What follows belongs to an exercise in optimizing a design on an open flow for small area; a production flow would make more cautious choices. In this exercise RTL edits were held to simulation tests only and were not proved equivalent to the original. Not every run is shown, and edits may drop behaviour that the tests do not exercise. The clock port is modelled as an ideal driver; clocking choices that lean on that would not hold on a real chip.

==> design/flow/design.v <==
module sbox_s (x, y);
  input [3:0] x;
  output [3:0] y;
  wire n10, n11, n12, n13, n14, n15, n16, n17, n18, n19, n20, n21, n22, n6, n7, n8, n9;
  c_clkinv g0 (.A(x[2]), .Y(n10));
  c_nor2 g1 (.A(x[1]), .B(x[2]), .Y(n11));
  c_nand2b g2 (.A_N(x[0]), .B(x[3]), .Y(n12));
  c_nor2 g3 (.A(n10), .B(x[0]), .Y(n13));
  c_o21ai g4 (.A1(x[3]), .A2(n13), .B1(n12), .Y(n14));
  c_and3 g5 (.A(n10), .B(x[0]), .C(x[3]), .X(n15));
  c_nand2 g6 (.A(n11), .B(n14), .Y(n16));
  c_o21ai g7 (.A1(n11), .A2(n14), .B1(n16), .Y(n8));
  c_nor2 g8 (.A(x[0]), .B(x[3]), .Y(n17));
  c_nor2b g9 (.A(n10), .B_N(x[1]), .Y(n18));
  c_nor3 g10 (.A(n17), .B(n18), .C(n15), .Y(n19));
  c_a21oi g11 (.A1(n17), .A2(n18), .B1(n19), .Y(n7));
  c_nor2 g12 (.A(n11), .B(n18), .Y(n20));
  c_nor2 g13 (.A(n12), .B(n20), .Y(n21));
  c_a21oi g14 (.A1(n12), .A2(n20), .B1(n21), .Y(n6));
  c_a22oi g15 (.A1(n10), .A2(x[0]), .B1(x[1]), .B2(x[3]), .Y(n22));
  c_o22ai g16 (.A1(x[1]), .A2(n14), .B1(n15), .B2(n22), .Y(n9));
  assign y[0] = n6;
  assign y[1] = n7;
  assign y[2] = n8;
  assign y[3] = n9;
endmodule
module sbox_k (x, y);
  input [3:0] x;
  output [3:0] y;
  wire n10, n11, n12, n13, n14, n15, n16, n17, n18, n19, n20, n21, n22, n23, n24, n25, n6, n7, n8, n9;
  c_clkinv g0 (.A(x[1]), .Y(n10));
  c_clkinv g1 (.A(x[2]), .Y(n11));
  c_clkinv g2 (.A(x[3]), .Y(n12));
  c_nand2 g3 (.A(x[0]), .B(x[3]), .Y(n13));
  c_nor2 g4 (.A(x[2]), .B(n13), .Y(n14));
  c_nor2 g5 (.A(x[1]), .B(x[2]), .Y(n15));
  c_nand2b g6 (.A_N(x[0]), .B(n12), .Y(n16));
  c_o21ai g7 (.A1(n11), .A2(n16), .B1(n13), .Y(n17));
  c_nor2 g8 (.A(n15), .B(n17), .Y(n18));
  c_a21oi g9 (.A1(n10), .A2(n14), .B1(n18), .Y(n8));
  c_nor2 g10 (.A(n10), .B(n11), .Y(n19));
  c_o21ai g11 (.A1(n14), .A2(n19), .B1(n16), .Y(n20));
  c_o21ai g12 (.A1(n16), .A2(n19), .B1(n20), .Y(n7));
  c_nor2 g13 (.A(x[0]), .B(n12), .Y(n21));
  c_nor2 g14 (.A(n15), .B(n19), .Y(n22));
  c_nor2 g15 (.A(n21), .B(n22), .Y(n23));
  c_a21oi g16 (.A1(n21), .A2(n22), .B1(n23), .Y(n6));
  c_a22oi g17 (.A1(n11), .A2(x[0]), .B1(x[1]), .B2(x[3]), .Y(n24));
  c_nor2 g18 (.A(n14), .B(n24), .Y(n25));
  c_a21oi g19 (.A1(n10), .A2(n17), .B1(n25), .Y(n9));
  assign y[0] = n6;
  assign y[1] = n7;
  assign y[2] = n8;
  assign y[3] = n9;
endmodule
module c_a21oi (A1, A2, B1, Y);
input A1;
input A2;
input B1;
output Y;
assign Y = (~A1&~B1) | (~A2&~B1);
endmodule
module c_a22oi (A1, A2, B1, B2, Y);
input A1;
input A2;
input B1;
input B2;
output Y;
assign Y = (~A1&~B1) | (~A1&~B2) | (~A2&~B1) | (~A2&~B2);
endmodule
module c_and3 (A, B, C, X);
input A;
input B;
input C;
output X;
assign X = (A&B&C);
endmodule
module c_clkinv (A, Y);
input A;
output Y;
assign Y = (~A);
endmodule
module c_nand2 (A, B, Y);
input A;
input B;
output Y;
assign Y = (~A) | (~B);
endmodule
module c_nand2b (A_N, B, Y);
input A_N;
input B;
output Y;
assign Y = (A_N) | (~B);
endmodule
module c_nand3 (A, B, C, Y);
input A;
input B;
input C;
output Y;
assign Y = (~A) | (~B) | (~C);
endmodule
module c_nand4 (A, B, C, D, Y);
input A;
input B;
input C;
input D;
output Y;
assign Y = (~A) | (~B) | (~C) | (~D);
endmodule
module c_nor2 (A, B, Y);
input A;
input B;
output Y;
assign Y = (~A&~B);
endmodule
module c_nor2b (A, B_N, Y);
input A;
input B_N;
output Y;
assign Y = (~A&B_N);
endmodule
module c_nor3 (A, B, C, Y);
input A;
input B;
input C;
output Y;
assign Y = (~A&~B&~C);
endmodule
module c_o21ai (A1, A2, B1, Y);
input A1;
input A2;
input B1;
output Y;
assign Y = (~A1&~A2) | (~B1);
endmodule
module c_o22a (A1, A2, B1, B2, X);
input A1;
input A2;
input B1;
input B2;
output X;
assign X = (A1&B1) | (A2&B1) | (A1&B2) | (A2&B2);
endmodule
module c_o22ai (A1, A2, B1, B2, Y);
input A1;
input A2;
input B1;
input B2;
output Y;
assign Y = (~B1&~B2) | (~A1&~A2);
endmodule
module c_xnor2 (A, B, Y);
input A;
input B;
output Y;
assign Y = (~A&~B) | (A&B);
endmodule
module c_xor2 (A, B, X);
input A;
input B;
output X;
assign X = (A&~B) | (~A&B);
endmodule
module counter (clk, reset, count);
  input clk;
  input reset;
  output reg [4:0] count;
  wire [4:0] n;
  wire e1, a2, e2, a3, e3, a4, e4;
  c_nor2 u_n0 (.A(reset), .B(count[0]), .Y(n[0]));
  c_xnor2 u_e1 (.A(count[1]), .B(count[0]), .Y(e1));
  c_nor2 u_n1 (.A(reset), .B(e1), .Y(n[1]));
  c_nand2 u_a2 (.A(count[1]), .B(count[0]), .Y(a2));
  c_xor2 u_e2 (.A(count[2]), .B(a2), .X(e2));
  c_nor2 u_n2 (.A(reset), .B(e2), .Y(n[2]));
  c_nand3 u_a3 (.A(count[2]), .B(count[1]), .C(count[0]), .Y(a3));
  c_xor2 u_e3 (.A(count[3]), .B(a3), .X(e3));
  c_nor2 u_n3 (.A(reset), .B(e3), .Y(n[3]));
  c_nand4 u_a4 (.A(count[3]), .B(count[2]), .C(count[1]), .D(count[0]), .Y(a4));
  c_xor2 u_e4 (.A(count[4]), .B(a4), .X(e4));
  c_nor2 u_n4 (.A(reset), .B(e4), .Y(n[4]));
  always @(posedge clk)
    count <= n;
endmodule
module boron_top (clk, plain_txt, key_in, cipher_txt, select, count1, reset);
input [63:0] plain_txt;
input [127:0] key_in;
input clk, select, reset;
output [63:0] cipher_txt;
output [4:0] count1;
reg [63:0] state_n;
reg [127:0] key;
wire [4:0] count;
wire ns;
wire [63:0] si, so, x;
wire [63:0] nstate_n;
wire [127:0] s, nkey;
wire [15:0] t1, t2;
assign count1 = count;
counter c2 (clk, reset, count);
c_clkinv u_ns (.A(select), .Y(ns));
always @(posedge clk) begin
  state_n <= nstate_n;
  key <= nkey;
end
c_xnor2 u_si0 (.A(state_n[0]), .B(key[0]), .Y(si[0]));
c_xnor2 u_si1 (.A(state_n[1]), .B(key[1]), .Y(si[1]));
c_xnor2 u_si2 (.A(state_n[2]), .B(key[2]), .Y(si[2]));
c_xnor2 u_si3 (.A(state_n[3]), .B(key[3]), .Y(si[3]));
c_xnor2 u_si4 (.A(state_n[4]), .B(key[4]), .Y(si[4]));
c_xnor2 u_si5 (.A(state_n[5]), .B(key[5]), .Y(si[5]));
c_xnor2 u_si6 (.A(state_n[6]), .B(key[6]), .Y(si[6]));
c_xnor2 u_si7 (.A(state_n[7]), .B(key[7]), .Y(si[7]));
c_xnor2 u_si8 (.A(state_n[8]), .B(key[8]), .Y(si[8]));
c_xnor2 u_si9 (.A(state_n[9]), .B(key[9]), .Y(si[9]));
c_xnor2 u_si10 (.A(state_n[10]), .B(key[10]), .Y(si[10]));
c_xnor2 u_si11 (.A(state_n[11]), .B(key[11]), .Y(si[11]));
c_xnor2 u_si12 (.A(state_n[12]), .B(key[12]), .Y(si[12]));
c_xnor2 u_si13 (.A(state_n[13]), .B(key[13]), .Y(si[13]));
c_xnor2 u_si14 (.A(state_n[14]), .B(key[14]), .Y(si[14]));
c_xnor2 u_si15 (.A(state_n[15]), .B(key[15]), .Y(si[15]));
c_xnor2 u_si16 (.A(state_n[16]), .B(key[16]), .Y(si[16]));
c_xnor2 u_si17 (.A(state_n[17]), .B(key[17]), .Y(si[17]));
c_xnor2 u_si18 (.A(state_n[18]), .B(key[18]), .Y(si[18]));
c_xnor2 u_si19 (.A(state_n[19]), .B(key[19]), .Y(si[19]));
c_xnor2 u_si20 (.A(state_n[20]), .B(key[20]), .Y(si[20]));
c_xnor2 u_si21 (.A(state_n[21]), .B(key[21]), .Y(si[21]));
c_xnor2 u_si22 (.A(state_n[22]), .B(key[22]), .Y(si[22]));
c_xnor2 u_si23 (.A(state_n[23]), .B(key[23]), .Y(si[23]));
c_xnor2 u_si24 (.A(state_n[24]), .B(key[24]), .Y(si[24]));
c_xnor2 u_si25 (.A(state_n[25]), .B(key[25]), .Y(si[25]));
c_xnor2 u_si26 (.A(state_n[26]), .B(key[26]), .Y(si[26]));
c_xnor2 u_si27 (.A(state_n[27]), .B(key[27]), .Y(si[27]));
c_xnor2 u_si28 (.A(state_n[28]), .B(key[28]), .Y(si[28]));
c_xnor2 u_si29 (.A(state_n[29]), .B(key[29]), .Y(si[29]));
c_xnor2 u_si30 (.A(state_n[30]), .B(key[30]), .Y(si[30]));
c_xnor2 u_si31 (.A(state_n[31]), .B(key[31]), .Y(si[31]));
c_xnor2 u_si32 (.A(state_n[32]), .B(key[32]), .Y(si[32]));
c_xnor2 u_si33 (.A(state_n[33]), .B(key[33]), .Y(si[33]));
c_xnor2 u_si34 (.A(state_n[34]), .B(key[34]), .Y(si[34]));
c_xnor2 u_si35 (.A(state_n[35]), .B(key[35]), .Y(si[35]));
c_xnor2 u_si36 (.A(state_n[36]), .B(key[36]), .Y(si[36]));
c_xnor2 u_si37 (.A(state_n[37]), .B(key[37]), .Y(si[37]));
c_xnor2 u_si38 (.A(state_n[38]), .B(key[38]), .Y(si[38]));
c_xnor2 u_si39 (.A(state_n[39]), .B(key[39]), .Y(si[39]));
c_xnor2 u_si40 (.A(state_n[40]), .B(key[40]), .Y(si[40]));
c_xnor2 u_si41 (.A(state_n[41]), .B(key[41]), .Y(si[41]));
c_xnor2 u_si42 (.A(state_n[42]), .B(key[42]), .Y(si[42]));
c_xnor2 u_si43 (.A(state_n[43]), .B(key[43]), .Y(si[43]));
c_xnor2 u_si44 (.A(state_n[44]), .B(key[44]), .Y(si[44]));
c_xnor2 u_si45 (.A(state_n[45]), .B(key[45]), .Y(si[45]));
c_xnor2 u_si46 (.A(state_n[46]), .B(key[46]), .Y(si[46]));
c_xnor2 u_si47 (.A(state_n[47]), .B(key[47]), .Y(si[47]));
c_xnor2 u_si48 (.A(state_n[48]), .B(key[48]), .Y(si[48]));
c_xnor2 u_si49 (.A(state_n[49]), .B(key[49]), .Y(si[49]));
c_xnor2 u_si50 (.A(state_n[50]), .B(key[50]), .Y(si[50]));
c_xnor2 u_si51 (.A(state_n[51]), .B(key[51]), .Y(si[51]));
c_xnor2 u_si52 (.A(state_n[52]), .B(key[52]), .Y(si[52]));
c_xnor2 u_si53 (.A(state_n[53]), .B(key[53]), .Y(si[53]));
c_xnor2 u_si54 (.A(state_n[54]), .B(key[54]), .Y(si[54]));
c_xnor2 u_si55 (.A(state_n[55]), .B(key[55]), .Y(si[55]));
c_xnor2 u_si56 (.A(state_n[56]), .B(key[56]), .Y(si[56]));
c_xnor2 u_si57 (.A(state_n[57]), .B(key[57]), .Y(si[57]));
c_xnor2 u_si58 (.A(state_n[58]), .B(key[58]), .Y(si[58]));
c_xnor2 u_si59 (.A(state_n[59]), .B(key[59]), .Y(si[59]));
c_xnor2 u_si60 (.A(state_n[60]), .B(key[60]), .Y(si[60]));
c_xnor2 u_si61 (.A(state_n[61]), .B(key[61]), .Y(si[61]));
c_xnor2 u_si62 (.A(state_n[62]), .B(key[62]), .Y(si[62]));
c_xnor2 u_si63 (.A(state_n[63]), .B(key[63]), .Y(si[63]));
assign cipher_txt = si;
sbox_s u_sb0 (.x(si[3:0]), .y(so[3:0]));
sbox_s u_sb1 (.x(si[7:4]), .y(so[7:4]));
sbox_s u_sb2 (.x(si[11:8]), .y(so[11:8]));
sbox_s u_sb3 (.x(si[15:12]), .y(so[15:12]));
sbox_s u_sb4 (.x(si[19:16]), .y(so[19:16]));
sbox_s u_sb5 (.x(si[23:20]), .y(so[23:20]));
sbox_s u_sb6 (.x(si[27:24]), .y(so[27:24]));
sbox_s u_sb7 (.x(si[31:28]), .y(so[31:28]));
sbox_s u_sb8 (.x(si[35:32]), .y(so[35:32]));
sbox_s u_sb9 (.x(si[39:36]), .y(so[39:36]));
sbox_s u_sb10 (.x(si[43:40]), .y(so[43:40]));
sbox_s u_sb11 (.x(si[47:44]), .y(so[47:44]));
sbox_s u_sb12 (.x(si[51:48]), .y(so[51:48]));
sbox_s u_sb13 (.x(si[55:52]), .y(so[55:52]));
sbox_s u_sb14 (.x(si[59:56]), .y(so[59:56]));
sbox_s u_sb15 (.x(si[63:60]), .y(so[63:60]));
c_xnor2 u_t1_0 (.A(so[33]), .B(so[7]), .Y(t1[0]));
c_xor2 u_t2_0 (.A(so[63]), .B(so[20]), .X(t2[0]));
c_xnor2 u_x63_0 (.A(so[63]), .B(t1[0]), .Y(x[48]));
assign x[32] = t1[0];
assign x[16] = t2[0];
c_xnor2 u_x15_0 (.A(t2[0]), .B(so[7]), .Y(x[0]));
c_xnor2 u_t1_1 (.A(so[34]), .B(so[8]), .Y(t1[1]));
c_xnor2 u_t2_1 (.A(so[48]), .B(so[21]), .Y(t2[1]));
c_xnor2 u_x63_1 (.A(so[48]), .B(t1[1]), .Y(x[49]));
assign x[33] = t1[1];
assign x[17] = t2[1];
c_xnor2 u_x15_1 (.A(t2[1]), .B(so[8]), .Y(x[1]));
c_xnor2 u_t1_2 (.A(so[35]), .B(so[9]), .Y(t1[2]));
c_xor2 u_t2_2 (.A(so[49]), .B(so[22]), .X(t2[2]));
c_xor2 u_x63_2 (.A(so[49]), .B(t1[2]), .X(x[50]));
assign x[34] = t1[2];
assign x[18] = t2[2];
c_xor2 u_x15_2 (.A(t2[2]), .B(so[9]), .X(x[2]));
c_xnor2 u_t1_3 (.A(so[36]), .B(so[10]), .Y(t1[3]));
c_xnor2 u_t2_3 (.A(so[50]), .B(so[23]), .Y(t2[3]));
c_xor2 u_x63_3 (.A(so[50]), .B(t1[3]), .X(x[51]));
assign x[35] = t1[3];
assign x[19] = t2[3];
c_xor2 u_x15_3 (.A(t2[3]), .B(so[10]), .X(x[3]));
c_xnor2 u_t1_4 (.A(so[37]), .B(so[11]), .Y(t1[4]));
c_xor2 u_t2_4 (.A(so[51]), .B(so[24]), .X(t2[4]));
c_xnor2 u_x63_4 (.A(so[51]), .B(t1[4]), .Y(x[52]));
assign x[36] = t1[4];
assign x[20] = t2[4];
c_xnor2 u_x15_4 (.A(t2[4]), .B(so[11]), .Y(x[4]));
c_xnor2 u_t1_5 (.A(so[38]), .B(so[12]), .Y(t1[5]));
c_xnor2 u_t2_5 (.A(so[52]), .B(so[25]), .Y(t2[5]));
c_xnor2 u_x63_5 (.A(so[52]), .B(t1[5]), .Y(x[53]));
assign x[37] = t1[5];
assign x[21] = t2[5];
c_xnor2 u_x15_5 (.A(t2[5]), .B(so[12]), .Y(x[5]));
c_xnor2 u_t1_6 (.A(so[39]), .B(so[13]), .Y(t1[6]));
c_xor2 u_t2_6 (.A(so[53]), .B(so[26]), .X(t2[6]));
c_xor2 u_x63_6 (.A(so[53]), .B(t1[6]), .X(x[54]));
assign x[38] = t1[6];
assign x[22] = t2[6];
c_xor2 u_x15_6 (.A(t2[6]), .B(so[13]), .X(x[6]));
c_xnor2 u_t1_7 (.A(so[40]), .B(so[14]), .Y(t1[7]));
c_xnor2 u_t2_7 (.A(so[54]), .B(so[27]), .Y(t2[7]));
c_xor2 u_x63_7 (.A(so[54]), .B(t1[7]), .X(x[55]));
assign x[39] = t1[7];
assign x[23] = t2[7];
c_xor2 u_x15_7 (.A(t2[7]), .B(so[14]), .X(x[7]));
c_xnor2 u_t1_8 (.A(so[41]), .B(so[15]), .Y(t1[8]));
c_xor2 u_t2_8 (.A(so[55]), .B(so[28]), .X(t2[8]));
c_xnor2 u_x63_8 (.A(so[55]), .B(t1[8]), .Y(x[56]));
assign x[40] = t1[8];
assign x[24] = t2[8];
c_xnor2 u_x15_8 (.A(t2[8]), .B(so[15]), .Y(x[8]));
c_xnor2 u_t1_9 (.A(so[42]), .B(so[0]), .Y(t1[9]));
c_xnor2 u_t2_9 (.A(so[56]), .B(so[29]), .Y(t2[9]));
c_xnor2 u_x63_9 (.A(so[56]), .B(t1[9]), .Y(x[57]));
assign x[41] = t1[9];
assign x[25] = t2[9];
c_xnor2 u_x15_9 (.A(t2[9]), .B(so[0]), .Y(x[9]));
c_xnor2 u_t1_10 (.A(so[43]), .B(so[1]), .Y(t1[10]));
c_xor2 u_t2_10 (.A(so[57]), .B(so[30]), .X(t2[10]));
c_xor2 u_x63_10 (.A(so[57]), .B(t1[10]), .X(x[58]));
assign x[42] = t1[10];
assign x[26] = t2[10];
c_xor2 u_x15_10 (.A(t2[10]), .B(so[1]), .X(x[10]));
c_xnor2 u_t1_11 (.A(so[44]), .B(so[2]), .Y(t1[11]));
c_xnor2 u_t2_11 (.A(so[58]), .B(so[31]), .Y(t2[11]));
c_xor2 u_x63_11 (.A(so[58]), .B(t1[11]), .X(x[59]));
assign x[43] = t1[11];
assign x[27] = t2[11];
c_xor2 u_x15_11 (.A(t2[11]), .B(so[2]), .X(x[11]));
c_xnor2 u_t1_12 (.A(so[45]), .B(so[3]), .Y(t1[12]));
c_xor2 u_t2_12 (.A(so[59]), .B(so[16]), .X(t2[12]));
c_xnor2 u_x63_12 (.A(so[59]), .B(t1[12]), .Y(x[60]));
assign x[44] = t1[12];
assign x[28] = t2[12];
c_xnor2 u_x15_12 (.A(t2[12]), .B(so[3]), .Y(x[12]));
c_xnor2 u_t1_13 (.A(so[46]), .B(so[4]), .Y(t1[13]));
c_xnor2 u_t2_13 (.A(so[60]), .B(so[17]), .Y(t2[13]));
c_xnor2 u_x63_13 (.A(so[60]), .B(t1[13]), .Y(x[61]));
assign x[45] = t1[13];
assign x[29] = t2[13];
c_xnor2 u_x15_13 (.A(t2[13]), .B(so[4]), .Y(x[13]));
c_xnor2 u_t1_14 (.A(so[47]), .B(so[5]), .Y(t1[14]));
c_xor2 u_t2_14 (.A(so[61]), .B(so[18]), .X(t2[14]));
c_xor2 u_x63_14 (.A(so[61]), .B(t1[14]), .X(x[62]));
assign x[46] = t1[14];
assign x[30] = t2[14];
c_xor2 u_x15_14 (.A(t2[14]), .B(so[5]), .X(x[14]));
c_xnor2 u_t1_15 (.A(so[32]), .B(so[6]), .Y(t1[15]));
c_xnor2 u_t2_15 (.A(so[62]), .B(so[19]), .Y(t2[15]));
c_xor2 u_x63_15 (.A(so[62]), .B(t1[15]), .X(x[63]));
assign x[47] = t1[15];
assign x[31] = t2[15];
c_xor2 u_x15_15 (.A(t2[15]), .B(so[6]), .X(x[15]));
c_o22ai u_ms0 (.A1(select), .A2(x[0]), .B1(ns), .B2(plain_txt[0]), .Y(nstate_n[0]));
c_o22ai u_ms1 (.A1(select), .A2(x[1]), .B1(ns), .B2(plain_txt[1]), .Y(nstate_n[1]));
c_o22ai u_ms2 (.A1(select), .A2(x[2]), .B1(ns), .B2(plain_txt[2]), .Y(nstate_n[2]));
c_o22ai u_ms3 (.A1(select), .A2(x[3]), .B1(ns), .B2(plain_txt[3]), .Y(nstate_n[3]));
c_o22ai u_ms4 (.A1(select), .A2(x[4]), .B1(ns), .B2(plain_txt[4]), .Y(nstate_n[4]));
c_o22ai u_ms5 (.A1(select), .A2(x[5]), .B1(ns), .B2(plain_txt[5]), .Y(nstate_n[5]));
c_o22ai u_ms6 (.A1(select), .A2(x[6]), .B1(ns), .B2(plain_txt[6]), .Y(nstate_n[6]));
c_o22ai u_ms7 (.A1(select), .A2(x[7]), .B1(ns), .B2(plain_txt[7]), .Y(nstate_n[7]));
c_o22ai u_ms8 (.A1(select), .A2(x[8]), .B1(ns), .B2(plain_txt[8]), .Y(nstate_n[8]));
c_o22ai u_ms9 (.A1(select), .A2(x[9]), .B1(ns), .B2(plain_txt[9]), .Y(nstate_n[9]));
c_o22ai u_ms10 (.A1(select), .A2(x[10]), .B1(ns), .B2(plain_txt[10]), .Y(nstate_n[10]));
c_o22ai u_ms11 (.A1(select), .A2(x[11]), .B1(ns), .B2(plain_txt[11]), .Y(nstate_n[11]));
c_o22ai u_ms12 (.A1(select), .A2(x[12]), .B1(ns), .B2(plain_txt[12]), .Y(nstate_n[12]));
c_o22ai u_ms13 (.A1(select), .A2(x[13]), .B1(ns), .B2(plain_txt[13]), .Y(nstate_n[13]));
c_o22ai u_ms14 (.A1(select), .A2(x[14]), .B1(ns), .B2(plain_txt[14]), .Y(nstate_n[14]));
c_o22ai u_ms15 (.A1(select), .A2(x[15]), .B1(ns), .B2(plain_txt[15]), .Y(nstate_n[15]));
c_o22ai u_ms16 (.A1(select), .A2(x[16]), .B1(ns), .B2(plain_txt[16]), .Y(nstate_n[16]));
c_o22ai u_ms17 (.A1(select), .A2(x[17]), .B1(ns), .B2(plain_txt[17]), .Y(nstate_n[17]));
c_o22ai u_ms18 (.A1(select), .A2(x[18]), .B1(ns), .B2(plain_txt[18]), .Y(nstate_n[18]));
c_o22ai u_ms19 (.A1(select), .A2(x[19]), .B1(ns), .B2(plain_txt[19]), .Y(nstate_n[19]));
c_o22ai u_ms20 (.A1(select), .A2(x[20]), .B1(ns), .B2(plain_txt[20]), .Y(nstate_n[20]));
c_o22ai u_ms21 (.A1(select), .A2(x[21]), .B1(ns), .B2(plain_txt[21]), .Y(nstate_n[21]));
c_o22ai u_ms22 (.A1(select), .A2(x[22]), .B1(ns), .B2(plain_txt[22]), .Y(nstate_n[22]));
c_o22ai u_ms23 (.A1(select), .A2(x[23]), .B1(ns), .B2(plain_txt[23]), .Y(nstate_n[23]));
c_o22ai u_ms24 (.A1(select), .A2(x[24]), .B1(ns), .B2(plain_txt[24]), .Y(nstate_n[24]));
c_o22ai u_ms25 (.A1(select), .A2(x[25]), .B1(ns), .B2(plain_txt[25]), .Y(nstate_n[25]));
c_o22ai u_ms26 (.A1(select), .A2(x[26]), .B1(ns), .B2(plain_txt[26]), .Y(nstate_n[26]));
c_o22ai u_ms27 (.A1(select), .A2(x[27]), .B1(ns), .B2(plain_txt[27]), .Y(nstate_n[27]));
c_o22ai u_ms28 (.A1(select), .A2(x[28]), .B1(ns), .B2(plain_txt[28]), .Y(nstate_n[28]));
c_o22ai u_ms29 (.A1(select), .A2(x[29]), .B1(ns), .B2(plain_txt[29]), .Y(nstate_n[29]));
c_o22ai u_ms30 (.A1(select), .A2(x[30]), .B1(ns), .B2(plain_txt[30]), .Y(nstate_n[30]));
c_o22ai u_ms31 (.A1(select), .A2(x[31]), .B1(ns), .B2(plain_txt[31]), .Y(nstate_n[31]));
c_o22ai u_ms32 (.A1(select), .A2(x[32]), .B1(ns), .B2(plain_txt[32]), .Y(nstate_n[32]));
c_o22ai u_ms33 (.A1(select), .A2(x[33]), .B1(ns), .B2(plain_txt[33]), .Y(nstate_n[33]));
c_o22ai u_ms34 (.A1(select), .A2(x[34]), .B1(ns), .B2(plain_txt[34]), .Y(nstate_n[34]));
c_o22ai u_ms35 (.A1(select), .A2(x[35]), .B1(ns), .B2(plain_txt[35]), .Y(nstate_n[35]));
c_o22ai u_ms36 (.A1(select), .A2(x[36]), .B1(ns), .B2(plain_txt[36]), .Y(nstate_n[36]));
c_o22ai u_ms37 (.A1(select), .A2(x[37]), .B1(ns), .B2(plain_txt[37]), .Y(nstate_n[37]));
c_o22ai u_ms38 (.A1(select), .A2(x[38]), .B1(ns), .B2(plain_txt[38]), .Y(nstate_n[38]));
c_o22ai u_ms39 (.A1(select), .A2(x[39]), .B1(ns), .B2(plain_txt[39]), .Y(nstate_n[39]));
c_o22ai u_ms40 (.A1(select), .A2(x[40]), .B1(ns), .B2(plain_txt[40]), .Y(nstate_n[40]));
c_o22ai u_ms41 (.A1(select), .A2(x[41]), .B1(ns), .B2(plain_txt[41]), .Y(nstate_n[41]));
c_o22ai u_ms42 (.A1(select), .A2(x[42]), .B1(ns), .B2(plain_txt[42]), .Y(nstate_n[42]));
c_o22ai u_ms43 (.A1(select), .A2(x[43]), .B1(ns), .B2(plain_txt[43]), .Y(nstate_n[43]));
c_o22ai u_ms44 (.A1(select), .A2(x[44]), .B1(ns), .B2(plain_txt[44]), .Y(nstate_n[44]));
c_o22ai u_ms45 (.A1(select), .A2(x[45]), .B1(ns), .B2(plain_txt[45]), .Y(nstate_n[45]));
c_o22ai u_ms46 (.A1(select), .A2(x[46]), .B1(ns), .B2(plain_txt[46]), .Y(nstate_n[46]));
c_o22ai u_ms47 (.A1(select), .A2(x[47]), .B1(ns), .B2(plain_txt[47]), .Y(nstate_n[47]));
c_o22ai u_ms48 (.A1(select), .A2(x[48]), .B1(ns), .B2(plain_txt[48]), .Y(nstate_n[48]));
c_o22ai u_ms49 (.A1(select), .A2(x[49]), .B1(ns), .B2(plain_txt[49]), .Y(nstate_n[49]));
c_o22ai u_ms50 (.A1(select), .A2(x[50]), .B1(ns), .B2(plain_txt[50]), .Y(nstate_n[50]));
c_o22ai u_ms51 (.A1(select), .A2(x[51]), .B1(ns), .B2(plain_txt[51]), .Y(nstate_n[51]));
c_o22ai u_ms52 (.A1(select), .A2(x[52]), .B1(ns), .B2(plain_txt[52]), .Y(nstate_n[52]));
c_o22ai u_ms53 (.A1(select), .A2(x[53]), .B1(ns), .B2(plain_txt[53]), .Y(nstate_n[53]));
c_o22ai u_ms54 (.A1(select), .A2(x[54]), .B1(ns), .B2(plain_txt[54]), .Y(nstate_n[54]));
c_o22ai u_ms55 (.A1(select), .A2(x[55]), .B1(ns), .B2(plain_txt[55]), .Y(nstate_n[55]));
c_o22ai u_ms56 (.A1(select), .A2(x[56]), .B1(ns), .B2(plain_txt[56]), .Y(nstate_n[56]));
c_o22ai u_ms57 (.A1(select), .A2(x[57]), .B1(ns), .B2(plain_txt[57]), .Y(nstate_n[57]));
c_o22ai u_ms58 (.A1(select), .A2(x[58]), .B1(ns), .B2(plain_txt[58]), .Y(nstate_n[58]));
c_o22ai u_ms59 (.A1(select), .A2(x[59]), .B1(ns), .B2(plain_txt[59]), .Y(nstate_n[59]));
c_o22ai u_ms60 (.A1(select), .A2(x[60]), .B1(ns), .B2(plain_txt[60]), .Y(nstate_n[60]));
c_o22ai u_ms61 (.A1(select), .A2(x[61]), .B1(ns), .B2(plain_txt[61]), .Y(nstate_n[61]));
c_o22ai u_ms62 (.A1(select), .A2(x[62]), .B1(ns), .B2(plain_txt[62]), .Y(nstate_n[62]));
c_o22ai u_ms63 (.A1(select), .A2(x[63]), .B1(ns), .B2(plain_txt[63]), .Y(nstate_n[63]));
assign s = {key[114:0], key[127:115]};
wire [127:0] ks;
sbox_k u_ks0 (.x(s[3:0]), .y(ks[3:0]));
sbox_k u_ks1 (.x(s[7:4]), .y(ks[7:4]));
assign ks[58:8] = s[58:8];
c_xor2 u_kc0 (.A(s[59]), .B(count[0]), .X(ks[59]));
c_xor2 u_kc1 (.A(s[60]), .B(count[1]), .X(ks[60]));
c_xor2 u_kc2 (.A(s[61]), .B(count[2]), .X(ks[61]));
c_xor2 u_kc3 (.A(s[62]), .B(count[3]), .X(ks[62]));
c_xor2 u_kc4 (.A(s[63]), .B(count[4]), .X(ks[63]));
assign ks[127:64] = s[127:64];
c_o22a u_mk0 (.A1(select), .A2(ks[0]), .B1(ns), .B2(key_in[0]), .X(nkey[0]));
c_o22a u_mk1 (.A1(select), .A2(ks[1]), .B1(ns), .B2(key_in[1]), .X(nkey[1]));
c_o22a u_mk2 (.A1(select), .A2(ks[2]), .B1(ns), .B2(key_in[2]), .X(nkey[2]));
c_o22a u_mk3 (.A1(select), .A2(ks[3]), .B1(ns), .B2(key_in[3]), .X(nkey[3]));
c_o22a u_mk4 (.A1(select), .A2(ks[4]), .B1(ns), .B2(key_in[4]), .X(nkey[4]));
c_o22a u_mk5 (.A1(select), .A2(ks[5]), .B1(ns), .B2(key_in[5]), .X(nkey[5]));
c_o22a u_mk6 (.A1(select), .A2(ks[6]), .B1(ns), .B2(key_in[6]), .X(nkey[6]));
c_o22a u_mk7 (.A1(select), .A2(ks[7]), .B1(ns), .B2(key_in[7]), .X(nkey[7]));
c_o22a u_mk8 (.A1(select), .A2(ks[8]), .B1(ns), .B2(key_in[8]), .X(nkey[8]));
c_o22a u_mk9 (.A1(select), .A2(ks[9]), .B1(ns), .B2(key_in[9]), .X(nkey[9]));
c_o22a u_mk10 (.A1(select), .A2(ks[10]), .B1(ns), .B2(key_in[10]), .X(nkey[10]));
c_o22a u_mk11 (.A1(select), .A2(ks[11]), .B1(ns), .B2(key_in[11]), .X(nkey[11]));
c_o22a u_mk12 (.A1(select), .A2(ks[12]), .B1(ns), .B2(key_in[12]), .X(nkey[12]));
c_o22a u_mk13 (.A1(select), .A2(ks[13]), .B1(ns), .B2(key_in[13]), .X(nkey[13]));
c_o22a u_mk14 (.A1(select), .A2(ks[14]), .B1(ns), .B2(key_in[14]), .X(nkey[14]));
c_o22a u_mk15 (.A1(select), .A2(ks[15]), .B1(ns), .B2(key_in[15]), .X(nkey[15]));
c_o22a u_mk16 (.A1(select), .A2(ks[16]), .B1(ns), .B2(key_in[16]), .X(nkey[16]));
c_o22a u_mk17 (.A1(select), .A2(ks[17]), .B1(ns), .B2(key_in[17]), .X(nkey[17]));
c_o22a u_mk18 (.A1(select), .A2(ks[18]), .B1(ns), .B2(key_in[18]), .X(nkey[18]));
c_o22a u_mk19 (.A1(select), .A2(ks[19]), .B1(ns), .B2(key_in[19]), .X(nkey[19]));
c_o22a u_mk20 (.A1(select), .A2(ks[20]), .B1(ns), .B2(key_in[20]), .X(nkey[20]));
c_o22a u_mk21 (.A1(select), .A2(ks[21]), .B1(ns), .B2(key_in[21]), .X(nkey[21]));
c_o22a u_mk22 (.A1(select), .A2(ks[22]), .B1(ns), .B2(key_in[22]), .X(nkey[22]));
c_o22a u_mk23 (.A1(select), .A2(ks[23]), .B1(ns), .B2(key_in[23]), .X(nkey[23]));
c_o22a u_mk24 (.A1(select), .A2(ks[24]), .B1(ns), .B2(key_in[24]), .X(nkey[24]));
c_o22a u_mk25 (.A1(select), .A2(ks[25]), .B1(ns), .B2(key_in[25]), .X(nkey[25]));
c_o22a u_mk26 (.A1(select), .A2(ks[26]), .B1(ns), .B2(key_in[26]), .X(nkey[26]));
c_o22a u_mk27 (.A1(select), .A2(ks[27]), .B1(ns), .B2(key_in[27]), .X(nkey[27]));
c_o22a u_mk28 (.A1(select), .A2(ks[28]), .B1(ns), .B2(key_in[28]), .X(nkey[28]));
c_o22a u_mk29 (.A1(select), .A2(ks[29]), .B1(ns), .B2(key_in[29]), .X(nkey[29]));
c_o22a u_mk30 (.A1(select), .A2(ks[30]), .B1(ns), .B2(key_in[30]), .X(nkey[30]));
c_o22a u_mk31 (.A1(select), .A2(ks[31]), .B1(ns), .B2(key_in[31]), .X(nkey[31]));
c_o22a u_mk32 (.A1(select), .A2(ks[32]), .B1(ns), .B2(key_in[32]), .X(nkey[32]));
c_o22a u_mk33 (.A1(select), .A2(ks[33]), .B1(ns), .B2(key_in[33]), .X(nkey[33]));
c_o22a u_mk34 (.A1(select), .A2(ks[34]), .B1(ns), .B2(key_in[34]), .X(nkey[34]));
c_o22a u_mk35 (.A1(select), .A2(ks[35]), .B1(ns), .B2(key_in[35]), .X(nkey[35]));
c_o22a u_mk36 (.A1(select), .A2(ks[36]), .B1(ns), .B2(key_in[36]), .X(nkey[36]));
c_o22a u_mk37 (.A1(select), .A2(ks[37]), .B1(ns), .B2(key_in[37]), .X(nkey[37]));
c_o22a u_mk38 (.A1(select), .A2(ks[38]), .B1(ns), .B2(key_in[38]), .X(nkey[38]));
c_o22a u_mk39 (.A1(select), .A2(ks[39]), .B1(ns), .B2(key_in[39]), .X(nkey[39]));
c_o22a u_mk40 (.A1(select), .A2(ks[40]), .B1(ns), .B2(key_in[40]), .X(nkey[40]));
c_o22a u_mk41 (.A1(select), .A2(ks[41]), .B1(ns), .B2(key_in[41]), .X(nkey[41]));
c_o22a u_mk42 (.A1(select), .A2(ks[42]), .B1(ns), .B2(key_in[42]), .X(nkey[42]));
c_o22a u_mk43 (.A1(select), .A2(ks[43]), .B1(ns), .B2(key_in[43]), .X(nkey[43]));
c_o22a u_mk44 (.A1(select), .A2(ks[44]), .B1(ns), .B2(key_in[44]), .X(nkey[44]));
c_o22a u_mk45 (.A1(select), .A2(ks[45]), .B1(ns), .B2(key_in[45]), .X(nkey[45]));
c_o22a u_mk46 (.A1(select), .A2(ks[46]), .B1(ns), .B2(key_in[46]), .X(nkey[46]));
c_o22a u_mk47 (.A1(select), .A2(ks[47]), .B1(ns), .B2(key_in[47]), .X(nkey[47]));
c_o22a u_mk48 (.A1(select), .A2(ks[48]), .B1(ns), .B2(key_in[48]), .X(nkey[48]));
c_o22a u_mk49 (.A1(select), .A2(ks[49]), .B1(ns), .B2(key_in[49]), .X(nkey[49]));
c_o22a u_mk50 (.A1(select), .A2(ks[50]), .B1(ns), .B2(key_in[50]), .X(nkey[50]));
c_o22a u_mk51 (.A1(select), .A2(ks[51]), .B1(ns), .B2(key_in[51]), .X(nkey[51]));
c_o22a u_mk52 (.A1(select), .A2(ks[52]), .B1(ns), .B2(key_in[52]), .X(nkey[52]));
c_o22a u_mk53 (.A1(select), .A2(ks[53]), .B1(ns), .B2(key_in[53]), .X(nkey[53]));
c_o22a u_mk54 (.A1(select), .A2(ks[54]), .B1(ns), .B2(key_in[54]), .X(nkey[54]));
c_o22a u_mk55 (.A1(select), .A2(ks[55]), .B1(ns), .B2(key_in[55]), .X(nkey[55]));
c_o22a u_mk56 (.A1(select), .A2(ks[56]), .B1(ns), .B2(key_in[56]), .X(nkey[56]));
c_o22a u_mk57 (.A1(select), .A2(ks[57]), .B1(ns), .B2(key_in[57]), .X(nkey[57]));
c_o22a u_mk58 (.A1(select), .A2(ks[58]), .B1(ns), .B2(key_in[58]), .X(nkey[58]));
c_o22a u_mk59 (.A1(select), .A2(ks[59]), .B1(ns), .B2(key_in[59]), .X(nkey[59]));
c_o22a u_mk60 (.A1(select), .A2(ks[60]), .B1(ns), .B2(key_in[60]), .X(nkey[60]));
c_o22a u_mk61 (.A1(select), .A2(ks[61]), .B1(ns), .B2(key_in[61]), .X(nkey[61]));
c_o22a u_mk62 (.A1(select), .A2(ks[62]), .B1(ns), .B2(key_in[62]), .X(nkey[62]));
c_o22a u_mk63 (.A1(select), .A2(ks[63]), .B1(ns), .B2(key_in[63]), .X(nkey[63]));
c_o22a u_mk64 (.A1(select), .A2(ks[64]), .B1(ns), .B2(key_in[64]), .X(nkey[64]));
c_o22a u_mk65 (.A1(select), .A2(ks[65]), .B1(ns), .B2(key_in[65]), .X(nkey[65]));
c_o22a u_mk66 (.A1(select), .A2(ks[66]), .B1(ns), .B2(key_in[66]), .X(nkey[66]));
c_o22a u_mk67 (.A1(select), .A2(ks[67]), .B1(ns), .B2(key_in[67]), .X(nkey[67]));
c_o22a u_mk68 (.A1(select), .A2(ks[68]), .B1(ns), .B2(key_in[68]), .X(nkey[68]));
c_o22a u_mk69 (.A1(select), .A2(ks[69]), .B1(ns), .B2(key_in[69]), .X(nkey[69]));
c_o22a u_mk70 (.A1(select), .A2(ks[70]), .B1(ns), .B2(key_in[70]), .X(nkey[70]));
c_o22a u_mk71 (.A1(select), .A2(ks[71]), .B1(ns), .B2(key_in[71]), .X(nkey[71]));
c_o22a u_mk72 (.A1(select), .A2(ks[72]), .B1(ns), .B2(key_in[72]), .X(nkey[72]));
c_o22a u_mk73 (.A1(select), .A2(ks[73]), .B1(ns), .B2(key_in[73]), .X(nkey[73]));
c_o22a u_mk74 (.A1(select), .A2(ks[74]), .B1(ns), .B2(key_in[74]), .X(nkey[74]));
c_o22a u_mk75 (.A1(select), .A2(ks[75]), .B1(ns), .B2(key_in[75]), .X(nkey[75]));
c_o22a u_mk76 (.A1(select), .A2(ks[76]), .B1(ns), .B2(key_in[76]), .X(nkey[76]));
c_o22a u_mk77 (.A1(select), .A2(ks[77]), .B1(ns), .B2(key_in[77]), .X(nkey[77]));
c_o22a u_mk78 (.A1(select), .A2(ks[78]), .B1(ns), .B2(key_in[78]), .X(nkey[78]));
c_o22a u_mk79 (.A1(select), .A2(ks[79]), .B1(ns), .B2(key_in[79]), .X(nkey[79]));
c_o22a u_mk80 (.A1(select), .A2(ks[80]), .B1(ns), .B2(key_in[80]), .X(nkey[80]));
c_o22a u_mk81 (.A1(select), .A2(ks[81]), .B1(ns), .B2(key_in[81]), .X(nkey[81]));
c_o22a u_mk82 (.A1(select), .A2(ks[82]), .B1(ns), .B2(key_in[82]), .X(nkey[82]));
c_o22a u_mk83 (.A1(select), .A2(ks[83]), .B1(ns), .B2(key_in[83]), .X(nkey[83]));
c_o22a u_mk84 (.A1(select), .A2(ks[84]), .B1(ns), .B2(key_in[84]), .X(nkey[84]));
c_o22a u_mk85 (.A1(select), .A2(ks[85]), .B1(ns), .B2(key_in[85]), .X(nkey[85]));
c_o22a u_mk86 (.A1(select), .A2(ks[86]), .B1(ns), .B2(key_in[86]), .X(nkey[86]));
c_o22a u_mk87 (.A1(select), .A2(ks[87]), .B1(ns), .B2(key_in[87]), .X(nkey[87]));
c_o22a u_mk88 (.A1(select), .A2(ks[88]), .B1(ns), .B2(key_in[88]), .X(nkey[88]));
c_o22a u_mk89 (.A1(select), .A2(ks[89]), .B1(ns), .B2(key_in[89]), .X(nkey[89]));
c_o22a u_mk90 (.A1(select), .A2(ks[90]), .B1(ns), .B2(key_in[90]), .X(nkey[90]));
c_o22a u_mk91 (.A1(select), .A2(ks[91]), .B1(ns), .B2(key_in[91]), .X(nkey[91]));
c_o22a u_mk92 (.A1(select), .A2(ks[92]), .B1(ns), .B2(key_in[92]), .X(nkey[92]));
c_o22a u_mk93 (.A1(select), .A2(ks[93]), .B1(ns), .B2(key_in[93]), .X(nkey[93]));
c_o22a u_mk94 (.A1(select), .A2(ks[94]), .B1(ns), .B2(key_in[94]), .X(nkey[94]));
c_o22a u_mk95 (.A1(select), .A2(ks[95]), .B1(ns), .B2(key_in[95]), .X(nkey[95]));
c_o22a u_mk96 (.A1(select), .A2(ks[96]), .B1(ns), .B2(key_in[96]), .X(nkey[96]));
c_o22a u_mk97 (.A1(select), .A2(ks[97]), .B1(ns), .B2(key_in[97]), .X(nkey[97]));
c_o22a u_mk98 (.A1(select), .A2(ks[98]), .B1(ns), .B2(key_in[98]), .X(nkey[98]));
c_o22a u_mk99 (.A1(select), .A2(ks[99]), .B1(ns), .B2(key_in[99]), .X(nkey[99]));
c_o22a u_mk100 (.A1(select), .A2(ks[100]), .B1(ns), .B2(key_in[100]), .X(nkey[100]));
c_o22a u_mk101 (.A1(select), .A2(ks[101]), .B1(ns), .B2(key_in[101]), .X(nkey[101]));
c_o22a u_mk102 (.A1(select), .A2(ks[102]), .B1(ns), .B2(key_in[102]), .X(nkey[102]));
c_o22a u_mk103 (.A1(select), .A2(ks[103]), .B1(ns), .B2(key_in[103]), .X(nkey[103]));
c_o22a u_mk104 (.A1(select), .A2(ks[104]), .B1(ns), .B2(key_in[104]), .X(nkey[104]));
c_o22a u_mk105 (.A1(select), .A2(ks[105]), .B1(ns), .B2(key_in[105]), .X(nkey[105]));
c_o22a u_mk106 (.A1(select), .A2(ks[106]), .B1(ns), .B2(key_in[106]), .X(nkey[106]));
c_o22a u_mk107 (.A1(select), .A2(ks[107]), .B1(ns), .B2(key_in[107]), .X(nkey[107]));
c_o22a u_mk108 (.A1(select), .A2(ks[108]), .B1(ns), .B2(key_in[108]), .X(nkey[108]));
c_o22a u_mk109 (.A1(select), .A2(ks[109]), .B1(ns), .B2(key_in[109]), .X(nkey[109]));
c_o22a u_mk110 (.A1(select), .A2(ks[110]), .B1(ns), .B2(key_in[110]), .X(nkey[110]));
c_o22a u_mk111 (.A1(select), .A2(ks[111]), .B1(ns), .B2(key_in[111]), .X(nkey[111]));
c_o22a u_mk112 (.A1(select), .A2(ks[112]), .B1(ns), .B2(key_in[112]), .X(nkey[112]));
c_o22a u_mk113 (.A1(select), .A2(ks[113]), .B1(ns), .B2(key_in[113]), .X(nkey[113]));
c_o22a u_mk114 (.A1(select), .A2(ks[114]), .B1(ns), .B2(key_in[114]), .X(nkey[114]));
c_o22a u_mk115 (.A1(select), .A2(ks[115]), .B1(ns), .B2(key_in[115]), .X(nkey[115]));
c_o22a u_mk116 (.A1(select), .A2(ks[116]), .B1(ns), .B2(key_in[116]), .X(nkey[116]));
c_o22a u_mk117 (.A1(select), .A2(ks[117]), .B1(ns), .B2(key_in[117]), .X(nkey[117]));
c_o22a u_mk118 (.A1(select), .A2(ks[118]), .B1(ns), .B2(key_in[118]), .X(nkey[118]));
c_o22a u_mk119 (.A1(select), .A2(ks[119]), .B1(ns), .B2(key_in[119]), .X(nkey[119]));
c_o22a u_mk120 (.A1(select), .A2(ks[120]), .B1(ns), .B2(key_in[120]), .X(nkey[120]));
c_o22a u_mk121 (.A1(select), .A2(ks[121]), .B1(ns), .B2(key_in[121]), .X(nkey[121]));
c_o22a u_mk122 (.A1(select), .A2(ks[122]), .B1(ns), .B2(key_in[122]), .X(nkey[122]));
c_o22a u_mk123 (.A1(select), .A2(ks[123]), .B1(ns), .B2(key_in[123]), .X(nkey[123]));
c_o22a u_mk124 (.A1(select), .A2(ks[124]), .B1(ns), .B2(key_in[124]), .X(nkey[124]));
c_o22a u_mk125 (.A1(select), .A2(ks[125]), .B1(ns), .B2(key_in[125]), .X(nkey[125]));
c_o22a u_mk126 (.A1(select), .A2(ks[126]), .B1(ns), .B2(key_in[126]), .X(nkey[126]));
c_o22a u_mk127 (.A1(select), .A2(ks[127]), .B1(ns), .B2(key_in[127]), .X(nkey[127]));
endmodule
==> design/flow/flow/run.sh <==
#!/bin/bash
# Own layout flow: the standard synthesis, then the standard ORFS steps with
# smaller port buffers, synthesis buffers removed, every cell first downsized to
# its smallest drive strength, and a clock tree of small buffers,
# shrunk after CTS while the flip-flop clock slew stays low.
set -euo pipefail
cd "$(dirname "$0")/.."
F=$PWD/flow
bash standard.sh synth > synth.log 2>&1
bash standard.sh \
  REMOVE_ABC_BUFFERS=1 \
  POST_FLOORPLAN_TCL=$F/post_floorplan.tcl \
  POST_CTS_TCL=$F/post_cts.tcl \
  BUFFER_PORTS_ARGS="-buffer_cell sky130_fd_sc_hd__buf_1" \
  CTS_ARGS="-sink_clustering_enable -repair_clock_nets -dont_use_dummy_load -buf_list sky130_fd_sc_hd__clkbuf_8" \
  finish > layout.log 2>&1
==> design/flow/flow/downsize.tcl <==
proc my_downsize_all {} {
  set dont_use {}
  if { [info exists ::env(DONT_USE_CELLS)] } { set dont_use $::env(DONT_USE_CELLS) }
  set best [dict create]
  set n 0
  set saved 0.0
  foreach inst [get_cells *] {
    set lc [get_lib_cells -of_objects $inst]
    set name [get_name $lc]
    if { ![regexp {^(sky130_fd_sc_hd__[a-z0-9]+)_[0-9]+$} $name -> fam] } { continue }
    if { [string match "*df*" $fam] || [string match "*tap*" $fam] || [string match "*conb*" $fam] } { continue }
    if { ![dict exists $best $fam] } {
      set bc ""
      set ba 1e9
      foreach c [get_lib_cells ${fam}_*] {
        set cn [get_name $c]
        if { ![regexp "^${fam}_\[0-9\]+\$" $cn] } { continue }
        if { [lsearch -exact $dont_use $cn] >= 0 } { continue }
        set a [get_property $c area]
        if { $a < $ba } { set ba $a; set bc $cn }
      }
      dict set best $fam [list $bc $ba]
    }
    lassign [dict get $best $fam] bc ba
    if { $bc ne "" && $bc ne $name } {
      set a0 [get_property $lc area]
      if { $ba < $a0 } {
        replace_cell $inst $bc
        incr n
        set saved [expr { $saved + $a0 - $ba }]
      }
    }
  }
  puts "my_downsize_all: resized $n cells, saved $saved um^2"
}
my_downsize_all
==> design/flow/flow/post_cts.tcl <==
proc my_max_clk_slew {} {
  set m 0.0
  foreach p [get_pins -hierarchical */CLK] {
    set s [get_property $p slew_max]
    if { $s > $m } { set m $s }
  }
  return $m
}
proc my_shrink_clock_buffers { limit } {
  estimate_parasitics -placement
  puts "my_shrink_clock_buffers: start max clk slew [my_max_clk_slew]"
  foreach to {sky130_fd_sc_hd__clkbuf_4 sky130_fd_sc_hd__clkbuf_2} {
    foreach inst [get_cells *] {
      # only the buffers CTS made (named clkbuf_*), not port or repair buffers
      if { ![string match clkbuf_* [get_name $inst]] } { continue }
      set from [get_property $inst ref_name]
      if { ![string match sky130_fd_sc_hd__clkbuf_* $from] } { continue }
      if { $from eq $to } { continue }
      if { [get_property [get_lib_cells $from] area] <= [get_property [get_lib_cells $to] area] } { continue }
      replace_cell $inst $to
      estimate_parasitics -placement
      if { [my_max_clk_slew] > $limit } {
        replace_cell $inst $from
        estimate_parasitics -placement
      } else {
        puts "my_shrink_clock_buffers: [get_name $inst] $from -> $to"
      }
    }
  }
  puts "my_shrink_clock_buffers: end max clk slew [my_max_clk_slew]"
}
my_shrink_clock_buffers 0.118
==> design/flow/flow/post_floorplan.tcl <==
source [file join [file dirname [info script]] downsize.tcl]
==> design/flow/standard.sh <==
#!/bin/bash
# synth_recipe.tcl (not shown) runs the flow's synth.tcl, then flattens the netlist and writes it again
# the make line also repeats each setting of config.mk as NAME=value (left out here)
make -C /OpenROAD-flow-scripts/flow DESIGN_CONFIG=/design/flow/config.mk WORK_HOME=/design/flow/orfs CLKGATE_MAP_FILE= SYNTH_SCRIPT=/design/flow/synth_recipe.tcl "${@:-finish}"
==> design/flow/config.mk <==
export PLATFORM = sky130hd
export DESIGN_NAME = boron_top
export DESIGN_NICKNAME = boron_top
export VERILOG_FILES = /design/flow/design.v
export SDC_FILE = /design/flow/constraint.sdc
export NUM_CORES = 4
export LEC_CHECK = 0
export CAP_MARGIN = 20
export CORE_MARGIN = 2
export CORE_UTILIZATION = 70
export SLEW_MARGIN = 20
export SYNTH_HIERARCHICAL = 1
==> design/flow/constraint.sdc <==
create_clock -name core_clock -period 5.0 [get_ports {clk}]
set_input_delay 1.0000 -clock core_clock [delete_from_list [all_inputs] [get_ports {clk}]]
set_output_delay 1.0000 -clock core_clock [all_outputs]
set_load 0.01 [all_outputs]
Run 1, cell area per tile:
Scale bar: 20 um. The die is cut into 12 by 12 equal tiles; dark blue is low, red is high, 0 to 100% covered.
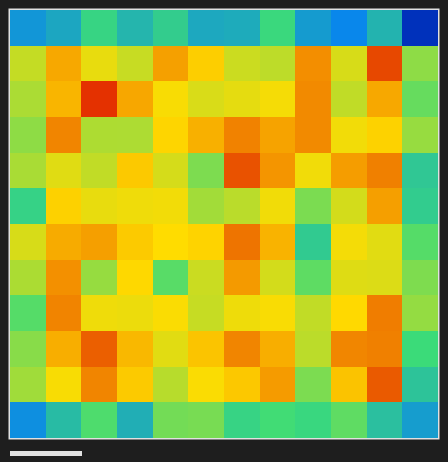
mean over tiles: 67%
tiles over 75% full: 35%
fullest tile: 94%
starting utilization of the core area: 72.3%
area of the placeable core: 12700 um^2
fraction of the core area covered by cells at the end of the flow: 75.9%

Run 1, the metal 3 layer:
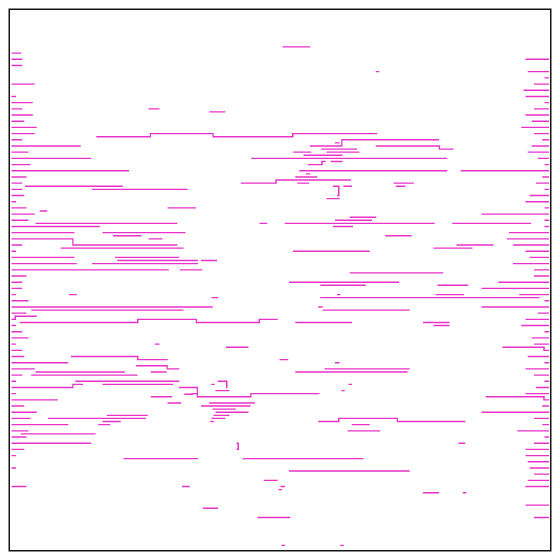
longest straight run: 47.8 um
share of all routed wire: 9.1%
nets with wire on the layer: 220
wire length on this layer: 2030 um
main direction: horizontal
routed wire length: 22200 um
met3 Resource Use GR: 8.11%
via count: 7524

Run 1, logic cells by family:
Scale bar: 20 um.
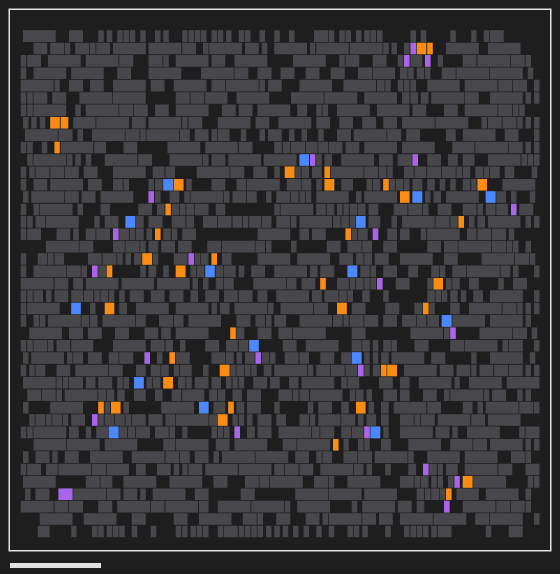
legend:
  orange:
    family: nand cells
    cells: 39
  purple:
    family: inv cells
    cells: 23
    where: all over the die
  blue:
    family: and/or cells
    cells: 16
fraction of area in multi-input gates: 43.4%
most common cell after layout, fill and taps aside: buf_1
count of non-filler cells in the finished layout: 1306

Run 1, placement by cell class:
Scale bar: 20 um. Fill, decap, tap and diode cells in gray.
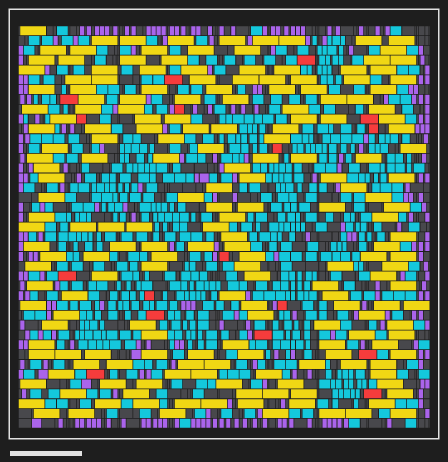
legend:
  red:
    class: clock-net drivers
    cells: 17
    share_of_their_area: 2.0%
  yellow:
    class: registers
    cells: 197
    share_of_their_area: 42%
  purple:
    class: remaining buffers and delay cells
    cells: 267
    share_of_their_area: 11%
  cyan:
    class: remaining logic cells
    cells: 650
    share_of_their_area: 45%
Rows: 41
register fraction of the total cell area: 40.8%
final std cell area, no fill: 9660 um^2

==> key figures, run 1 <==
Finish
  – Sequential cell area: 3940 um^2
  – Fillers: 1026
  – Area Growth Syn to Fin: 5.06%
  – Total area of multi-input combinational cells: 4190 um^2
  – Final net count: 1328
  – Fraction of final layout cells with drive strength greater than 1: 2.03%

Floorplan
  – Die area: 14100 um^2
  – Number of placed I/O pins: 264
  – Die W: 119 um
  – Die extent in y: 119 um

GRT
  – Maximum number of pins on one net before global-route repair: 103
  – Overall Global Routing Usage: 31.1%
  – Overflow left after global routing: 0
  – Vias in the first global route: 6703
  – First-pass GRT wire length: 33900 um
  – Antenna violations before repair: 1

Setup path
  – Setup crit start: key[7]
  – Setup CP Type: reg2out
  – Endpoint type of the worst setup path: output port
  – Worst Path Arrival: 1.68 ns
  – Reg2reg start: key[53]
  – Reg-to-Reg End: state_n[6]
  – Worst EP required: 4.00 ns
  – Crit start category: flop
  – R2R setup slack: 2.69 ns
  – Cell depth of the worst flop-to-flop path: 7
  – Critical path peak fanout: 6
  – Critical path destination: cipher_txt[7]

Synth
  – Cells taking the most area after synthesis: dfxtp_1 43%, o22a_1 12%, xnor2_1 10%, buf_4 5.9%, o22ai_1 5.4%
  – Cell variety after synth: 18
  – Basic-gate share of the synthesized area counting and, or, nand and nor cells: 11.5%
  – Compound-gate portion of the synthesized area: 25.8%
  – Average footprint of a synthesized cell: 10.0 um^2
  – Area share of the largest cell type after synthesis: 42.9%
  – Cell area after technology mapping: 9200 um^2
  – Multiplexer share of the synthesized area: 0%
  – Xor/xnor cell area share of the yosys netlist: 13.0%
  – Adder-Cell Fraction of Synth Area: 0%
  – Top cell type by total area after synthesis: dfxtp_1
  – Sequential-to-total area share from yosys stat: 42.9%
  – Cell count after synthesis: 919
  – Largest family of logic cells by synthesized area: compound AO/OA/AOI/OAI gates
  – Number of warnings issued by yosys: 8
  – Post-synthesis sequential element count: 197

Clock network
  – Worst-skew pair later-pin latency: 0.61 ns
  – Clk slew on worst S/H paths: 0.10 ns
  – CTS tree: built
  – Number of clock sinks seen by CTS: 197

Route
  – Count of unresolved DRC violations after routing: 0
  – ANT nets after route: 0
  – Routed length on met2: 10500 um
  – Router iterations before antenna repair: 7
  – Violation count after the first detailed-routing iteration: 765
  – Metal-1 WL: 9300 um
  – Top layer used by detailed routing: met4
  – Average wire per standard cell: 17.0 um
  – Number of vias per cell: 5.76
  – Sum of met3 wire segment lengths after detailed routing: 2030 um

Timing
  – Final total negative setup slack: 0 ns
  – Achievable frequency: 373 MHz
  – Minimum clock period: 2.68 ns
  – Pin slew with the least headroom to its limit: 0.833 ns
  – Clock Skews: 0.0328 ns
  – Final setup violating endpoints: 0
  – Slew headroom: 44.4%
  – Share of the cycle needed by the critical path after routing: 53.6%
  – Setup repair after global routing missed its margin: false
  – Total count of max-transition violations in the final report: 0
  – Final hold violation count: 0

Flow run
  – Max-capacitance violation count: 0

Run status
  – Status: finished clean

Min path
  – Worst hold-check path type: reg2reg

Placement
  – Detailed placement HPWL: 16700 um
  – Placer congestion estimate: 0.938
  – IO buf count: 263
-- run 1: cell usage after synthesis, drive strengths merged --
master,n
dfxtp,197
o22a,128
xnor2,105
nor2,101
o22ai,80
buf,72
a21oi,38
o21ai,38
xor2,32
inv,23
nand2,19
a22oi,18
nand2b,18
and3,16
nor2b,16
nor3,16
nand3,1
nand4,1
-- run 1: Yosys stat by module, one instance, submodules excluded, a selection --
module | times used | flops+latches | area [um^2] | cells
c_and3 | 16 | 0 | 6.26 | 1
c_nor2b | 16 | 0 | 13.8 | 1
c_o22a | 128 | 0 | 8.76 | 1
c_nand2b | 18 | 0 | 6.26 | 1
boron_top | 1 | 192 | 3840 | 192
sbox_k | 2 | 0 | 30.0 | 4
c_xor2 | 32 | 0 | 8.76 | 1
sbox_s | 16 | 0 | 30.0 | 4
c_xnor2 | 105 | 0 | 8.76 | 1
c_o21ai | 38 | 0 | 5.00 | 1
c_nand3 | 1 | 0 | 5.00 | 1
c_nand2 | 19 | 0 | 3.75 | 1
c_nand4 | 1 | 0 | 6.26 | 1
c_clkinv | 23 | 0 | 3.75 | 1
c_a22oi | 18 | 0 | 12.5 | 1
c_nor3 | 16 | 0 | 10.0 | 1
-- run 1: worst max-delay path, cell delays in order (launching register included) --
cell	delay, ns
dfxtp_1	0.40
xnor2_1	0.45
buf_1	0.23
-- run 1: layer usage --
layer / vias up / GRT usage, %
met5: - / 0
met4: 0 / 10.3
met3: 37 / 8.11
met2: 352 / 49.8
met1: 3453 / 40.8
li1: 3682 / -
-- run 1: state kept, by name (all words and copies together), names as in the netlist --
register  count
c2.count      5
key         128
state_n      64
-- run 1: per-stage QoR --
step	hold WS [ns]	cell area (um^2)	cells	setup slack (ns)
final	0.446	9660	1306	2.32
after global routing	0.453	9660	1305	2.24
after global placement	0.428	9460	1286	2.05
after detailed placement	0.433	9460	1286	2.04
after floorplan	0.426	8650	847	0.806
-- run 1: area by class of cell --
type                       instances  area share (%)
sequential                       197            40.8
tap                              172            2.23
inverter                          23           0.945
multi-input combinational        627            43.4
timing repair buffer             267            10.6
clock buffer                      17            1.97
antenna                            3          0.0777
-- run 1: cell families (layout without fill, tap and decap cells) --
logic type | Yosys count | in the layout
buffers and inverters | 95 | 307
AO/OA/AOI/OAI | 302 | 302
XOR/XNOR | 137 | 137
AND/OR/NAND/NOR | 188 | 188
other | 0 | 3
flip-flops | 197 | 197
-- run 1: cell usage in the layout, fill, tap and decap left out --
cell	synthesis	final
xnor2_1	105	105
and3_1	16	16
nor2b_1	0	16
nand2b_1	18	18
nand4_1	1	1
diode_2	0	3
nand2_1	19	19
o22a_1	128	128
buf_4	72	4
clkbuf_4	0	8
o22ai_1	80	80
dfxtp_1	197	197
nor2_1	101	101
inv_1	23	22
nor3_1	0	16
clkbuf_8	0	10
xor2_1	32	32
a22oi_1	0	18
buf_1	0	262
inv_6	0	1
a21oi_1	0	38
o21ai_1	38	38
nand3_1	1	1
-- run 1: worst min path at each step --
stage / start / to / slack [ns] / depth (start not counted)
after global placement: key[87] / key[100] / 0.43 / 1
final: key[100] / key[113] / 0.45 / 1
after floorplan: key[87] / key[100] / 0.43 / 1
after detailed placement: key[113] / key[126] / 0.43 / 1
after global routing: key[100] / key[113] / 0.45 / 1
==> run 2, diff against run 1 <==
--- a/design/flow/design.v
+++ b/design/flow/design.v
@@ -1,28 +1,22 @@
 module sbox_s (x, y);
   input [3:0] x;
   output [3:0] y;
-  wire n10, n11, n12, n13, n14, n15, n16, n17, n18, n19, n20, n21, n22, n6, n7, n8, n9;
-  c_clkinv g0 (.A(x[2]), .Y(n10));
-  c_nor2 g1 (.A(x[1]), .B(x[2]), .Y(n11));
-  c_nand2b g2 (.A_N(x[0]), .B(x[3]), .Y(n12));
-  c_nor2 g3 (.A(n10), .B(x[0]), .Y(n13));
-  c_o21ai g4 (.A1(x[3]), .A2(n13), .B1(n12), .Y(n14));
-  c_and3 g5 (.A(n10), .B(x[0]), .C(x[3]), .X(n15));
-  c_nand2 g6 (.A(n11), .B(n14), .Y(n16));
-  c_o21ai g7 (.A1(n11), .A2(n14), .B1(n16), .Y(n8));
-  c_nor2 g8 (.A(x[0]), .B(x[3]), .Y(n17));
-  c_nor2b g9 (.A(n10), .B_N(x[1]), .Y(n18));
-  c_nor3 g10 (.A(n17), .B(n18), .C(n15), .Y(n19));
-  c_a21oi g11 (.A1(n17), .A2(n18), .B1(n19), .Y(n7));
-  c_nor2 g12 (.A(n11), .B(n18), .Y(n20));
-  c_nor2 g13 (.A(n12), .B(n20), .Y(n21));
-  c_a21oi g14 (.A1(n12), .A2(n20), .B1(n21), .Y(n6));
-  c_a22oi g15 (.A1(n10), .A2(x[0]), .B1(x[1]), .B2(x[3]), .Y(n22));
-  c_o22ai g16 (.A1(x[1]), .A2(n14), .B1(n15), .B2(n22), .Y(n9));
-  assign y[0] = n6;
-  assign y[1] = n7;
-  assign y[2] = n8;
-  assign y[3] = n9;
+  wire n4, n5, n7, n9, n13, n17, n19, n24, n29, n31, n33;
+  c_nor2 g4 (.A(x[3]), .B(x[0]), .Y(n4));
+  c_a21oi g5 (.A1(x[3]), .A2(x[0]), .B1(n4), .Y(n5));
+  c_o22ai g7 (.A1(n5), .A2(n5), .B1(x[1]), .B2(x[2]), .Y(n7));
+  c_xnor2 g9 (.A(x[1]), .B(x[2]), .Y(n9));
+  c_nand2 g13 (.A(x[3]), .B(n5), .Y(n13));
+  c_xor2 g17 (.A(n9), .B(n13), .X(n17));
+  c_a2bb2oi g19 (.A1_N(n9), .A2_N(x[1]), .B1(x[0]), .B2(n9), .Y(n19));
+  c_xor2 g24 (.A(n4), .B(x[1]), .X(n24));
+  c_o31ai g29 (.A1(x[2]), .A2(n5), .A3(n24), .B1(n7), .Y(n29));
+  c_o22ai g31 (.A1(n29), .A2(n24), .B1(n9), .B2(n7), .Y(n31));
+  c_xor2 g33 (.A(n19), .B(n7), .X(n33));
+  assign y[0] = n17;
+  assign y[1] = n31;
+  assign y[2] = n29;
+  assign y[3] = n33;
 endmodule
 module sbox_k (x, y);
   input [3:0] x;
@@ -68,12 +62,13 @@
 output Y;
 assign Y = (~A1&~B1) | (~A1&~B2) | (~A2&~B1) | (~A2&~B2);
 endmodule
-module c_and3 (A, B, C, X);
-input A;
-input B;
-input C;
-output X;
-assign X = (A&B&C);
+module c_a2bb2oi (A1_N, A2_N, B1, B2, Y);
+input A1_N;
+input A2_N;
+input B1;
+input B2;
+output Y;
+assign Y = (A1_N&~B1) | (A1_N&~B2) | (A2_N&~B1) | (A2_N&~B2);
 endmodule
 module c_clkinv (A, Y);
 input A;
@@ -113,19 +108,6 @@
 output Y;
 assign Y = (~A&~B);
 endmodule
-module c_nor2b (A, B_N, Y);
-input A;
-input B_N;
-output Y;
-assign Y = (~A&B_N);
-endmodule
-module c_nor3 (A, B, C, Y);
-input A;
-input B;
-input C;
-output Y;
-assign Y = (~A&~B&~C);
-endmodule
 module c_o21ai (A1, A2, B1, Y);
 input A1;
 input A2;
@@ -149,6 +131,14 @@
 output Y;
 assign Y = (~B1&~B2) | (~A1&~A2);
 endmodule
+module c_o31ai (A1, A2, A3, B1, Y);
+input A1;
+input A2;
+input A3;
+input B1;
+output Y;
+assign Y = (~A1&~A2&~A3) | (~B1);
+endmodule
 module c_xnor2 (A, B, Y);
 input A;
 input B;
@@ -284,102 +274,102 @@
 sbox_s u_sb13 (.x(si[55:52]), .y(so[55:52]));
 sbox_s u_sb14 (.x(si[59:56]), .y(so[59:56]));
 sbox_s u_sb15 (.x(si[63:60]), .y(so[63:60]));
-c_xnor2 u_t1_0 (.A(so[33]), .B(so[7]), .Y(t1[0]));
-c_xor2 u_t2_0 (.A(so[63]), .B(so[20]), .X(t2[0]));
+c_xor2 u_t1_0 (.A(so[33]), .B(so[7]), .X(t1[0]));
+c_xnor2 u_t2_0 (.A(so[63]), .B(so[20]), .Y(t2[0]));
 c_xnor2 u_x63_0 (.A(so[63]), .B(t1[0]), .Y(x[48]));
 assign x[32] = t1[0];
 assign x[16] = t2[0];
 c_xnor2 u_x15_0 (.A(t2[0]), .B(so[7]), .Y(x[0]));
 c_xnor2 u_t1_1 (.A(so[34]), .B(so[8]), .Y(t1[1]));
 c_xnor2 u_t2_1 (.A(so[48]), .B(so[21]), .Y(t2[1]));
-c_xnor2 u_x63_1 (.A(so[48]), .B(t1[1]), .Y(x[49]));
+c_xor2 u_x63_1 (.A(so[48]), .B(t1[1]), .X(x[49]));
 assign x[33] = t1[1];
 assign x[17] = t2[1];
-c_xnor2 u_x15_1 (.A(t2[1]), .B(so[8]), .Y(x[1]));
-c_xnor2 u_t1_2 (.A(so[35]), .B(so[9]), .Y(t1[2]));
+c_xor2 u_x15_1 (.A(t2[1]), .B(so[8]), .X(x[1]));
+c_xor2 u_t1_2 (.A(so[35]), .B(so[9]), .X(t1[2]));
 c_xor2 u_t2_2 (.A(so[49]), .B(so[22]), .X(t2[2]));
-c_xor2 u_x63_2 (.A(so[49]), .B(t1[2]), .X(x[50]));
+c_xnor2 u_x63_2 (.A(so[49]), .B(t1[2]), .Y(x[50]));
 assign x[34] = t1[2];
 assign x[18] = t2[2];
-c_xor2 u_x15_2 (.A(t2[2]), .B(so[9]), .X(x[2]));
+c_xnor2 u_x15_2 (.A(t2[2]), .B(so[9]), .Y(x[2]));
 c_xnor2 u_t1_3 (.A(so[36]), .B(so[10]), .Y(t1[3]));
-c_xnor2 u_t2_3 (.A(so[50]), .B(so[23]), .Y(t2[3]));
-c_xor2 u_x63_3 (.A(so[50]), .B(t1[3]), .X(x[51]));
+c_xor2 u_t2_3 (.A(so[50]), .B(so[23]), .X(t2[3]));
+c_xnor2 u_x63_3 (.A(so[50]), .B(t1[3]), .Y(x[51]));
 assign x[35] = t1[3];
 assign x[19] = t2[3];
-c_xor2 u_x15_3 (.A(t2[3]), .B(so[10]), .X(x[3]));
-c_xnor2 u_t1_4 (.A(so[37]), .B(so[11]), .Y(t1[4]));
-c_xor2 u_t2_4 (.A(so[51]), .B(so[24]), .X(t2[4]));
+c_xnor2 u_x15_3 (.A(t2[3]), .B(so[10]), .Y(x[3]));
+c_xor2 u_t1_4 (.A(so[37]), .B(so[11]), .X(t1[4]));
+c_xnor2 u_t2_4 (.A(so[51]), .B(so[24]), .Y(t2[4]));
 c_xnor2 u_x63_4 (.A(so[51]), .B(t1[4]), .Y(x[52]));
 assign x[36] = t1[4];
 assign x[20] = t2[4];
 c_xnor2 u_x15_4 (.A(t2[4]), .B(so[11]), .Y(x[4]));
 c_xnor2 u_t1_5 (.A(so[38]), .B(so[12]), .Y(t1[5]));
 c_xnor2 u_t2_5 (.A(so[52]), .B(so[25]), .Y(t2[5]));
-c_xnor2 u_x63_5 (.A(so[52]), .B(t1[5]), .Y(x[53]));
+c_xor2 u_x63_5 (.A(so[52]), .B(t1[5]), .X(x[53]));
 assign x[37] = t1[5];
 assign x[21] = t2[5];
-c_xnor2 u_x15_5 (.A(t2[5]), .B(so[12]), .Y(x[5]));
-c_xnor2 u_t1_6 (.A(so[39]), .B(so[13]), .Y(t1[6]));
+c_xor2 u_x15_5 (.A(t2[5]), .B(so[12]), .X(x[5]));
+c_xor2 u_t1_6 (.A(so[39]), .B(so[13]), .X(t1[6]));
 c_xor2 u_t2_6 (.A(so[53]), .B(so[26]), .X(t2[6]));
-c_xor2 u_x63_6 (.A(so[53]), .B(t1[6]), .X(x[54]));
+c_xnor2 u_x63_6 (.A(so[53]), .B(t1[6]), .Y(x[54]));
 assign x[38] = t1[6];
 assign x[22] = t2[6];
-c_xor2 u_x15_6 (.A(t2[6]), .B(so[13]), .X(x[6]));
+c_xnor2 u_x15_6 (.A(t2[6]), .B(so[13]), .Y(x[6]));
 c_xnor2 u_t1_7 (.A(so[40]), .B(so[14]), .Y(t1[7]));
-c_xnor2 u_t2_7 (.A(so[54]), .B(so[27]), .Y(t2[7]));
-c_xor2 u_x63_7 (.A(so[54]), .B(t1[7]), .X(x[55]));
+c_xor2 u_t2_7 (.A(so[54]), .B(so[27]), .X(t2[7]));
+c_xnor2 u_x63_7 (.A(so[54]), .B(t1[7]), .Y(x[55]));
 assign x[39] = t1[7];
 assign x[23] = t2[7];
-c_xor2 u_x15_7 (.A(t2[7]), .B(so[14]), .X(x[7]));
-c_xnor2 u_t1_8 (.A(so[41]), .B(so[15]), .Y(t1[8]));
-c_xor2 u_t2_8 (.A(so[55]), .B(so[28]), .X(t2[8]));
+c_xnor2 u_x15_7 (.A(t2[7]), .B(so[14]), .Y(x[7]));
+c_xor2 u_t1_8 (.A(so[41]), .B(so[15]), .X(t1[8]));
+c_xnor2 u_t2_8 (.A(so[55]), .B(so[28]), .Y(t2[8]));
 c_xnor2 u_x63_8 (.A(so[55]), .B(t1[8]), .Y(x[56]));
 assign x[40] = t1[8];
 assign x[24] = t2[8];
 c_xnor2 u_x15_8 (.A(t2[8]), .B(so[15]), .Y(x[8]));
 c_xnor2 u_t1_9 (.A(so[42]), .B(so[0]), .Y(t1[9]));
 c_xnor2 u_t2_9 (.A(so[56]), .B(so[29]), .Y(t2[9]));
-c_xnor2 u_x63_9 (.A(so[56]), .B(t1[9]), .Y(x[57]));
+c_xor2 u_x63_9 (.A(so[56]), .B(t1[9]), .X(x[57]));
 assign x[41] = t1[9];
 assign x[25] = t2[9];
-c_xnor2 u_x15_9 (.A(t2[9]), .B(so[0]), .Y(x[9]));
-c_xnor2 u_t1_10 (.A(so[43]), .B(so[1]), .Y(t1[10]));
+c_xor2 u_x15_9 (.A(t2[9]), .B(so[0]), .X(x[9]));
+c_xor2 u_t1_10 (.A(so[43]), .B(so[1]), .X(t1[10]));
 c_xor2 u_t2_10 (.A(so[57]), .B(so[30]), .X(t2[10]));
-c_xor2 u_x63_10 (.A(so[57]), .B(t1[10]), .X(x[58]));
+c_xnor2 u_x63_10 (.A(so[57]), .B(t1[10]), .Y(x[58]));
 assign x[42] = t1[10];
 assign x[26] = t2[10];
-c_xor2 u_x15_10 (.A(t2[10]), .B(so[1]), .X(x[10]));
+c_xnor2 u_x15_10 (.A(t2[10]), .B(so[1]), .Y(x[10]));
 c_xnor2 u_t1_11 (.A(so[44]), .B(so[2]), .Y(t1[11]));
-c_xnor2 u_t2_11 (.A(so[58]), .B(so[31]), .Y(t2[11]));
-c_xor2 u_x63_11 (.A(so[58]), .B(t1[11]), .X(x[59]));
+c_xor2 u_t2_11 (.A(so[58]), .B(so[31]), .X(t2[11]));
+c_xnor2 u_x63_11 (.A(so[58]), .B(t1[11]), .Y(x[59]));
 assign x[43] = t1[11];
 assign x[27] = t2[11];
-c_xor2 u_x15_11 (.A(t2[11]), .B(so[2]), .X(x[11]));
-c_xnor2 u_t1_12 (.A(so[45]), .B(so[3]), .Y(t1[12]));
-c_xor2 u_t2_12 (.A(so[59]), .B(so[16]), .X(t2[12]));
+c_xnor2 u_x15_11 (.A(t2[11]), .B(so[2]), .Y(x[11]));
+c_xor2 u_t1_12 (.A(so[45]), .B(so[3]), .X(t1[12]));
+c_xnor2 u_t2_12 (.A(so[59]), .B(so[16]), .Y(t2[12]));
 c_xnor2 u_x63_12 (.A(so[59]), .B(t1[12]), .Y(x[60]));
 assign x[44] = t1[12];
 assign x[28] = t2[12];
 c_xnor2 u_x15_12 (.A(t2[12]), .B(so[3]), .Y(x[12]));
 c_xnor2 u_t1_13 (.A(so[46]), .B(so[4]), .Y(t1[13]));
 c_xnor2 u_t2_13 (.A(so[60]), .B(so[17]), .Y(t2[13]));
-c_xnor2 u_x63_13 (.A(so[60]), .B(t1[13]), .Y(x[61]));
+c_xor2 u_x63_13 (.A(so[60]), .B(t1[13]), .X(x[61]));
 assign x[45] = t1[13];
 assign x[29] = t2[13];
-c_xnor2 u_x15_13 (.A(t2[13]), .B(so[4]), .Y(x[13]));
-c_xnor2 u_t1_14 (.A(so[47]), .B(so[5]), .Y(t1[14]));
+c_xor2 u_x15_13 (.A(t2[13]), .B(so[4]), .X(x[13]));
+c_xor2 u_t1_14 (.A(so[47]), .B(so[5]), .X(t1[14]));
 c_xor2 u_t2_14 (.A(so[61]), .B(so[18]), .X(t2[14]));
-c_xor2 u_x63_14 (.A(so[61]), .B(t1[14]), .X(x[62]));
+c_xnor2 u_x63_14 (.A(so[61]), .B(t1[14]), .Y(x[62]));
 assign x[46] = t1[14];
 assign x[30] = t2[14];
-c_xor2 u_x15_14 (.A(t2[14]), .B(so[5]), .X(x[14]));
+c_xnor2 u_x15_14 (.A(t2[14]), .B(so[5]), .Y(x[14]));
 c_xnor2 u_t1_15 (.A(so[32]), .B(so[6]), .Y(t1[15]));
-c_xnor2 u_t2_15 (.A(so[62]), .B(so[19]), .Y(t2[15]));
-c_xor2 u_x63_15 (.A(so[62]), .B(t1[15]), .X(x[63]));
+c_xor2 u_t2_15 (.A(so[62]), .B(so[19]), .X(t2[15]));
+c_xnor2 u_x63_15 (.A(so[62]), .B(t1[15]), .Y(x[63]));
 assign x[47] = t1[15];
 assign x[31] = t2[15];
-c_xor2 u_x15_15 (.A(t2[15]), .B(so[6]), .X(x[15]));
+c_xnor2 u_x15_15 (.A(t2[15]), .B(so[6]), .Y(x[15]));
 c_o22ai u_ms0 (.A1(select), .A2(x[0]), .B1(ns), .B2(plain_txt[0]), .Y(nstate_n[0]));
 c_o22ai u_ms1 (.A1(select), .A2(x[1]), .B1(ns), .B2(plain_txt[1]), .Y(nstate_n[1]));
 c_o22ai u_ms2 (.A1(select), .A2(x[2]), .B1(ns), .B2(plain_txt[2]), .Y(nstate_n[2]));
Run 2, placement by cell class:
Scale bar: 20 um. Fill, decap, tap and diode cells in gray.
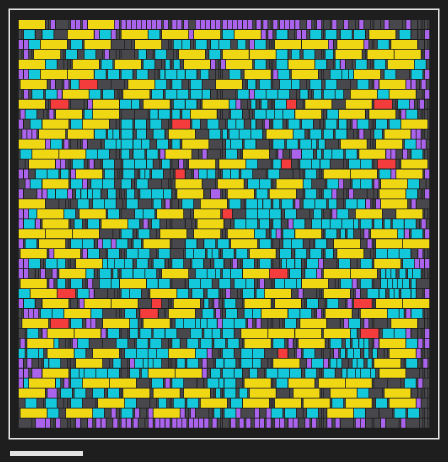
legend:
  yellow:
    class: registers
    cells: 197
    share_of_their_area: 42%
  cyan:
    class: remaining logic cells
    cells: 554
    share_of_their_area: 45%
  red:
    class: clock-net drivers
    cells: 17
    share_of_their_area: 2.1%
  purple:
    class: remaining buffers and delay cells
    cells: 267
    share_of_their_area: 11%
final std cell area, no fill: 9540 um^2
area of the placeable core: 12500 um^2
register fraction of the total cell area: 41.3%

==> key figures, run 2 <==
Timing
  – Achievable frequency: 379 MHz (+1.5%)
  – Post-route setup slack: 2.36 ns (+0.0404 ns)
  – Slew headroom: 31.7% (-13 points)
  – Clock Skews: 0.0383 ns (+0.00549 ns)
  – Pin slew with the least headroom to its limit: 1.02 ns (+0.191 ns)
  – Worst slack on hold paths: 0.430 ns (-0.0159 ns)
  – Final total negative setup slack: 0 ns (unchanged)
  – Minimum clock period: 2.64 ns (-0.0404 ns)
  – Share of the cycle needed by the critical path after routing: 52.7% (-0.81 points)
  – Total count of max-transition violations in the final report: 0 (unchanged)
  – Final setup violating endpoints: 0 (unchanged)
  – Final hold violation count: 0 (unchanged)
  – Setup repair after global routing missed its margin: false

Synth
  – Cell count after synthesis: 823 (-10%)
  – Cell variety after synth: 17 (-1)
  – Post-synthesis async set-or-reset flop share: 0% (unchanged)
  – Cells taking the most area after synthesis: dfxtp_1 44%, o22a_1 13%, xnor2_1 12%, xor2_1 7.9%, o22ai_1 6.7%
  – Leading cell type by number of instances after synthesis: dfxtp_1
  – Most instantiated flip-flop cell in the synthesis netlist: dfxtp_1
  – Area share of the largest cell type after synthesis: 44.2% (+1.3 points)
  – Number of enable flip-flop cells after synthesis: 0 (unchanged)
  – Most used standard cells in the synthesized netlist: 197 x dfxtp_1, 128 x o22a_1, 121 x xnor2_1
  – Cell area after technology mapping: 8910 um^2 (-3.0%)
  – Post-synthesis sequential element count: 197 (unchanged)
  – Top cell type by total area after synthesis: dfxtp_1
  – Sequential-to-total area share from yosys stat: 44.2% (+1.3 points)
  – Average footprint of a synthesized cell: 10.8 um^2 (+8.3%)
  – Number of warnings issued by yosys: 8 (unchanged)

Setup path
  – Endpoint type of the worst setup path: flop
  – Setup CP Type: reg2reg
  – Reg2reg start: key[15]
  – CP Cell Sequence: xnor2_1 -> nor2_1 -> xor2_1 -> o31ai_1 -> o22ai_1 -> xor2_1 -> xnor2_1 -> o22ai_1
  – Crit start category: flop
  – Setup crit start: key[15]
  – Worst EP required: 5.44 ns (+1.44 ns)
  – Critical path peak fanout: 4 (-2)
  – Delay contributed by the slowest stage of the critical path: 0.51 ns (+0.06 ns)
  – Worst path slowest cell: o31ai_1
  – Largest delay contributor family on the critical path: XOR/XNOR gates
  – Number of buffers and inverters on the critical path: 0 (-1)
  – Worst Path Arrival: 3.08 ns (+1.40 ns)

Route
  – Number of vias per cell: 5.76 (about the same)
  – ANT nets after route: 0 (unchanged)
  – Routed wire length: 21500 um (-3.2%)
  – Violation count after the first detailed-routing iteration: 557 (-27%)
  – Router iterations before antenna repair: 4 (-3)
  – Count of unresolved DRC violations after routing: 0 (unchanged)
  – Average wire per standard cell: 17.8 um (+4.7%)
  – Via count: 6948 (-7.7%)

Min path
  – Worst hold start: key[76]
  – Worst hold-check path type: reg2reg

Placement
  – Placer congestion estimate: 0.905 (-3.5%)
  – Post-place setup slack: 2.38 ns (+0.337 ns)
  – Detailed placement HPWL: 16300 um (-2.4%)
  – Placed Cells incl. Taps: 1190 (-7.5%)
  – Cell area after placement: 9340 um^2 (-1.3%)
  – IO buf count: 263 (unchanged)

GRT
  – Overall Global Routing Usage: 30.4% (-0.69 points)
  – Antenna violations before repair: 0 (-1)
  – First-pass GRT wire length: 31000 um (-8.5%)
  – Vias in the first global route: 6217 (-7.3%)
  – Maximum number of pins on one net before global-route repair: 104 (+0.97%)
  – Overflow left after global routing: 0 (unchanged)

Clock network
  – CTS tree: built
  – Clk slew on worst S/H paths: 0.11 ns (about the same)
  – Worst-skew pair later-pin latency: 0.60 ns (about the same)
  – Number of clock sinks seen by CTS: 197 (unchanged)

Finish
  – Fraction of final layout cells with drive strength greater than 1: 2.22% (+0.19 points)
  – Final net count: 1232 (-7.2%)
  – Registers with the highest flip-flop counts: key x128, state_n x64, c2.count x5
  – Count of non-filler cells in the finished layout: 1207 (-7.6%)
  – Fillers: 985 (-4.0%)
  – Register ranked first by flip-flop count: key
  – Sequential cell area: 3940 um^2 (unchanged)
  – Diode count: 0 (-3)
  – Total area of multi-input combinational cells: 4130 um^2 (-1.4%)
  – Max reg flops: 128 (unchanged)
  – Top library cells by usage in the layout, fill and taps aside: 262 x buf_1, 197 x dfxtp_1, 128 x o22a_1
  – Area Growth Syn to Fin: 7.00%
  – Most common cell after layout, fill and taps aside: buf_1

Flow run
  – Max-capacitance violation count: 0 (unchanged)

Run status
  – Status: finished clean

Floorplan
  – Number of placed I/O pins: 264 (unchanged)
  – Die area: 13700 um^2 (-2.9%)
  – Die extent in y: 117 um (-1.5%)
  – Rows: 41 (unchanged)
  – Die W: 117 um (-1.5%)
Run 2, cell area per tile:
Scale bar: 20 um. The die is cut into 12 by 12 equal tiles; dark blue is low, red is high, 0 to 100% covered.
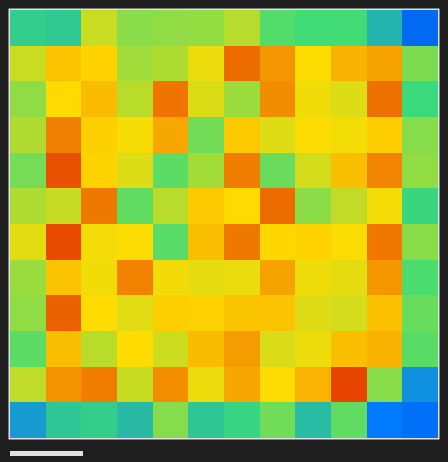
fullest tile: 92%
tiles over 75% full: 37%
mean over tiles: 68%
fraction of the core area covered by cells at the end of the flow: 76.2%
starting utilization of the core area: 71.2%

run 2: per-module statistics from Yosys (local to each module, per instance), a selection:
module	times used	area, um^2	flip-flops and latches
sbox_k	2	30.0	0
c_a22oi	2	12.5	0
sbox_s	16	30.0	0
c_a21oi	22	8.76	0
c_nand2	19	3.75	0
c_nand3	1	5.00	0
counter	1	100	5
run 2: path summary, 6_finish.rpt:
check,to,slack (ns),cells after the start
worst max-delay path,state_n[54],2.36,8
worst min-delay path,key[89],0.43,1
worst max register to register,state_n[54],2.36,8
worst min register to register,key[89],0.43,1
run 2: cells by family after synthesis:
family | Yosys count | synth area share [%]
buffers and inverters | 79 | 6.36
AOI/OAI and AO/OA | 286 | 27.0
xor gates and xnor gates | 201 | 19.7
and+or+nand+nor | 60 | 2.62
DFF | 197 | 44.2
run 2: layout make-up:
| cell class | instances | share of cell area, % |
|---|---|---|
| clock buffers | 17 | 2.06 |
| inverters | 7 | 0.328 |
| repair buffers | 267 | 10.7 |
| multi-input cells | 547 | 43.3 |
| flip-flops and latches | 197 | 41.3 |
| well taps | 172 | 2.26 |
run 2: metal layers:
| metal | vias up | part of all wire, % | GRT usage [%] |
|---|---|---|---|
| met5 | - | 0 | 0 |
| li1 | 3397 | - | - |
| met1 | 3234 | 41 | 37.5 |
| met3 | 49 | 7.9 | 8.34 |
| met4 | 0 | 3.5 | 14.1 |
| met2 | 268 | 47 | 49.6 |
==> run 3, diff against run 2 <==
--- a/design/flow/design.v
+++ b/design/flow/design.v
@@ -1,51 +1,44 @@
 module sbox_s (x, y);
   input [3:0] x;
   output [3:0] y;
-  wire n4, n5, n7, n9, n13, n17, n19, n24, n29, n31, n33;
-  c_nor2 g4 (.A(x[3]), .B(x[0]), .Y(n4));
-  c_a21oi g5 (.A1(x[3]), .A2(x[0]), .B1(n4), .Y(n5));
-  c_o22ai g7 (.A1(n5), .A2(n5), .B1(x[1]), .B2(x[2]), .Y(n7));
-  c_xnor2 g9 (.A(x[1]), .B(x[2]), .Y(n9));
-  c_nand2 g13 (.A(x[3]), .B(n5), .Y(n13));
-  c_xor2 g17 (.A(n9), .B(n13), .X(n17));
-  c_a2bb2oi g19 (.A1_N(n9), .A2_N(x[1]), .B1(x[0]), .B2(n9), .Y(n19));
-  c_xor2 g24 (.A(n4), .B(x[1]), .X(n24));
-  c_o31ai g29 (.A1(x[2]), .A2(n5), .A3(n24), .B1(n7), .Y(n29));
-  c_o22ai g31 (.A1(n29), .A2(n24), .B1(n9), .B2(n7), .Y(n31));
-  c_xor2 g33 (.A(n19), .B(n7), .X(n33));
-  assign y[0] = n17;
-  assign y[1] = n31;
-  assign y[2] = n29;
-  assign y[3] = n33;
+  wire n4, n5, n6, n8, n9, n10, n13, n14, n17, n20, n22, n30;
+  c_nand2 g4 (.A(x[3]), .B(x[3]), .Y(n4));
+  c_nand2 g5 (.A(x[0]), .B(x[3]), .Y(n5));
+  c_nor2 g6 (.A(x[2]), .B(x[2]), .Y(n6));
+  c_xor2 g8 (.A(x[1]), .B(n5), .X(n8));
+  c_o21ai g9 (.A1(x[0]), .A2(x[3]), .B1(n5), .Y(n9));
+  c_o22ai g10 (.A1(n6), .A2(n9), .B1(n8), .B2(x[2]), .Y(n10));
+  c_a22oi g13 (.A1(x[2]), .A2(n4), .B1(x[3]), .B2(n6), .Y(n13));
+  c_nor2 g14 (.A(n8), .B(n6), .Y(n14));
+  c_a22oi g17 (.A1(n13), .A2(x[0]), .B1(x[2]), .B2(n9), .Y(n17));
+  c_xor2 g20 (.A(n13), .B(n8), .X(n20));
+  c_o22ai g22 (.A1(n4), .A2(n8), .B1(n17), .B2(n14), .Y(n22));
+  c_o22ai g30 (.A1(n14), .A2(n9), .B1(n17), .B2(n8), .Y(n30));
+  assign y[0] = n20;
+  assign y[1] = n30;
+  assign y[2] = n10;
+  assign y[3] = n22;
 endmodule
 module sbox_k (x, y);
   input [3:0] x;
   output [3:0] y;
-  wire n10, n11, n12, n13, n14, n15, n16, n17, n18, n19, n20, n21, n22, n23, n24, n25, n6, n7, n8, n9;
-  c_clkinv g0 (.A(x[1]), .Y(n10));
-  c_clkinv g1 (.A(x[2]), .Y(n11));
-  c_clkinv g2 (.A(x[3]), .Y(n12));
-  c_nand2 g3 (.A(x[0]), .B(x[3]), .Y(n13));
-  c_nor2 g4 (.A(x[2]), .B(n13), .Y(n14));
-  c_nor2 g5 (.A(x[1]), .B(x[2]), .Y(n15));
-  c_nand2b g6 (.A_N(x[0]), .B(n12), .Y(n16));
-  c_o21ai g7 (.A1(n11), .A2(n16), .B1(n13), .Y(n17));
-  c_nor2 g8 (.A(n15), .B(n17), .Y(n18));
-  c_a21oi g9 (.A1(n10), .A2(n14), .B1(n18), .Y(n8));
-  c_nor2 g10 (.A(n10), .B(n11), .Y(n19));
-  c_o21ai g11 (.A1(n14), .A2(n19), .B1(n16), .Y(n20));
-  c_o21ai g12 (.A1(n16), .A2(n19), .B1(n20), .Y(n7));
-  c_nor2 g13 (.A(x[0]), .B(n12), .Y(n21));
-  c_nor2 g14 (.A(n15), .B(n19), .Y(n22));
-  c_nor2 g15 (.A(n21), .B(n22), .Y(n23));
-  c_a21oi g16 (.A1(n21), .A2(n22), .B1(n23), .Y(n6));
-  c_a22oi g17 (.A1(n11), .A2(x[0]), .B1(x[1]), .B2(x[3]), .Y(n24));
-  c_nor2 g18 (.A(n14), .B(n24), .Y(n25));
-  c_a21oi g19 (.A1(n10), .A2(n17), .B1(n25), .Y(n9));
-  assign y[0] = n6;
-  assign y[1] = n7;
-  assign y[2] = n8;
-  assign y[3] = n9;
+  wire n4, n5, n6, n7, n8, n12, n13, n14, n16, n19, n22, n30;
+  c_xor2 g4 (.A(x[0]), .B(x[3]), .X(n4));
+  c_nand2 g5 (.A(x[3]), .B(n4), .Y(n5));
+  c_xnor2 g6 (.A(n5), .B(x[2]), .Y(n6));
+  c_o21a g7 (.A1(x[0]), .A2(x[1]), .B1(x[2]), .X(n7));
+  c_xor2 g8 (.A(x[1]), .B(n6), .X(n8));
+  c_a21oi g12 (.A1(x[3]), .A2(n8), .B1(n7), .Y(n12));
+  c_a22o g13 (.A1(n4), .A2(x[2]), .B1(x[3]), .B2(n5), .X(n13));
+  c_o21a g14 (.A1(n6), .A2(x[0]), .B1(n12), .X(n14));
+  c_nand2 g16 (.A(x[1]), .B(n13), .Y(n16));
+  c_o21ai g19 (.A1(n7), .A2(n4), .B1(n16), .Y(n19));
+  c_o22ai g22 (.A1(x[3]), .A2(n12), .B1(n7), .B2(n14), .Y(n22));
+  c_o22ai g30 (.A1(n13), .A2(x[1]), .B1(n12), .B2(n4), .Y(n30));
+  assign y[0] = n8;
+  assign y[1] = n19;
+  assign y[2] = n30;
+  assign y[3] = n22;
 endmodule
 module c_a21oi (A1, A2, B1, Y);
 input A1;
@@ -54,21 +47,21 @@
 output Y;
 assign Y = (~A1&~B1) | (~A2&~B1);
 endmodule
-module c_a22oi (A1, A2, B1, B2, Y);
+module c_a22o (A1, A2, B1, B2, X);
 input A1;
 input A2;
 input B1;
 input B2;
-output Y;
-assign Y = (~A1&~B1) | (~A1&~B2) | (~A2&~B1) | (~A2&~B2);
+output X;
+assign X = (B1&B2) | (A1&A2);
 endmodule
-module c_a2bb2oi (A1_N, A2_N, B1, B2, Y);
-input A1_N;
-input A2_N;
+module c_a22oi (A1, A2, B1, B2, Y);
+input A1;
+input A2;
 input B1;
 input B2;
 output Y;
-assign Y = (A1_N&~B1) | (A1_N&~B2) | (A2_N&~B1) | (A2_N&~B2);
+assign Y = (~A1&~B1) | (~A1&~B2) | (~A2&~B1) | (~A2&~B2);
 endmodule
 module c_clkinv (A, Y);
 input A;
@@ -81,12 +74,6 @@
 output Y;
 assign Y = (~A) | (~B);
 endmodule
-module c_nand2b (A_N, B, Y);
-input A_N;
-input B;
-output Y;
-assign Y = (A_N) | (~B);
-endmodule
 module c_nand3 (A, B, C, Y);
 input A;
 input B;
@@ -108,6 +95,13 @@
 output Y;
 assign Y = (~A&~B);
 endmodule
+module c_o21a (A1, A2, B1, X);
+input A1;
+input A2;
+input B1;
+output X;
+assign X = (A1&B1) | (A2&B1);
+endmodule
 module c_o21ai (A1, A2, B1, Y);
 input A1;
 input A2;
@@ -131,14 +125,6 @@
 output Y;
 assign Y = (~B1&~B2) | (~A1&~A2);
 endmodule
-module c_o31ai (A1, A2, A3, B1, Y);
-input A1;
-input A2;
-input A3;
-input B1;
-output Y;
-assign Y = (~A1&~A2&~A3) | (~B1);
-endmodule
 module c_xnor2 (A, B, Y);
 input A;
 input B;
--- a/design/flow/flow/post_cts.tcl
+++ b/design/flow/flow/post_cts.tcl
@@ -29,4 +29,4 @@
   }
   puts "my_shrink_clock_buffers: end max clk slew [my_max_clk_slew]"
 }
-my_shrink_clock_buffers 0.118
+my_shrink_clock_buffers 0.121
Run 3, supply voltage drop heat map:
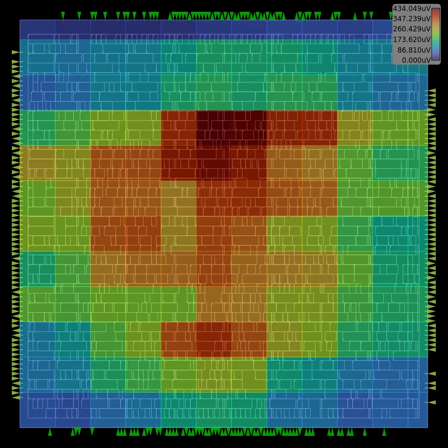

==> key figures, run 3 <==
Synth
  – Cell area after technology mapping: 8710 um^2 (-2.3%)
  – Most used standard cells in the synthesized netlist: 197 x dfxtp_1, 128 x o22a_1, 116 x o22ai_1
  – Most instantiated flip-flop cell in the synthesis netlist: dfxtp_1
  – Post-synthesis async set-or-reset flop share: 0% (unchanged)
  – Number of enable flip-flop cells after synthesis: 0 (unchanged)
  – Cells taking the most area after synthesis: dfxtp_1 45%, o22a_1 13%, xnor2_1 11%, o22ai_1 8.3%, xor2_1 6.8%
  – Post-synthesis sequential element count: 197 (unchanged)
  – Area share of the largest cell type after synthesis: 45.3% (+1.0 points)
  – Cell variety after synth: 16 (-1)
  – Top cell type by total area after synthesis: dfxtp_1
  – Leading cell type by number of instances after synthesis: dfxtp_1
  – Number of warnings issued by yosys: 8 (unchanged)
  – Average footprint of a synthesized cell: 10.6 um^2 (-2.3%)
  – Sequential-to-total area share from yosys stat: 45.3% (+1.0 points)
  – Cell count after synthesis: 823 (unchanged)

Timing
  – Achievable frequency: 372 MHz (-2.0%)
  – Minimum clock period: 2.69 ns (+0.0544 ns)
  – Slew headroom: 32.3% (+0.51 points)
  – Setup repair after global routing missed its margin: false
  – Pin slew with the least headroom to its limit: 1.02 ns (-0.00760 ns)
  – Worst slack on hold paths: 0.451 ns (+0.0217 ns)
  – Final total negative setup slack: 0 ns (unchanged)
  – Final hold violation count: 0 (unchanged)
  – Share of the cycle needed by the critical path after routing: 53.8% (+1.1 points)
  – Clock Skews: 0.0340 ns (-0.00431 ns)
  – Total count of max-transition violations in the final report: 0 (unchanged)
  – Final setup violating endpoints: 0 (unchanged)

Min path
  – Worst hold-check path type: reg2reg
  – Worst Hold Depth: 1 (unchanged)
  – Worst hold start: key[88]
  – Hold worst-path end: key[101]

Route
  – Via count: 7127 (+2.6%)
  – ANT nets after route: 0 (unchanged)
  – Count of unresolved DRC violations after routing: 0 (unchanged)
  – Routed wire length: 22000 um (+2.3%)
  – Top layer used by detailed routing: met4
  – Sum of met3 wire segment lengths after detailed routing: 2010 um (+18%)
  – Violation count after the first detailed-routing iteration: 606 (+8.8%)
  – Router iterations before antenna repair: 6 (+2)
  – Number of vias per cell: 5.92 (+2.8%)
  – Average wire per standard cell: 18.3 um (+2.6%)
  – Metal-1 WL: 8750 um (-1.4%)
  – Routed length on met2: 10600 um (+4.3%)

Setup path
  – Reg-to-Reg End: state_n[12]
  – Endpoint type of the worst setup path: flop
  – Worst EP required: 5.43 ns (about the same)
  – Largest delay contributor family on the critical path: XOR/XNOR gates
  – Reg2reg start: key[59]
  – Library cell appearing most often on the critical path: xnor2_1
  – Delay contributed by the slowest stage of the critical path: 0.45 ns (-0.06 ns)
  – Setup crit start: key[59]
  – R2R setup slack: 2.31 ns (-0.05 ns)
  – Setup CP Type: reg2reg
  – Crit start category: flop
  – Worst path slowest cell: xnor2_1
  – Worst Path Arrival: 3.12 ns (+0.04 ns)
  – CP Cell Sequence: xnor2_1 -> nand2_1 -> xor2_1 -> nor2_1 -> o22ai_1 -> xnor2_1 -> xnor2_1 -> o22ai_1
  – Number of buffers and inverters on the critical path: 0 (unchanged)
  – Cell depth of the worst flop-to-flop path: 8 (unchanged)
  – Critical path peak fanout: 6 (+2)

GRT
  – Overflow left after global routing: 0 (unchanged)
  – Overall Global Routing Usage: 32.8% (+2.4 points)
  – Maximum number of pins on one net before global-route repair: 143 (+38%)
  – Antenna violations before repair: 1 (+1)
  – First-pass GRT wire length: 33300 um (+7.3%)
  – Vias in the first global route: 6576 (+5.8%)

Finish
  – Registers with the highest flip-flop counts: key x128, state_n x64, c2.count x5
  – Final net count: 1232 (unchanged)
  – Register ranked first by flip-flop count: key
  – Top library cells by usage in the layout, fill and taps aside: 262 x buf_1, 197 x dfxtp_1, 128 x o22a_1
  – Area Growth Syn to Fin: 8.13%
  – Most common cell after layout, fill and taps aside: buf_1
  – Count of non-filler cells in the finished layout: 1204 (-0.25%)
  – Max reg flops: 128 (unchanged)
  – Fraction of final layout cells with drive strength greater than 1: 2.22% (unchanged)

Clock network
  – Clk slew on worst S/H paths: 0.10 ns (about the same)
  – Worst-skew pair later-pin latency: 0.58 ns (-0.02 ns)
  – CTS tree: built
  – Number of clock sinks seen by CTS: 197 (unchanged)

Floorplan
  – Die area: 13400 um^2 (-2.2%)
  – Number of placed I/O pins: 264 (unchanged)
  – Die W: 116 um (-1.1%)
  – Rows: 40 (-2.4%)
  – Die extent in y: 116 um (-1.1%)

Placement
  – Placer congestion estimate: 0.966 (+6.8%)
  – IO buf count: 263 (unchanged)
  – Placed Cells incl. Taps: 1186 (-0.34%)
  – Detailed placement HPWL: 16500 um (+0.87%)

Flow run
  – Max-capacitance violation count: 0 (unchanged)

Run status
  – Status: finished clean
Run 3, cell area per tile:
Scale bar: 20 um. The die is cut into 12 by 12 equal tiles; dark blue is low, red is high, 0 to 100% covered.
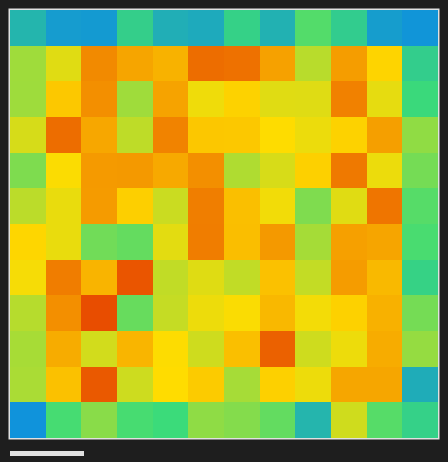
mean over tiles: 69%
fullest tile: 91%
tiles over 75% full: 42%
fraction of the core area covered by cells at the end of the flow: 78.1%
area of the placeable core: 12100 um^2
starting utilization of the core area: 72.2%

run 3: changes by cell type after synthesis, moves of 12 or more:
cell,change
a22oi_2,+30
o31ai_2,-16
xor2_1,-12
a21oi_2,-20
xnor2_1,-14
nand2_1,+18
o22ai_1,+20
a2bb2oi_2,-16
o21ai_1,+12
run 3: cell families (layout without fill, tap and decap cells):
kind of cell | after synthesis | in the layout | share of synthesized area (%)
compound gates | 302 | 302 | 27.6
flops | 197 | 197 | 45.3
xor+xnor | 175 | 175 | 17.6
simple gates | 76 | 76 | 3.32
buf+inv | 73 | 285 | 6.25
other cells | 0 | 1 | 0
run 3: worst max-delay path by stage:
stage / endpoint / slack, ns / cells after the start
2_1_floorplan: key[0] / 0.81 / 2
3_3_place_gp: state_n[47] / 1.78 / 4
3_5_place_dp: state_n[14] / 1.78 / 4
5_1_grt: state_n[12] / 2.11 / 8
6_report: state_n[12] / 2.31 / 8
run 3: Yosys stat by module (local to each module, per instance), excerpt:
module	times used	flops+latches	area, um^2	cells inside
boron_top	1	192	3840	192
counter	1	5	100	5
c_a22o	2	0	8.76	1
c_xor2	68	0	8.76	1
c_o21a	4	0	7.51	1
c_o22ai	116	0	6.26	1
c_nand4	1	0	6.26	1
c_o21ai	18	0	5.00	1
c_nand3	1	0	5.00	1
c_nor2	37	0	3.75	1
run 3: layout make-up:
type                    instances  area, um^2
multi-input cells             553        4060
flip-flops and latches        197        3940
fillers                       904        2640
repair buffers                267        1020
well taps                     168         210
clock buffers                  17         178
inverters                       1        8.76
diodes                          1        2.50
run 3: metrics by stage:
| stage | cell area [um^2] | util (%) | setup WS, ns |
|---|---|---|---|
| after floorplan | 8170 | - | 0.806 |
| after global placement | 9240 | 76.6 | 1.78 |
| after detailed placement | 9240 | 76.6 | 1.78 |
| after global routing | 9420 | 78.1 | 2.11 |
| final | 9420 | 78.1 | 2.31 |
run 3: layer usage:
layer / vias up / GRT usage, %
met2: 293 / 54.4
met5: - / 0
met3: 47 / 10.8
met4: 0 / 13.2
li1: 3447 / -
met1: 3340 / 39.4
==> run 4, diff against run 3 <==
--- a/design/flow/design.v
+++ b/design/flow/design.v
@@ -1,20 +1,20 @@
 module sbox_s (x, y);
   input [3:0] x;
   output [3:0] y;
-  wire n4, n5, n6, n8, n9, n10, n13, n14, n17, n20, n22, n30;
-  c_nand2 g4 (.A(x[3]), .B(x[3]), .Y(n4));
+  wire n4, n5, n6, n8, n9, n10, n13, n14, n17, n21, n22, n30;
+  c_clkinv g4 (.A(x[3]), .Y(n4));
   c_nand2 g5 (.A(x[0]), .B(x[3]), .Y(n5));
-  c_nor2 g6 (.A(x[2]), .B(x[2]), .Y(n6));
-  c_xor2 g8 (.A(x[1]), .B(n5), .X(n8));
-  c_o21ai g9 (.A1(x[0]), .A2(x[3]), .B1(n5), .Y(n9));
-  c_o22ai g10 (.A1(n6), .A2(n9), .B1(n8), .B2(x[2]), .Y(n10));
-  c_a22oi g13 (.A1(x[2]), .A2(n4), .B1(x[3]), .B2(n6), .Y(n13));
+  c_clkinv g6 (.A(x[2]), .Y(n6));
+  c_xor2 g8 (.A(n5), .B(x[1]), .X(n8));
+  c_o21ai g9 (.A1(x[3]), .A2(x[0]), .B1(n5), .Y(n9));
+  c_o22ai g10 (.A1(n9), .A2(n6), .B1(x[2]), .B2(n8), .Y(n10));
+  c_o22ai g13 (.A1(n6), .A2(n4), .B1(x[2]), .B2(x[3]), .Y(n13));
   c_nor2 g14 (.A(n8), .B(n6), .Y(n14));
-  c_a22oi g17 (.A1(n13), .A2(x[0]), .B1(x[2]), .B2(n9), .Y(n17));
-  c_xor2 g20 (.A(n13), .B(n8), .X(n20));
-  c_o22ai g22 (.A1(n4), .A2(n8), .B1(n17), .B2(n14), .Y(n22));
-  c_o22ai g30 (.A1(n14), .A2(n9), .B1(n17), .B2(n8), .Y(n30));
-  assign y[0] = n20;
+  c_a22oi g17 (.A1(x[0]), .A2(n13), .B1(n9), .B2(x[2]), .Y(n17));
+  c_xor2 g21 (.A(n8), .B(n13), .X(n21));
+  c_o22ai g22 (.A1(n8), .A2(n4), .B1(n14), .B2(n17), .Y(n22));
+  c_o22ai g30 (.A1(n14), .A2(n9), .B1(n8), .B2(n10), .Y(n30));
+  assign y[0] = n21;
   assign y[1] = n30;
   assign y[2] = n10;
   assign y[3] = n22;
Run 4, the metal 3 layer:
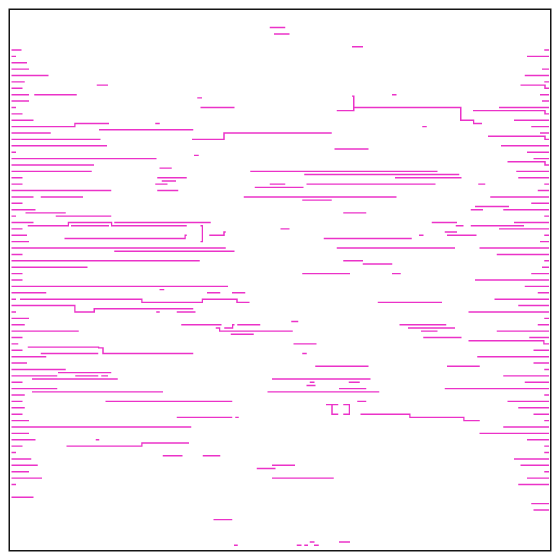
wire length on this layer: 2030 um
nets with wire on the layer: 214
share of all routed wire: 9.5%
longest straight run: 45.8 um
main direction: horizontal
met3 Resource Use GR: 9.23%
routed wire length: 21300 um
via count: 7077

==> key figures, run 4 <==
Finish
  – Most common cell after layout, fill and taps aside: buf_1
  – Final net count: 1232 (unchanged)
  – Count of non-filler cells in the finished layout: 1183 (-1.7%)
  – Top library cells by usage in the layout, fill and taps aside: 262 x buf_1, 197 x dfxtp_1, 132 x o22ai_1
  – Registers with the highest flip-flop counts: key x128, state_n x64, c2.count x5
  – Sequential cell area: 3940 um^2 (unchanged)
  – Total area of multi-input combinational cells: 3920 um^2 (-3.5%)
  – Final std cell area, no fill: 9390 um^2 (-0.29%)
  – Area Growth Syn to Fin: 9.07%
  – Max reg flops: 128 (unchanged)
  – Register ranked first by flip-flop count: key
  – Fraction of final layout cells with drive strength greater than 1: 2.22% (unchanged)
  – Fillers: 910 (+0.66%)

Synth
  – Cell variety after synth: 16 (unchanged)
  – Leading cell type by number of instances after synthesis: dfxtp_1
  – Top cell type by total area after synthesis: dfxtp_1
  – Post-synthesis sequential element count: 197 (unchanged)
  – Area share of the largest cell type after synthesis: 45.8% (+0.53 points)
  – Cells taking the most area after synthesis: dfxtp_1 46%, o22a_1 13%, xnor2_1 11%, o22ai_1 9.6%, xor2_1 6.9%
  – Cell area after technology mapping: 8610 um^2 (-1.1%)
  – Sequential-to-total area share from yosys stat: 45.8% (+0.53 points)
  – Number of warnings issued by yosys: 8 (unchanged)
  – Cell count after synthesis: 823 (unchanged)
  – Average footprint of a synthesized cell: 10.5 um^2 (-1.1%)
  – Most instantiated flip-flop cell in the synthesis netlist: dfxtp_1
  – Most used standard cells in the synthesized netlist: 197 x dfxtp_1, 132 x o22ai_1, 128 x o22a_1
  – Number of enable flip-flop cells after synthesis: 0 (unchanged)
  – Post-synthesis async set-or-reset flop share: 0% (unchanged)

Route
  – ANT nets after route: 0 (unchanged)
  – Count of unresolved DRC violations after routing: 0 (unchanged)
  – Average wire per standard cell: 18.0 um (-1.4%)
  – Router iterations before antenna repair: 6 (unchanged)
  – Number of vias per cell: 5.98 (+1.1%)
  – Violation count after the first detailed-routing iteration: 793 (+31%)

Setup path
  – Crit start category: flop
  – Cell depth of the worst flop-to-flop path: 8 (unchanged)
  – Endpoint type of the worst setup path: flop
  – Worst EP required: 5.43 ns (about the same)
  – Critical path peak fanout: 5 (-1)
  – Worst Path Arrival: 3.08 ns (-0.04 ns)
  – Reg2reg start: key[3]
  – Reg-to-Reg End: state_n[58]
  – Setup crit start: key[3]
  – R2R setup slack: 2.36 ns (+0.05 ns)
  – Setup CP Type: reg2reg

Timing
  – Achievable frequency: 378 MHz (+1.8%)
  – Clock Skews: 0.0452 ns (+0.0112 ns)
  – Final total negative setup slack: 0 ns (unchanged)
  – Slew headroom: 37.2% (+4.9 points)
  – Pin slew with the least headroom to its limit: 0.942 ns (-0.0739 ns)
  – Worst slack on hold paths: 0.420 ns (-0.0311 ns)
  – Minimum clock period: 2.64 ns (-0.0472 ns)
  – Final hold violation count: 0 (unchanged)
  – Total count of max-transition violations in the final report: 0 (unchanged)
  – Post-route setup slack: 2.36 ns (+0.0472 ns)
  – Final setup violating endpoints: 0 (unchanged)
  – Setup repair after global routing missed its margin: false
  – Share of the cycle needed by the critical path after routing: 52.9% (-0.94 points)

GRT
  – Maximum number of pins on one net before global-route repair: 130 (-9.1%)
  – Vias in the first global route: 6444 (-2.0%)
  – Overflow left after global routing: 0 (unchanged)
  – Overall Global Routing Usage: 32.0% (-0.74 points)
  – Met1 track utilization from global routing: 41.9% (+2.5 points)
  – Most congested layer reported by global routing: met2
  – Met2 routing resource usage after global routing: 49.0% (-5.4 points)
  – First-pass GRT wire length: 32200 um (-3.1%)
  – Antenna violations before repair: 1 (unchanged)

Min path
  – Worst Hold Depth: 1 (unchanged)
  – Worst hold-check path type: reg2reg
  – Worst hold start: key[103]
  – Hold worst-path end: key[116]

Clock network
  – Clk slew on worst S/H paths: 0.11 ns (about the same)
  – CTS tree: built
  – Worst-skew pair later-pin latency: 0.62 ns (+0.04 ns)
  – Number of clock sinks seen by CTS: 197 (unchanged)

Placement
  – IO buf count: 263 (unchanged)
  – Placed Cells incl. Taps: 1165 (-1.8%)
  – Placer congestion estimate: 0.923 (-4.4%)
  – Post-place setup slack: 2.09 ns (+0.301 ns)
  – Cell area after placement: 9190 um^2 (-0.50%)
  – Detailed placement HPWL: 16100 um (-2.4%)

Run status
  – Status: finished clean

Floorplan
  – Die W: 115 um (-0.55%)
  – Area of the placeable core: 12000 um^2 (-0.42%)
  – Die area: 13200 um^2 (-1.1%)
  – Die extent in y: 115 um (-0.55%)
  – Rows: 40 (unchanged)
  – Starting utilization of the core area: 71.7% (-0.53 points)
  – Number of placed I/O pins: 264 (unchanged)

Flow run
  – Max-capacitance violation count: 0 (unchanged)
Run 4, supply voltage drop heat map:
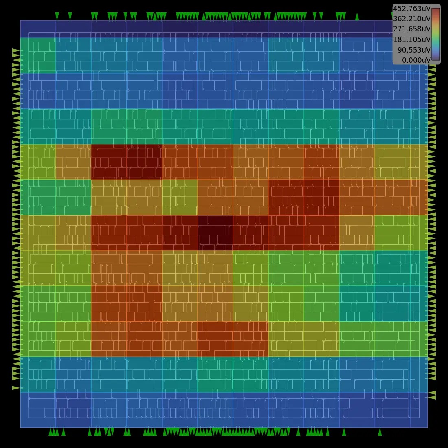

==> run 4: cells by family (layout without fill, tap and decap cells) <==
kind of cell           after synthesis  count (layout)  share of synthesized area, %
buffers and inverters              105             317                          7.71
AND/OR/NAND/NOR                     44              44                          1.96
other                                0               1                             0
flip-flops                         197             197                          45.8
AO/OA/AOI/OAI                      302             302                          26.7
XOR/XNOR                           175             175                          17.8
==> run 4: layout make-up <==
class                   instances  area share [%]
multi-input cells             521            41.7
well taps                     147            1.96
repair buffers                267            10.9
flip-flops and latches        197            42.0
inverters                      33            1.37
clock buffers                  17            2.09
diodes                          1          0.0266
==> run 4: worst max-delay path by stage <==
stage	end	slack, ns	depth (start not counted)
detailed placement	key[125]	2.09	4
global route	state_n[10]	2.19	8
floorplan	key[0]	0.81	2
finish	state_n[58]	2.36	8
global placement	state_n[61]	2.09	4
==> run 4: stage by stage <==
step	utilization, %
5_1_grt	78.2
6_report	78.2
3_3_place_gp	76.5
2_1_floorplan	-
3_5_place_dp	76.5
==> run 4: critical path, cell delays in order, from the launching register on <==
cell and delay, ns:
dfxtp_1 0.35, xnor2_1 0.40, nand2_1 0.14, xor2_1 0.39, o22ai_1 0.26, o22ai_1 0.39, xor2_1 0.31, xnor2_1 0.16
o22ai_1 0.09
==> run 4: layer usage <==
layer,vias up,part of all wire (%)
met5,-,0
met4,0,3.8
met3,46,9.5
met2,331,45
met1,3296,41
li1,3404,-
==> run 4: modules after synthesis (local to each module, per instance), a selection <==
module	cells inside	flip-flops and latches	times used
c_nor2	1	0	21
c_xor2	1	0	68
counter	5	5	1
c_a22o	1	0	2
c_nand3	1	0	1
sbox_k	4	0	2
c_o21ai	1	0	18
c_nand4	1	0	1
c_nand2	1	0	21
c_xnor2	1	0	107
c_a22oi	1	0	16
c_a21oi	1	0	2
sbox_s	4	0	16
c_o22ai	1	0	132
boron_top	192	192	1
==> run 5, diff against run 4 <==
--- a/design/flow/flow/post_cts.tcl
+++ b/design/flow/flow/post_cts.tcl
@@ -29,4 +29,4 @@
   }
   puts "my_shrink_clock_buffers: end max clk slew [my_max_clk_slew]"
 }
-my_shrink_clock_buffers 0.121
+my_shrink_clock_buffers 0.116
Run 5, placement by cell class:
Scale bar: 20 um. Fill, decap, tap and diode cells in gray.
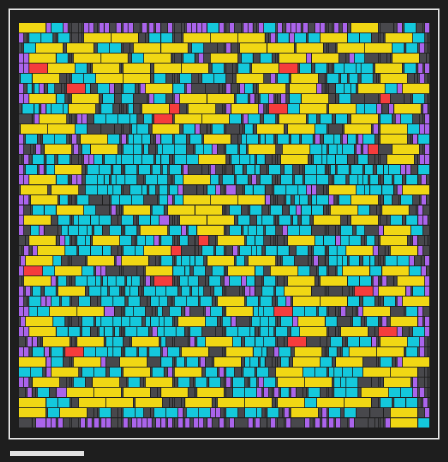
legend:
  yellow:
    class: registers
    cells: 197
    share_of_their_area: 43%
  purple:
    class: remaining buffers and delay cells
    cells: 267
    share_of_their_area: 11%
  cyan:
    class: remaining logic cells
    cells: 554
    share_of_their_area: 44%
  red:
    class: clock-net drivers
    cells: 17
    share_of_their_area: 2.2%
register fraction of the total cell area: 42.0%
fraction of the core area covered by cells at the end of the flow: 78.3%
Rows: 40
area of the placeable core: 12000 um^2

==> key figures, run 5 <==
Run status
  – Status: finished clean

Timing
  – Final total negative setup slack: 0 ns (unchanged)
  – Setup repair after global routing missed its margin: false
  – Final hold violation count: 0 (unchanged)
  – Total count of max-transition violations in the final report: 0 (unchanged)
  – Pin slew with the least headroom to its limit: 0.930 ns (-0.0124 ns)
  – Clock Skews: 0.0358 ns (-0.00934 ns)
  – Post-route setup slack: 2.36 ns (+0.0000200 ns)
  – Minimum clock period: 2.64 ns (-0.0000200 ns)
  – Slew headroom: 38.0% (+0.83 points)
  – Final setup violating endpoints: 0 (unchanged)
  – Share of the cycle needed by the critical path after routing: 52.9% (about the same)
  – Achievable frequency: 378 MHz (about the same)

Synth
  – Number of enable flip-flop cells after synthesis: 0 (unchanged)
  – Leading cell type by number of instances after synthesis: dfxtp_1
  – Cell count after synthesis: 823 (unchanged)
  – Sequential-to-total area share from yosys stat: 45.8% (unchanged)
  – Most used standard cells in the synthesized netlist: 197 x dfxtp_1, 132 x o22ai_1, 128 x o22a_1
  – Area share of the largest cell type after synthesis: 45.8% (unchanged)
  – Post-synthesis async set-or-reset flop share: 0% (unchanged)
  – Cell variety after synth: 16 (unchanged)
  – Most instantiated flip-flop cell in the synthesis netlist: dfxtp_1
  – Cell area after technology mapping: 8610 um^2 (unchanged)
  – Number of warnings issued by yosys: 8 (unchanged)
  – Average footprint of a synthesized cell: 10.5 um^2 (unchanged)
  – Top cell type by total area after synthesis: dfxtp_1
  – Cells taking the most area after synthesis: dfxtp_1 46%, o22a_1 13%, xnor2_1 11%, o22ai_1 9.6%, xor2_1 6.9%
  – Post-synthesis sequential element count: 197 (unchanged)

Floorplan
  – Number of placed I/O pins: 264 (unchanged)
  – Die extent in y: 115 um (unchanged)
  – Die W: 115 um (unchanged)
  – Starting utilization of the core area: 71.7% (unchanged)
  – Die area: 13200 um^2 (unchanged)

Placement
  – Placed Cells incl. Taps: 1165 (unchanged)
  – Placer congestion estimate: 0.923 (unchanged)
  – IO buf count: 263 (unchanged)
  – Post-place setup slack: 2.09 ns (unchanged)
  – Cell area after placement: 9190 um^2 (unchanged)
  – Detailed placement HPWL: 16100 um (unchanged)

Setup path
  – Setup CP Type: reg2out
  – Largest delay contributor family on the critical path: XOR/XNOR gates
  – CP Cell Sequence: xnor2_1 -> buf_1
  – Number of buffers and inverters on the critical path: 1 (+1)
  – Endpoint type of the worst setup path: output port
  – Worst path slowest cell: xnor2_1
  – Cell depth of the worst flop-to-flop path: 8 (unchanged)
  – Worst EP required: 4.00 ns (-1.43 ns)
  – Reg2reg start: key[56]
  – R2R setup slack: 2.36 ns (about the same)
  – Critical path peak fanout: 5 (unchanged)
  – Delay contributed by the slowest stage of the critical path: 0.45 ns (+0.05 ns)
  – Crit start category: flop
  – Worst Path Arrival: 1.64 ns (-1.44 ns)
  – Reg-to-Reg End: state_n[10]

Finish
  – Sequential cell area: 3940 um^2 (unchanged)
  – Count of non-filler cells in the finished layout: 1183 (unchanged)
  – Fillers: 908 (-0.22%)
  – Final std cell area, no fill: 9400 um^2 (about the same)
  – Registers with the highest flip-flop counts: key x128, state_n x64, c2.count x5
  – Total area of multi-input combinational cells: 3920 um^2 (unchanged)
  – Area Growth Syn to Fin: 9.14% (about the same)
  – Most common cell after layout, fill and taps aside: buf_1
  – Top library cells by usage in the layout, fill and taps aside: 262 x buf_1, 197 x dfxtp_1, 132 x o22ai_1
  – Fraction of final layout cells with drive strength greater than 1: 2.22% (unchanged)
  – Final net count: 1232 (unchanged)
  – Max reg flops: 128 (unchanged)
  – Register ranked first by flip-flop count: key

GRT
  – Overflow left after global routing: 0 (unchanged)
  – Overall Global Routing Usage: 32.0% (unchanged)
  – Antenna violations before repair: 1 (unchanged)
  – Vias in the first global route: 6444 (unchanged)
  – Maximum number of pins on one net before global-route repair: 130 (unchanged)
  – First-pass GRT wire length: 32200 um (unchanged)

Clock network
  – Worst-skew pair later-pin latency: 0.61 ns (about the same)
  – Clk slew on worst S/H paths: 0.11 ns (about the same)
  – CTS tree: built
  – Number of clock sinks seen by CTS: 197 (unchanged)

Min path
  – Worst hold start: key[103]
  – Hold worst-path end: key[116]
  – Worst hold-check path type: reg2reg
  – Worst Hold Depth: 1 (unchanged)

Route
  – Via count: 7073 (-0.057%)
  – Routed wire length: 21400 um (+0.19%)
  – Router iterations before antenna repair: 5 (-1)
  – Count of unresolved DRC violations after routing: 0 (unchanged)
  – Violation count after the first detailed-routing iteration: 767 (-3.3%)
  – Number of vias per cell: 5.98 (about the same)
  – Average wire per standard cell: 18.1 um (+0.19%)
  – ANT nets after route: 0 (unchanged)

Flow run
  – Max-capacitance violation count: 0 (unchanged)
Run 5, supply voltage drop heat map:
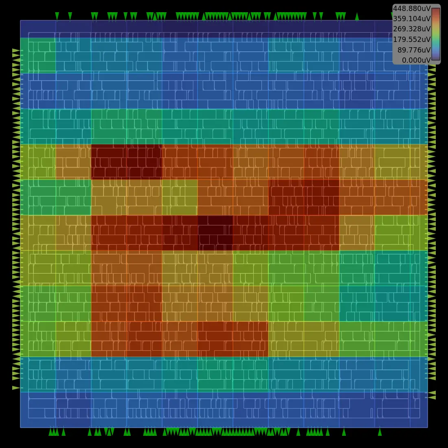

run 5: changes by cell type in the layout (fill, tap and decap cells not counted):
cell	before	now
clkbuf_8	11	12
clkbuf_4	7	6
run 5: Yosys stat by module, one instance, submodules excluded, a selection:
module / flops+latches / copies in the design / cells inside / cell area [um^2]
c_o22ai: 0 / 132 / 1 / 6.26
counter: 5 / 1 / 5 / 100
c_nand4: 0 / 1 / 1 / 6.26
c_xor2: 0 / 68 / 1 / 8.76
c_nor2: 0 / 21 / 1 / 3.75
c_o21a: 0 / 4 / 1 / 7.51
c_a22o: 0 / 2 / 1 / 8.76
c_clkinv: 0 / 33 / 1 / 3.75
sbox_s: 0 / 16 / 4 / 30.0
c_o21ai: 0 / 18 / 1 / 5.00
c_a21oi: 0 / 2 / 1 / 8.76
c_nand2: 0 / 21 / 1 / 3.75
boron_top: 192 / 1 / 192 / 3840
sbox_k: 0 / 2 / 4 / 30.0
c_a22oi: 0 / 16 / 1 / 12.5
run 5: worst max path at each step:
stage | cells past startpoint | slack (ns) | from | endpoint
floorplan | 2 | 0.81 | select | key[0]
global placement | 4 | 2.09 | select | state_n[61]
detailed placement | 4 | 2.09 | select | key[125]
global route | 8 | 2.19 | key[56] | state_n[10]
finish | 2 | 2.36 | key[39] | cipher_txt[39]
run 5: stage by stage:
| stage | util [%] | hold slack (ns) |
|---|---|---|
| 2_1_floorplan | - | 0.426 |
| 3_3_place_gp | 76.5 | 0.428 |
| 3_5_place_dp | 76.5 | 0.435 |
| 5_1_grt | 78.3 | 0.444 |
| 6_report | 78.3 | 0.421 |
run 5: layer usage:
| layer | wire, um | vias to the layer above | track usage (%) | share of wire [%] |
|---|---|---|---|---|
| li1 | - | 3406 | - | - |
| met1 | 8980 | 3310 | 41.9 | 42 |
| met2 | 9710 | 316 | 49.0 | 45 |
| met3 | 1930 | 41 | 9.23 | 9.0 |
| met4 | 765 | 0 | 15.5 | 3.6 |
| met5 | 0 | - | 0 | 0 |
run 5: logic make-up after synthesis:
group,share of synthesized area (%)
compound gates,26.7
xor+xnor,17.8
buf+inv,7.71
flops,45.8
simple gates,1.96
run 5: layout make-up:
cell class / instances / area share (%)
sequential: 197 / 42.0
multi-input combinational: 521 / 41.7
timing repair buffer: 267 / 10.9
clock buffer: 17 / 2.16
tap: 147 / 1.96
inverter: 33 / 1.37
antenna: 1 / 0.0266
--- run 6: outline of the changes from run 5 ---
design/flow/design.v: 562 -> 569 lines; modules unchanged: 15
  sbox_s: edited, 21 -> 20 lines
  c_o2bb2ai: new, 8 lines
  c_o31ai: new, 8 lines
  boron_top: edited, 402 -> 402 lines
  removed: c_a22oi
==> module c_o31ai as of run 6 <==
module c_o31ai (A1, A2, A3, B1, Y);
input A1;
input A2;
input A3;
input B1;
output Y;
assign Y = (~A1&~A2&~A3) | (~B1);
endmodule
==> module sbox_s as of run 6 <==
module sbox_s (x, y);
  input [3:0] x;
  output [3:0] y;
  wire n4, n5, n7, n15, n17, n23, n24, n25, n29, n32, n33;
  c_xnor2 g4 (.A(x[0]), .B(x[2]), .Y(n4));
  c_o2bb2ai g5 (.A1_N(x[0]), .A2_N(n4), .B1(x[1]), .B2(n4), .Y(n5));
  c_nor2 g7 (.A(x[3]), .B(x[0]), .Y(n7));
  c_xor2 g15 (.A(n7), .B(x[1]), .X(n15));
  c_xnor2 g17 (.A(n4), .B(n15), .Y(n17));
  c_a21oi g23 (.A1(x[3]), .A2(x[0]), .B1(n7), .Y(n23));
  c_nand2 g24 (.A(x[2]), .B(n15), .Y(n24));
  c_o21ai g25 (.A1(n15), .A2(x[2]), .B1(n23), .Y(n25));
  c_xnor2 g29 (.A(n25), .B(n5), .Y(n29));
  c_o31ai g32 (.A1(x[2]), .A2(n15), .A3(n23), .B1(n25), .Y(n32));
  c_o21ai g33 (.A1(n23), .A2(x[2]), .B1(n24), .Y(n33));
  assign y[0] = n17;
  assign y[1] = n33;
  assign y[2] = n32;
  assign y[3] = n29;
endmodule
==> module c_o2bb2ai as of run 6 <==
module c_o2bb2ai (A1_N, A2_N, B1, B2, Y);
input A1_N;
input A2_N;
input B1;
input B2;
output Y;
assign Y = (~B1&~B2) | (A1_N&A2_N);
endmodule
--- a/design/flow/flow/post_cts.tcl
+++ b/design/flow/flow/post_cts.tcl
@@ -30,3 +30,3 @@
   puts "my_shrink_clock_buffers: end max clk slew [my_max_clk_slew]"
 }
-my_shrink_clock_buffers 0.116
+my_shrink_clock_buffers 0.125
Run 6, placement by cell class:
Scale bar: 20 um. Fill, decap, tap and diode cells in gray.
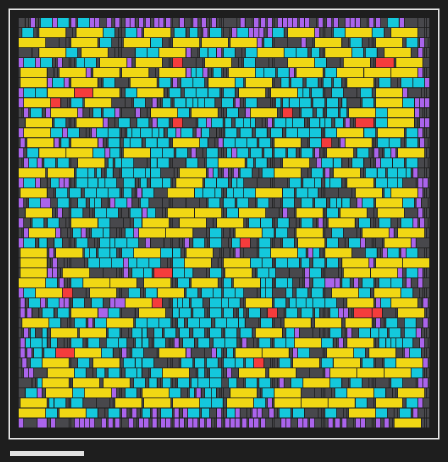
legend:
  purple:
    class: remaining buffers and delay cells
    cells: 267
    share_of_their_area: 11%
  yellow:
    class: registers
    cells: 197
    share_of_their_area: 43%
  cyan:
    class: remaining logic cells
    cells: 538
    share_of_their_area: 44%
  red:
    class: clock-net drivers
    cells: 17
    share_of_their_area: 1.8%
register fraction of the total cell area: 41.7%
area of the placeable core: 12500 um^2
fraction of the core area covered by cells at the end of the flow: 75.8%
final std cell area, no fill: 9450 um^2
Rows: 41

==> key figures, run 6 <==
Synth
  – Basic-gate share of the synthesized area counting and, or, nand and nor cells: 1.91% (-0.049 points)
  – Area share of the largest cell type after synthesis: 44.7% (-1.1 points)
  – Number of enable flip-flop cells after synthesis: 0 (unchanged)
  – Post-synthesis sequential element count: 197 (unchanged)
  – Cell count after synthesis: 807 (-1.9%)
  – Multiplexer share of the synthesized area: 0% (unchanged)
  – Xor/xnor cell area share of the yosys netlist: 20.5% (+2.7 points)
  – Cell variety after synth: 17 (+1)
  – Adder-Cell Fraction of Synth Area: 0% (unchanged)
  – Top cell type by total area after synthesis: dfxtp_1
  – Most instantiated flip-flop cell in the synthesis netlist: dfxtp_1
  – Sequential-to-total area share from yosys stat: 44.7% (-1.1 points)
  – Largest family of logic cells by synthesized area: compound AO/OA/AOI/OAI gates
  – Cell area after technology mapping: 8830 um^2 (+2.6%)
  – Compound-gate portion of the synthesized area: 26.7% (about the same)
  – Leading cell type by number of instances after synthesis: dfxtp_1
  – Average footprint of a synthesized cell: 10.9 um^2 (+4.6%)
  – Most used standard cells in the synthesized netlist: 197 x dfxtp_1, 155 x xnor2_1, 128 x o22a_1
  – Post-synthesis async set-or-reset flop share: 0% (unchanged)
  – Cells taking the most area after synthesis: dfxtp_1 45%, xnor2_1 15%, o22a_1 13%, buf_4 6.1%, xor2_1 5.2%
  – Number of warnings issued by yosys: 8 (unchanged)

Timing
  – Pin slew with the least headroom to its limit: 0.882 ns (-0.0477 ns)
  – Share of the cycle needed by the critical path after routing: 53.3% (+0.37 points)
  – Clock Skews: 0.0429 ns (+0.00707 ns)
  – Final hold violation count: 0 (unchanged)
  – Final setup violating endpoints: 0 (unchanged)
  – Setup repair after global routing missed its margin: false
  – Slew headroom: 41.2% (+3.2 points)
  – Final total negative setup slack: 0 ns (unchanged)
  – Total count of max-transition violations in the final report: 0 (unchanged)
  – Minimum clock period: 2.66 ns (+0.0184 ns)
  – Achievable frequency: 376 MHz (-0.69%)

Placement
  – Placer congestion estimate: 0.918 (-0.61%)
  – Detailed placement HPWL: 15900 um (-1.4%)
  – IO buf count: 263 (unchanged)

Finish
  – Top library cells by usage in the layout, fill and taps aside: 262 x buf_1, 197 x dfxtp_1, 155 x xnor2_1
  – Fraction of final layout cells with drive strength greater than 1: 2.26% (+0.035 points)
  – Area Growth Syn to Fin: 7.03%
  – Final net count: 1216 (-1.3%)
  – Register ranked first by flip-flop count: key
  – Sequential cell area: 3940 um^2 (unchanged)
  – Most common cell after layout, fill and taps aside: buf_1
  – Registers with the highest flip-flop counts: key x128, state_n x64, c2.count x5
  – Total area of multi-input combinational cells: 4100 um^2 (+4.6%)
  – Max reg flops: 128 (unchanged)
  – Fillers: 1002 (+10%)

GRT
  – Most congested layer reported by global routing: met2
  – Maximum number of pins on one net before global-route repair: 121 (-6.9%)
  – Met2 routing resource usage after global routing: 48.5% (-0.49 points)
  – Met1 track utilization from global routing: 38.2% (-3.7 points)
  – Overflow left after global routing: 0 (unchanged)
  – Vias in the first global route: 6159 (-4.4%)
  – First-pass GRT wire length: 30800 um (-4.3%)
  – Overall Global Routing Usage: 30.4% (-1.6 points)
  – Antenna violations before repair: 1 (unchanged)

Clock network
  – Number of clock sinks seen by CTS: 197 (unchanged)
  – Clk slew on worst S/H paths: 0.12 ns (about the same)
  – Worst-skew pair later-pin latency: 0.59 ns (-0.02 ns)
  – CTS tree: built

Route
  – Violation count after the first detailed-routing iteration: 599 (-22%)
  – Average wire per standard cell: 17.7 um (-2.3%)
  – Count of unresolved DRC violations after routing: 0 (unchanged)
  – Router iterations before antenna repair: 5 (unchanged)
  – ANT nets after route: 0 (unchanged)
  – Number of vias per cell: 5.70 (-4.7%)

Setup path
  – Largest delay contributor family on the critical path: XOR/XNOR gates
  – CP Cell Sequence: xnor2_1 -> buf_1
  – Worst EP required: 4.00 ns (about the same)
  – Setup CP Type: reg2out
  – Delay contributed by the slowest stage of the critical path: 0.46 ns (about the same)
  – Number of buffers and inverters on the critical path: 1 (unchanged)
  – Critical path peak fanout: 6 (+1)
  – Worst path slowest cell: xnor2_1
  – Endpoint type of the worst setup path: output port
  – Crit start category: flop
  – Worst Path Arrival: 1.66 ns (+0.02 ns)

Flow run
  – Max-capacitance violation count: 0 (unchanged)

Min path
  – Worst hold-check path type: reg2reg

Floorplan
  – Number of placed I/O pins: 264 (unchanged)
  – Die area: 13500 um^2 (+2.5%)
  – Starting utilization of the core area: 70.9% (-0.85 points)
  – Die extent in y: 116 um (+1.2%)
  – Die W: 116 um (+1.2%)

Run status
  – Status: finished clean
Run 6, the metal 3 layer:
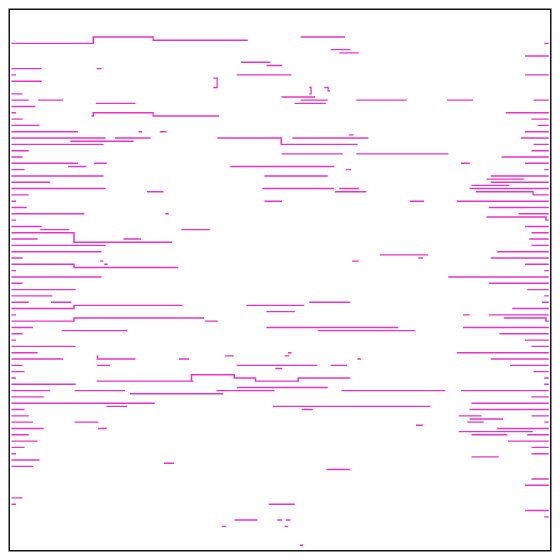
longest straight run: 33.6 um
wire length on this layer: 1830 um
nets with wire on the layer: 187
share of all routed wire: 8.7%
via count: 6789
met3 Resource Use GR: 9.39%
routed wire length: 21000 um

## run 6: worst reg2reg max path, stage by stage, from the launching register on
cell     delay [ns]
dfxtp_1        0.36
xnor2_1        0.45
nor2_1         0.15
xor2_1         0.22
o21ai_1        0.23
o31ai_1        0.12
xnor2_1        0.48
xor2_1         0.21
o22ai_1        0.11
## run 6: stage by stage
| stage | hold WS (ns) | cell area, um^2 | instances | worst slack, ns |
|---|---|---|---|---|
| after floorplan | 0.426 | 8290 | 735 | 0.806 |
| after global placement | 0.428 | 9290 | 1174 | 2.10 |
| after detailed placement | 0.433 | 9290 | 1174 | 2.08 |
| final | 0.424 | 9450 | 1192 | 2.34 |
| after global routing | 0.432 | 9450 | 1192 | 2.21 |
## run 6: worst paths after layout
| check | slack [ns] | start | end | depth (start not counted) |
|---|---|---|---|---|
| worst min register to register | 0.42 | key[80] | key[93] | 1 |
| worst max register to register | 2.48 | key[24] | state_n[6] | 8 |
| worst min-delay path | 0.42 | key[80] | key[93] | 1 |
| worst max-delay path | 2.34 | state_n[14] | cipher_txt[14] | 2 |
## run 6: metal layers
layer / wire length (um) / up-vias
met5: 0 / -
met4: 706 / 0
met3: 1830 / 49
met2: 9810 / 286
met1: 8700 / 3130
li1: - / 3324
## run 6: cell type report
class	count	share of cell area (%)
Multi-Input combinational cell	537	43.3
Sequential cell	197	41.7
Timing Repair Buffer	267	10.8
Tap cell	172	2.28
Clock buffer	17	1.75
Inverter	1	0.0927
Antenna cell	1	0.0265
## run 6: Yosys stat by module (local to each module, per instance), a selection
module	cells	cell area [um^2]	flops+latches
boron_top	192	3840	192
counter	5	100	5
c_o31ai	1	12.5	0
c_a21oi	1	8.76	0
c_o22ai	1	6.26	0
c_nand4	1	6.26	0
c_o21ai	1	5.00	0
c_nand3	1	5.00	0
c_nand2	1	3.75	0
c_clkinv	1	3.75	0
## run 6: logic make-up (layout without fill, tap and decap cells)
kind of cell / Yosys count / in the layout
compound gates: 286 / 286
buf+inv: 73 / 285
xor+xnor: 207 / 207
other cells: 0 / 1
flops: 197 / 197
simple gates: 44 / 44

port drivers added, routing unchanged:
How much do the figures lean on ideal ports? The routed layouts below were timed once more, with nothing changed but the port constraints.
Step 1 assumes that a clkbuf_16 drives the clock port and a buf_2 every other input.
Step 2 moves the port delays by t, midway between the first and last clock arrival at a register: inputs arrive t later, outputs are due t later. That takes back most of the time a late clock gives input paths.
a / b / c = ideal / step 1 / step 2; a / b = the first two.
run | shift t [ns] | slack for setup (ns) | clock arrival spread, ns | slew at the worst register clock pin (ns)
run 1 | 0.634 | 2.322 / 2.280 / 2.028 | 0.033 / 0.034 | 0.11 / 0.11
run 2 | 0.622 | 2.363 / 2.336 / 2.361 | 0.039 / 0.038 | 0.11 / 0.11
run 3 | 0.605 | 2.308 / 2.288 / 1.744 | 0.035 / 0.035 | 0.12 / 0.12
run 4 | 0.640 | 2.355 / 2.319 / 2.020 | 0.046 / 0.046 | 0.12 / 0.12
run 5 | 0.635 | 2.355 / 2.317 / 2.042 | 0.036 / 0.037 | 0.11 / 0.11
run 6 | 0.613 | 2.337 / 2.295 / 2.035 | 0.044 / 0.043 | 0.12 / 0.12
After both steps setup and hold are still met in every run listed. For run 3, which loses most, drivers alone change the setup slack by -0.020 ns; drivers and shift together by -0.564 ns.
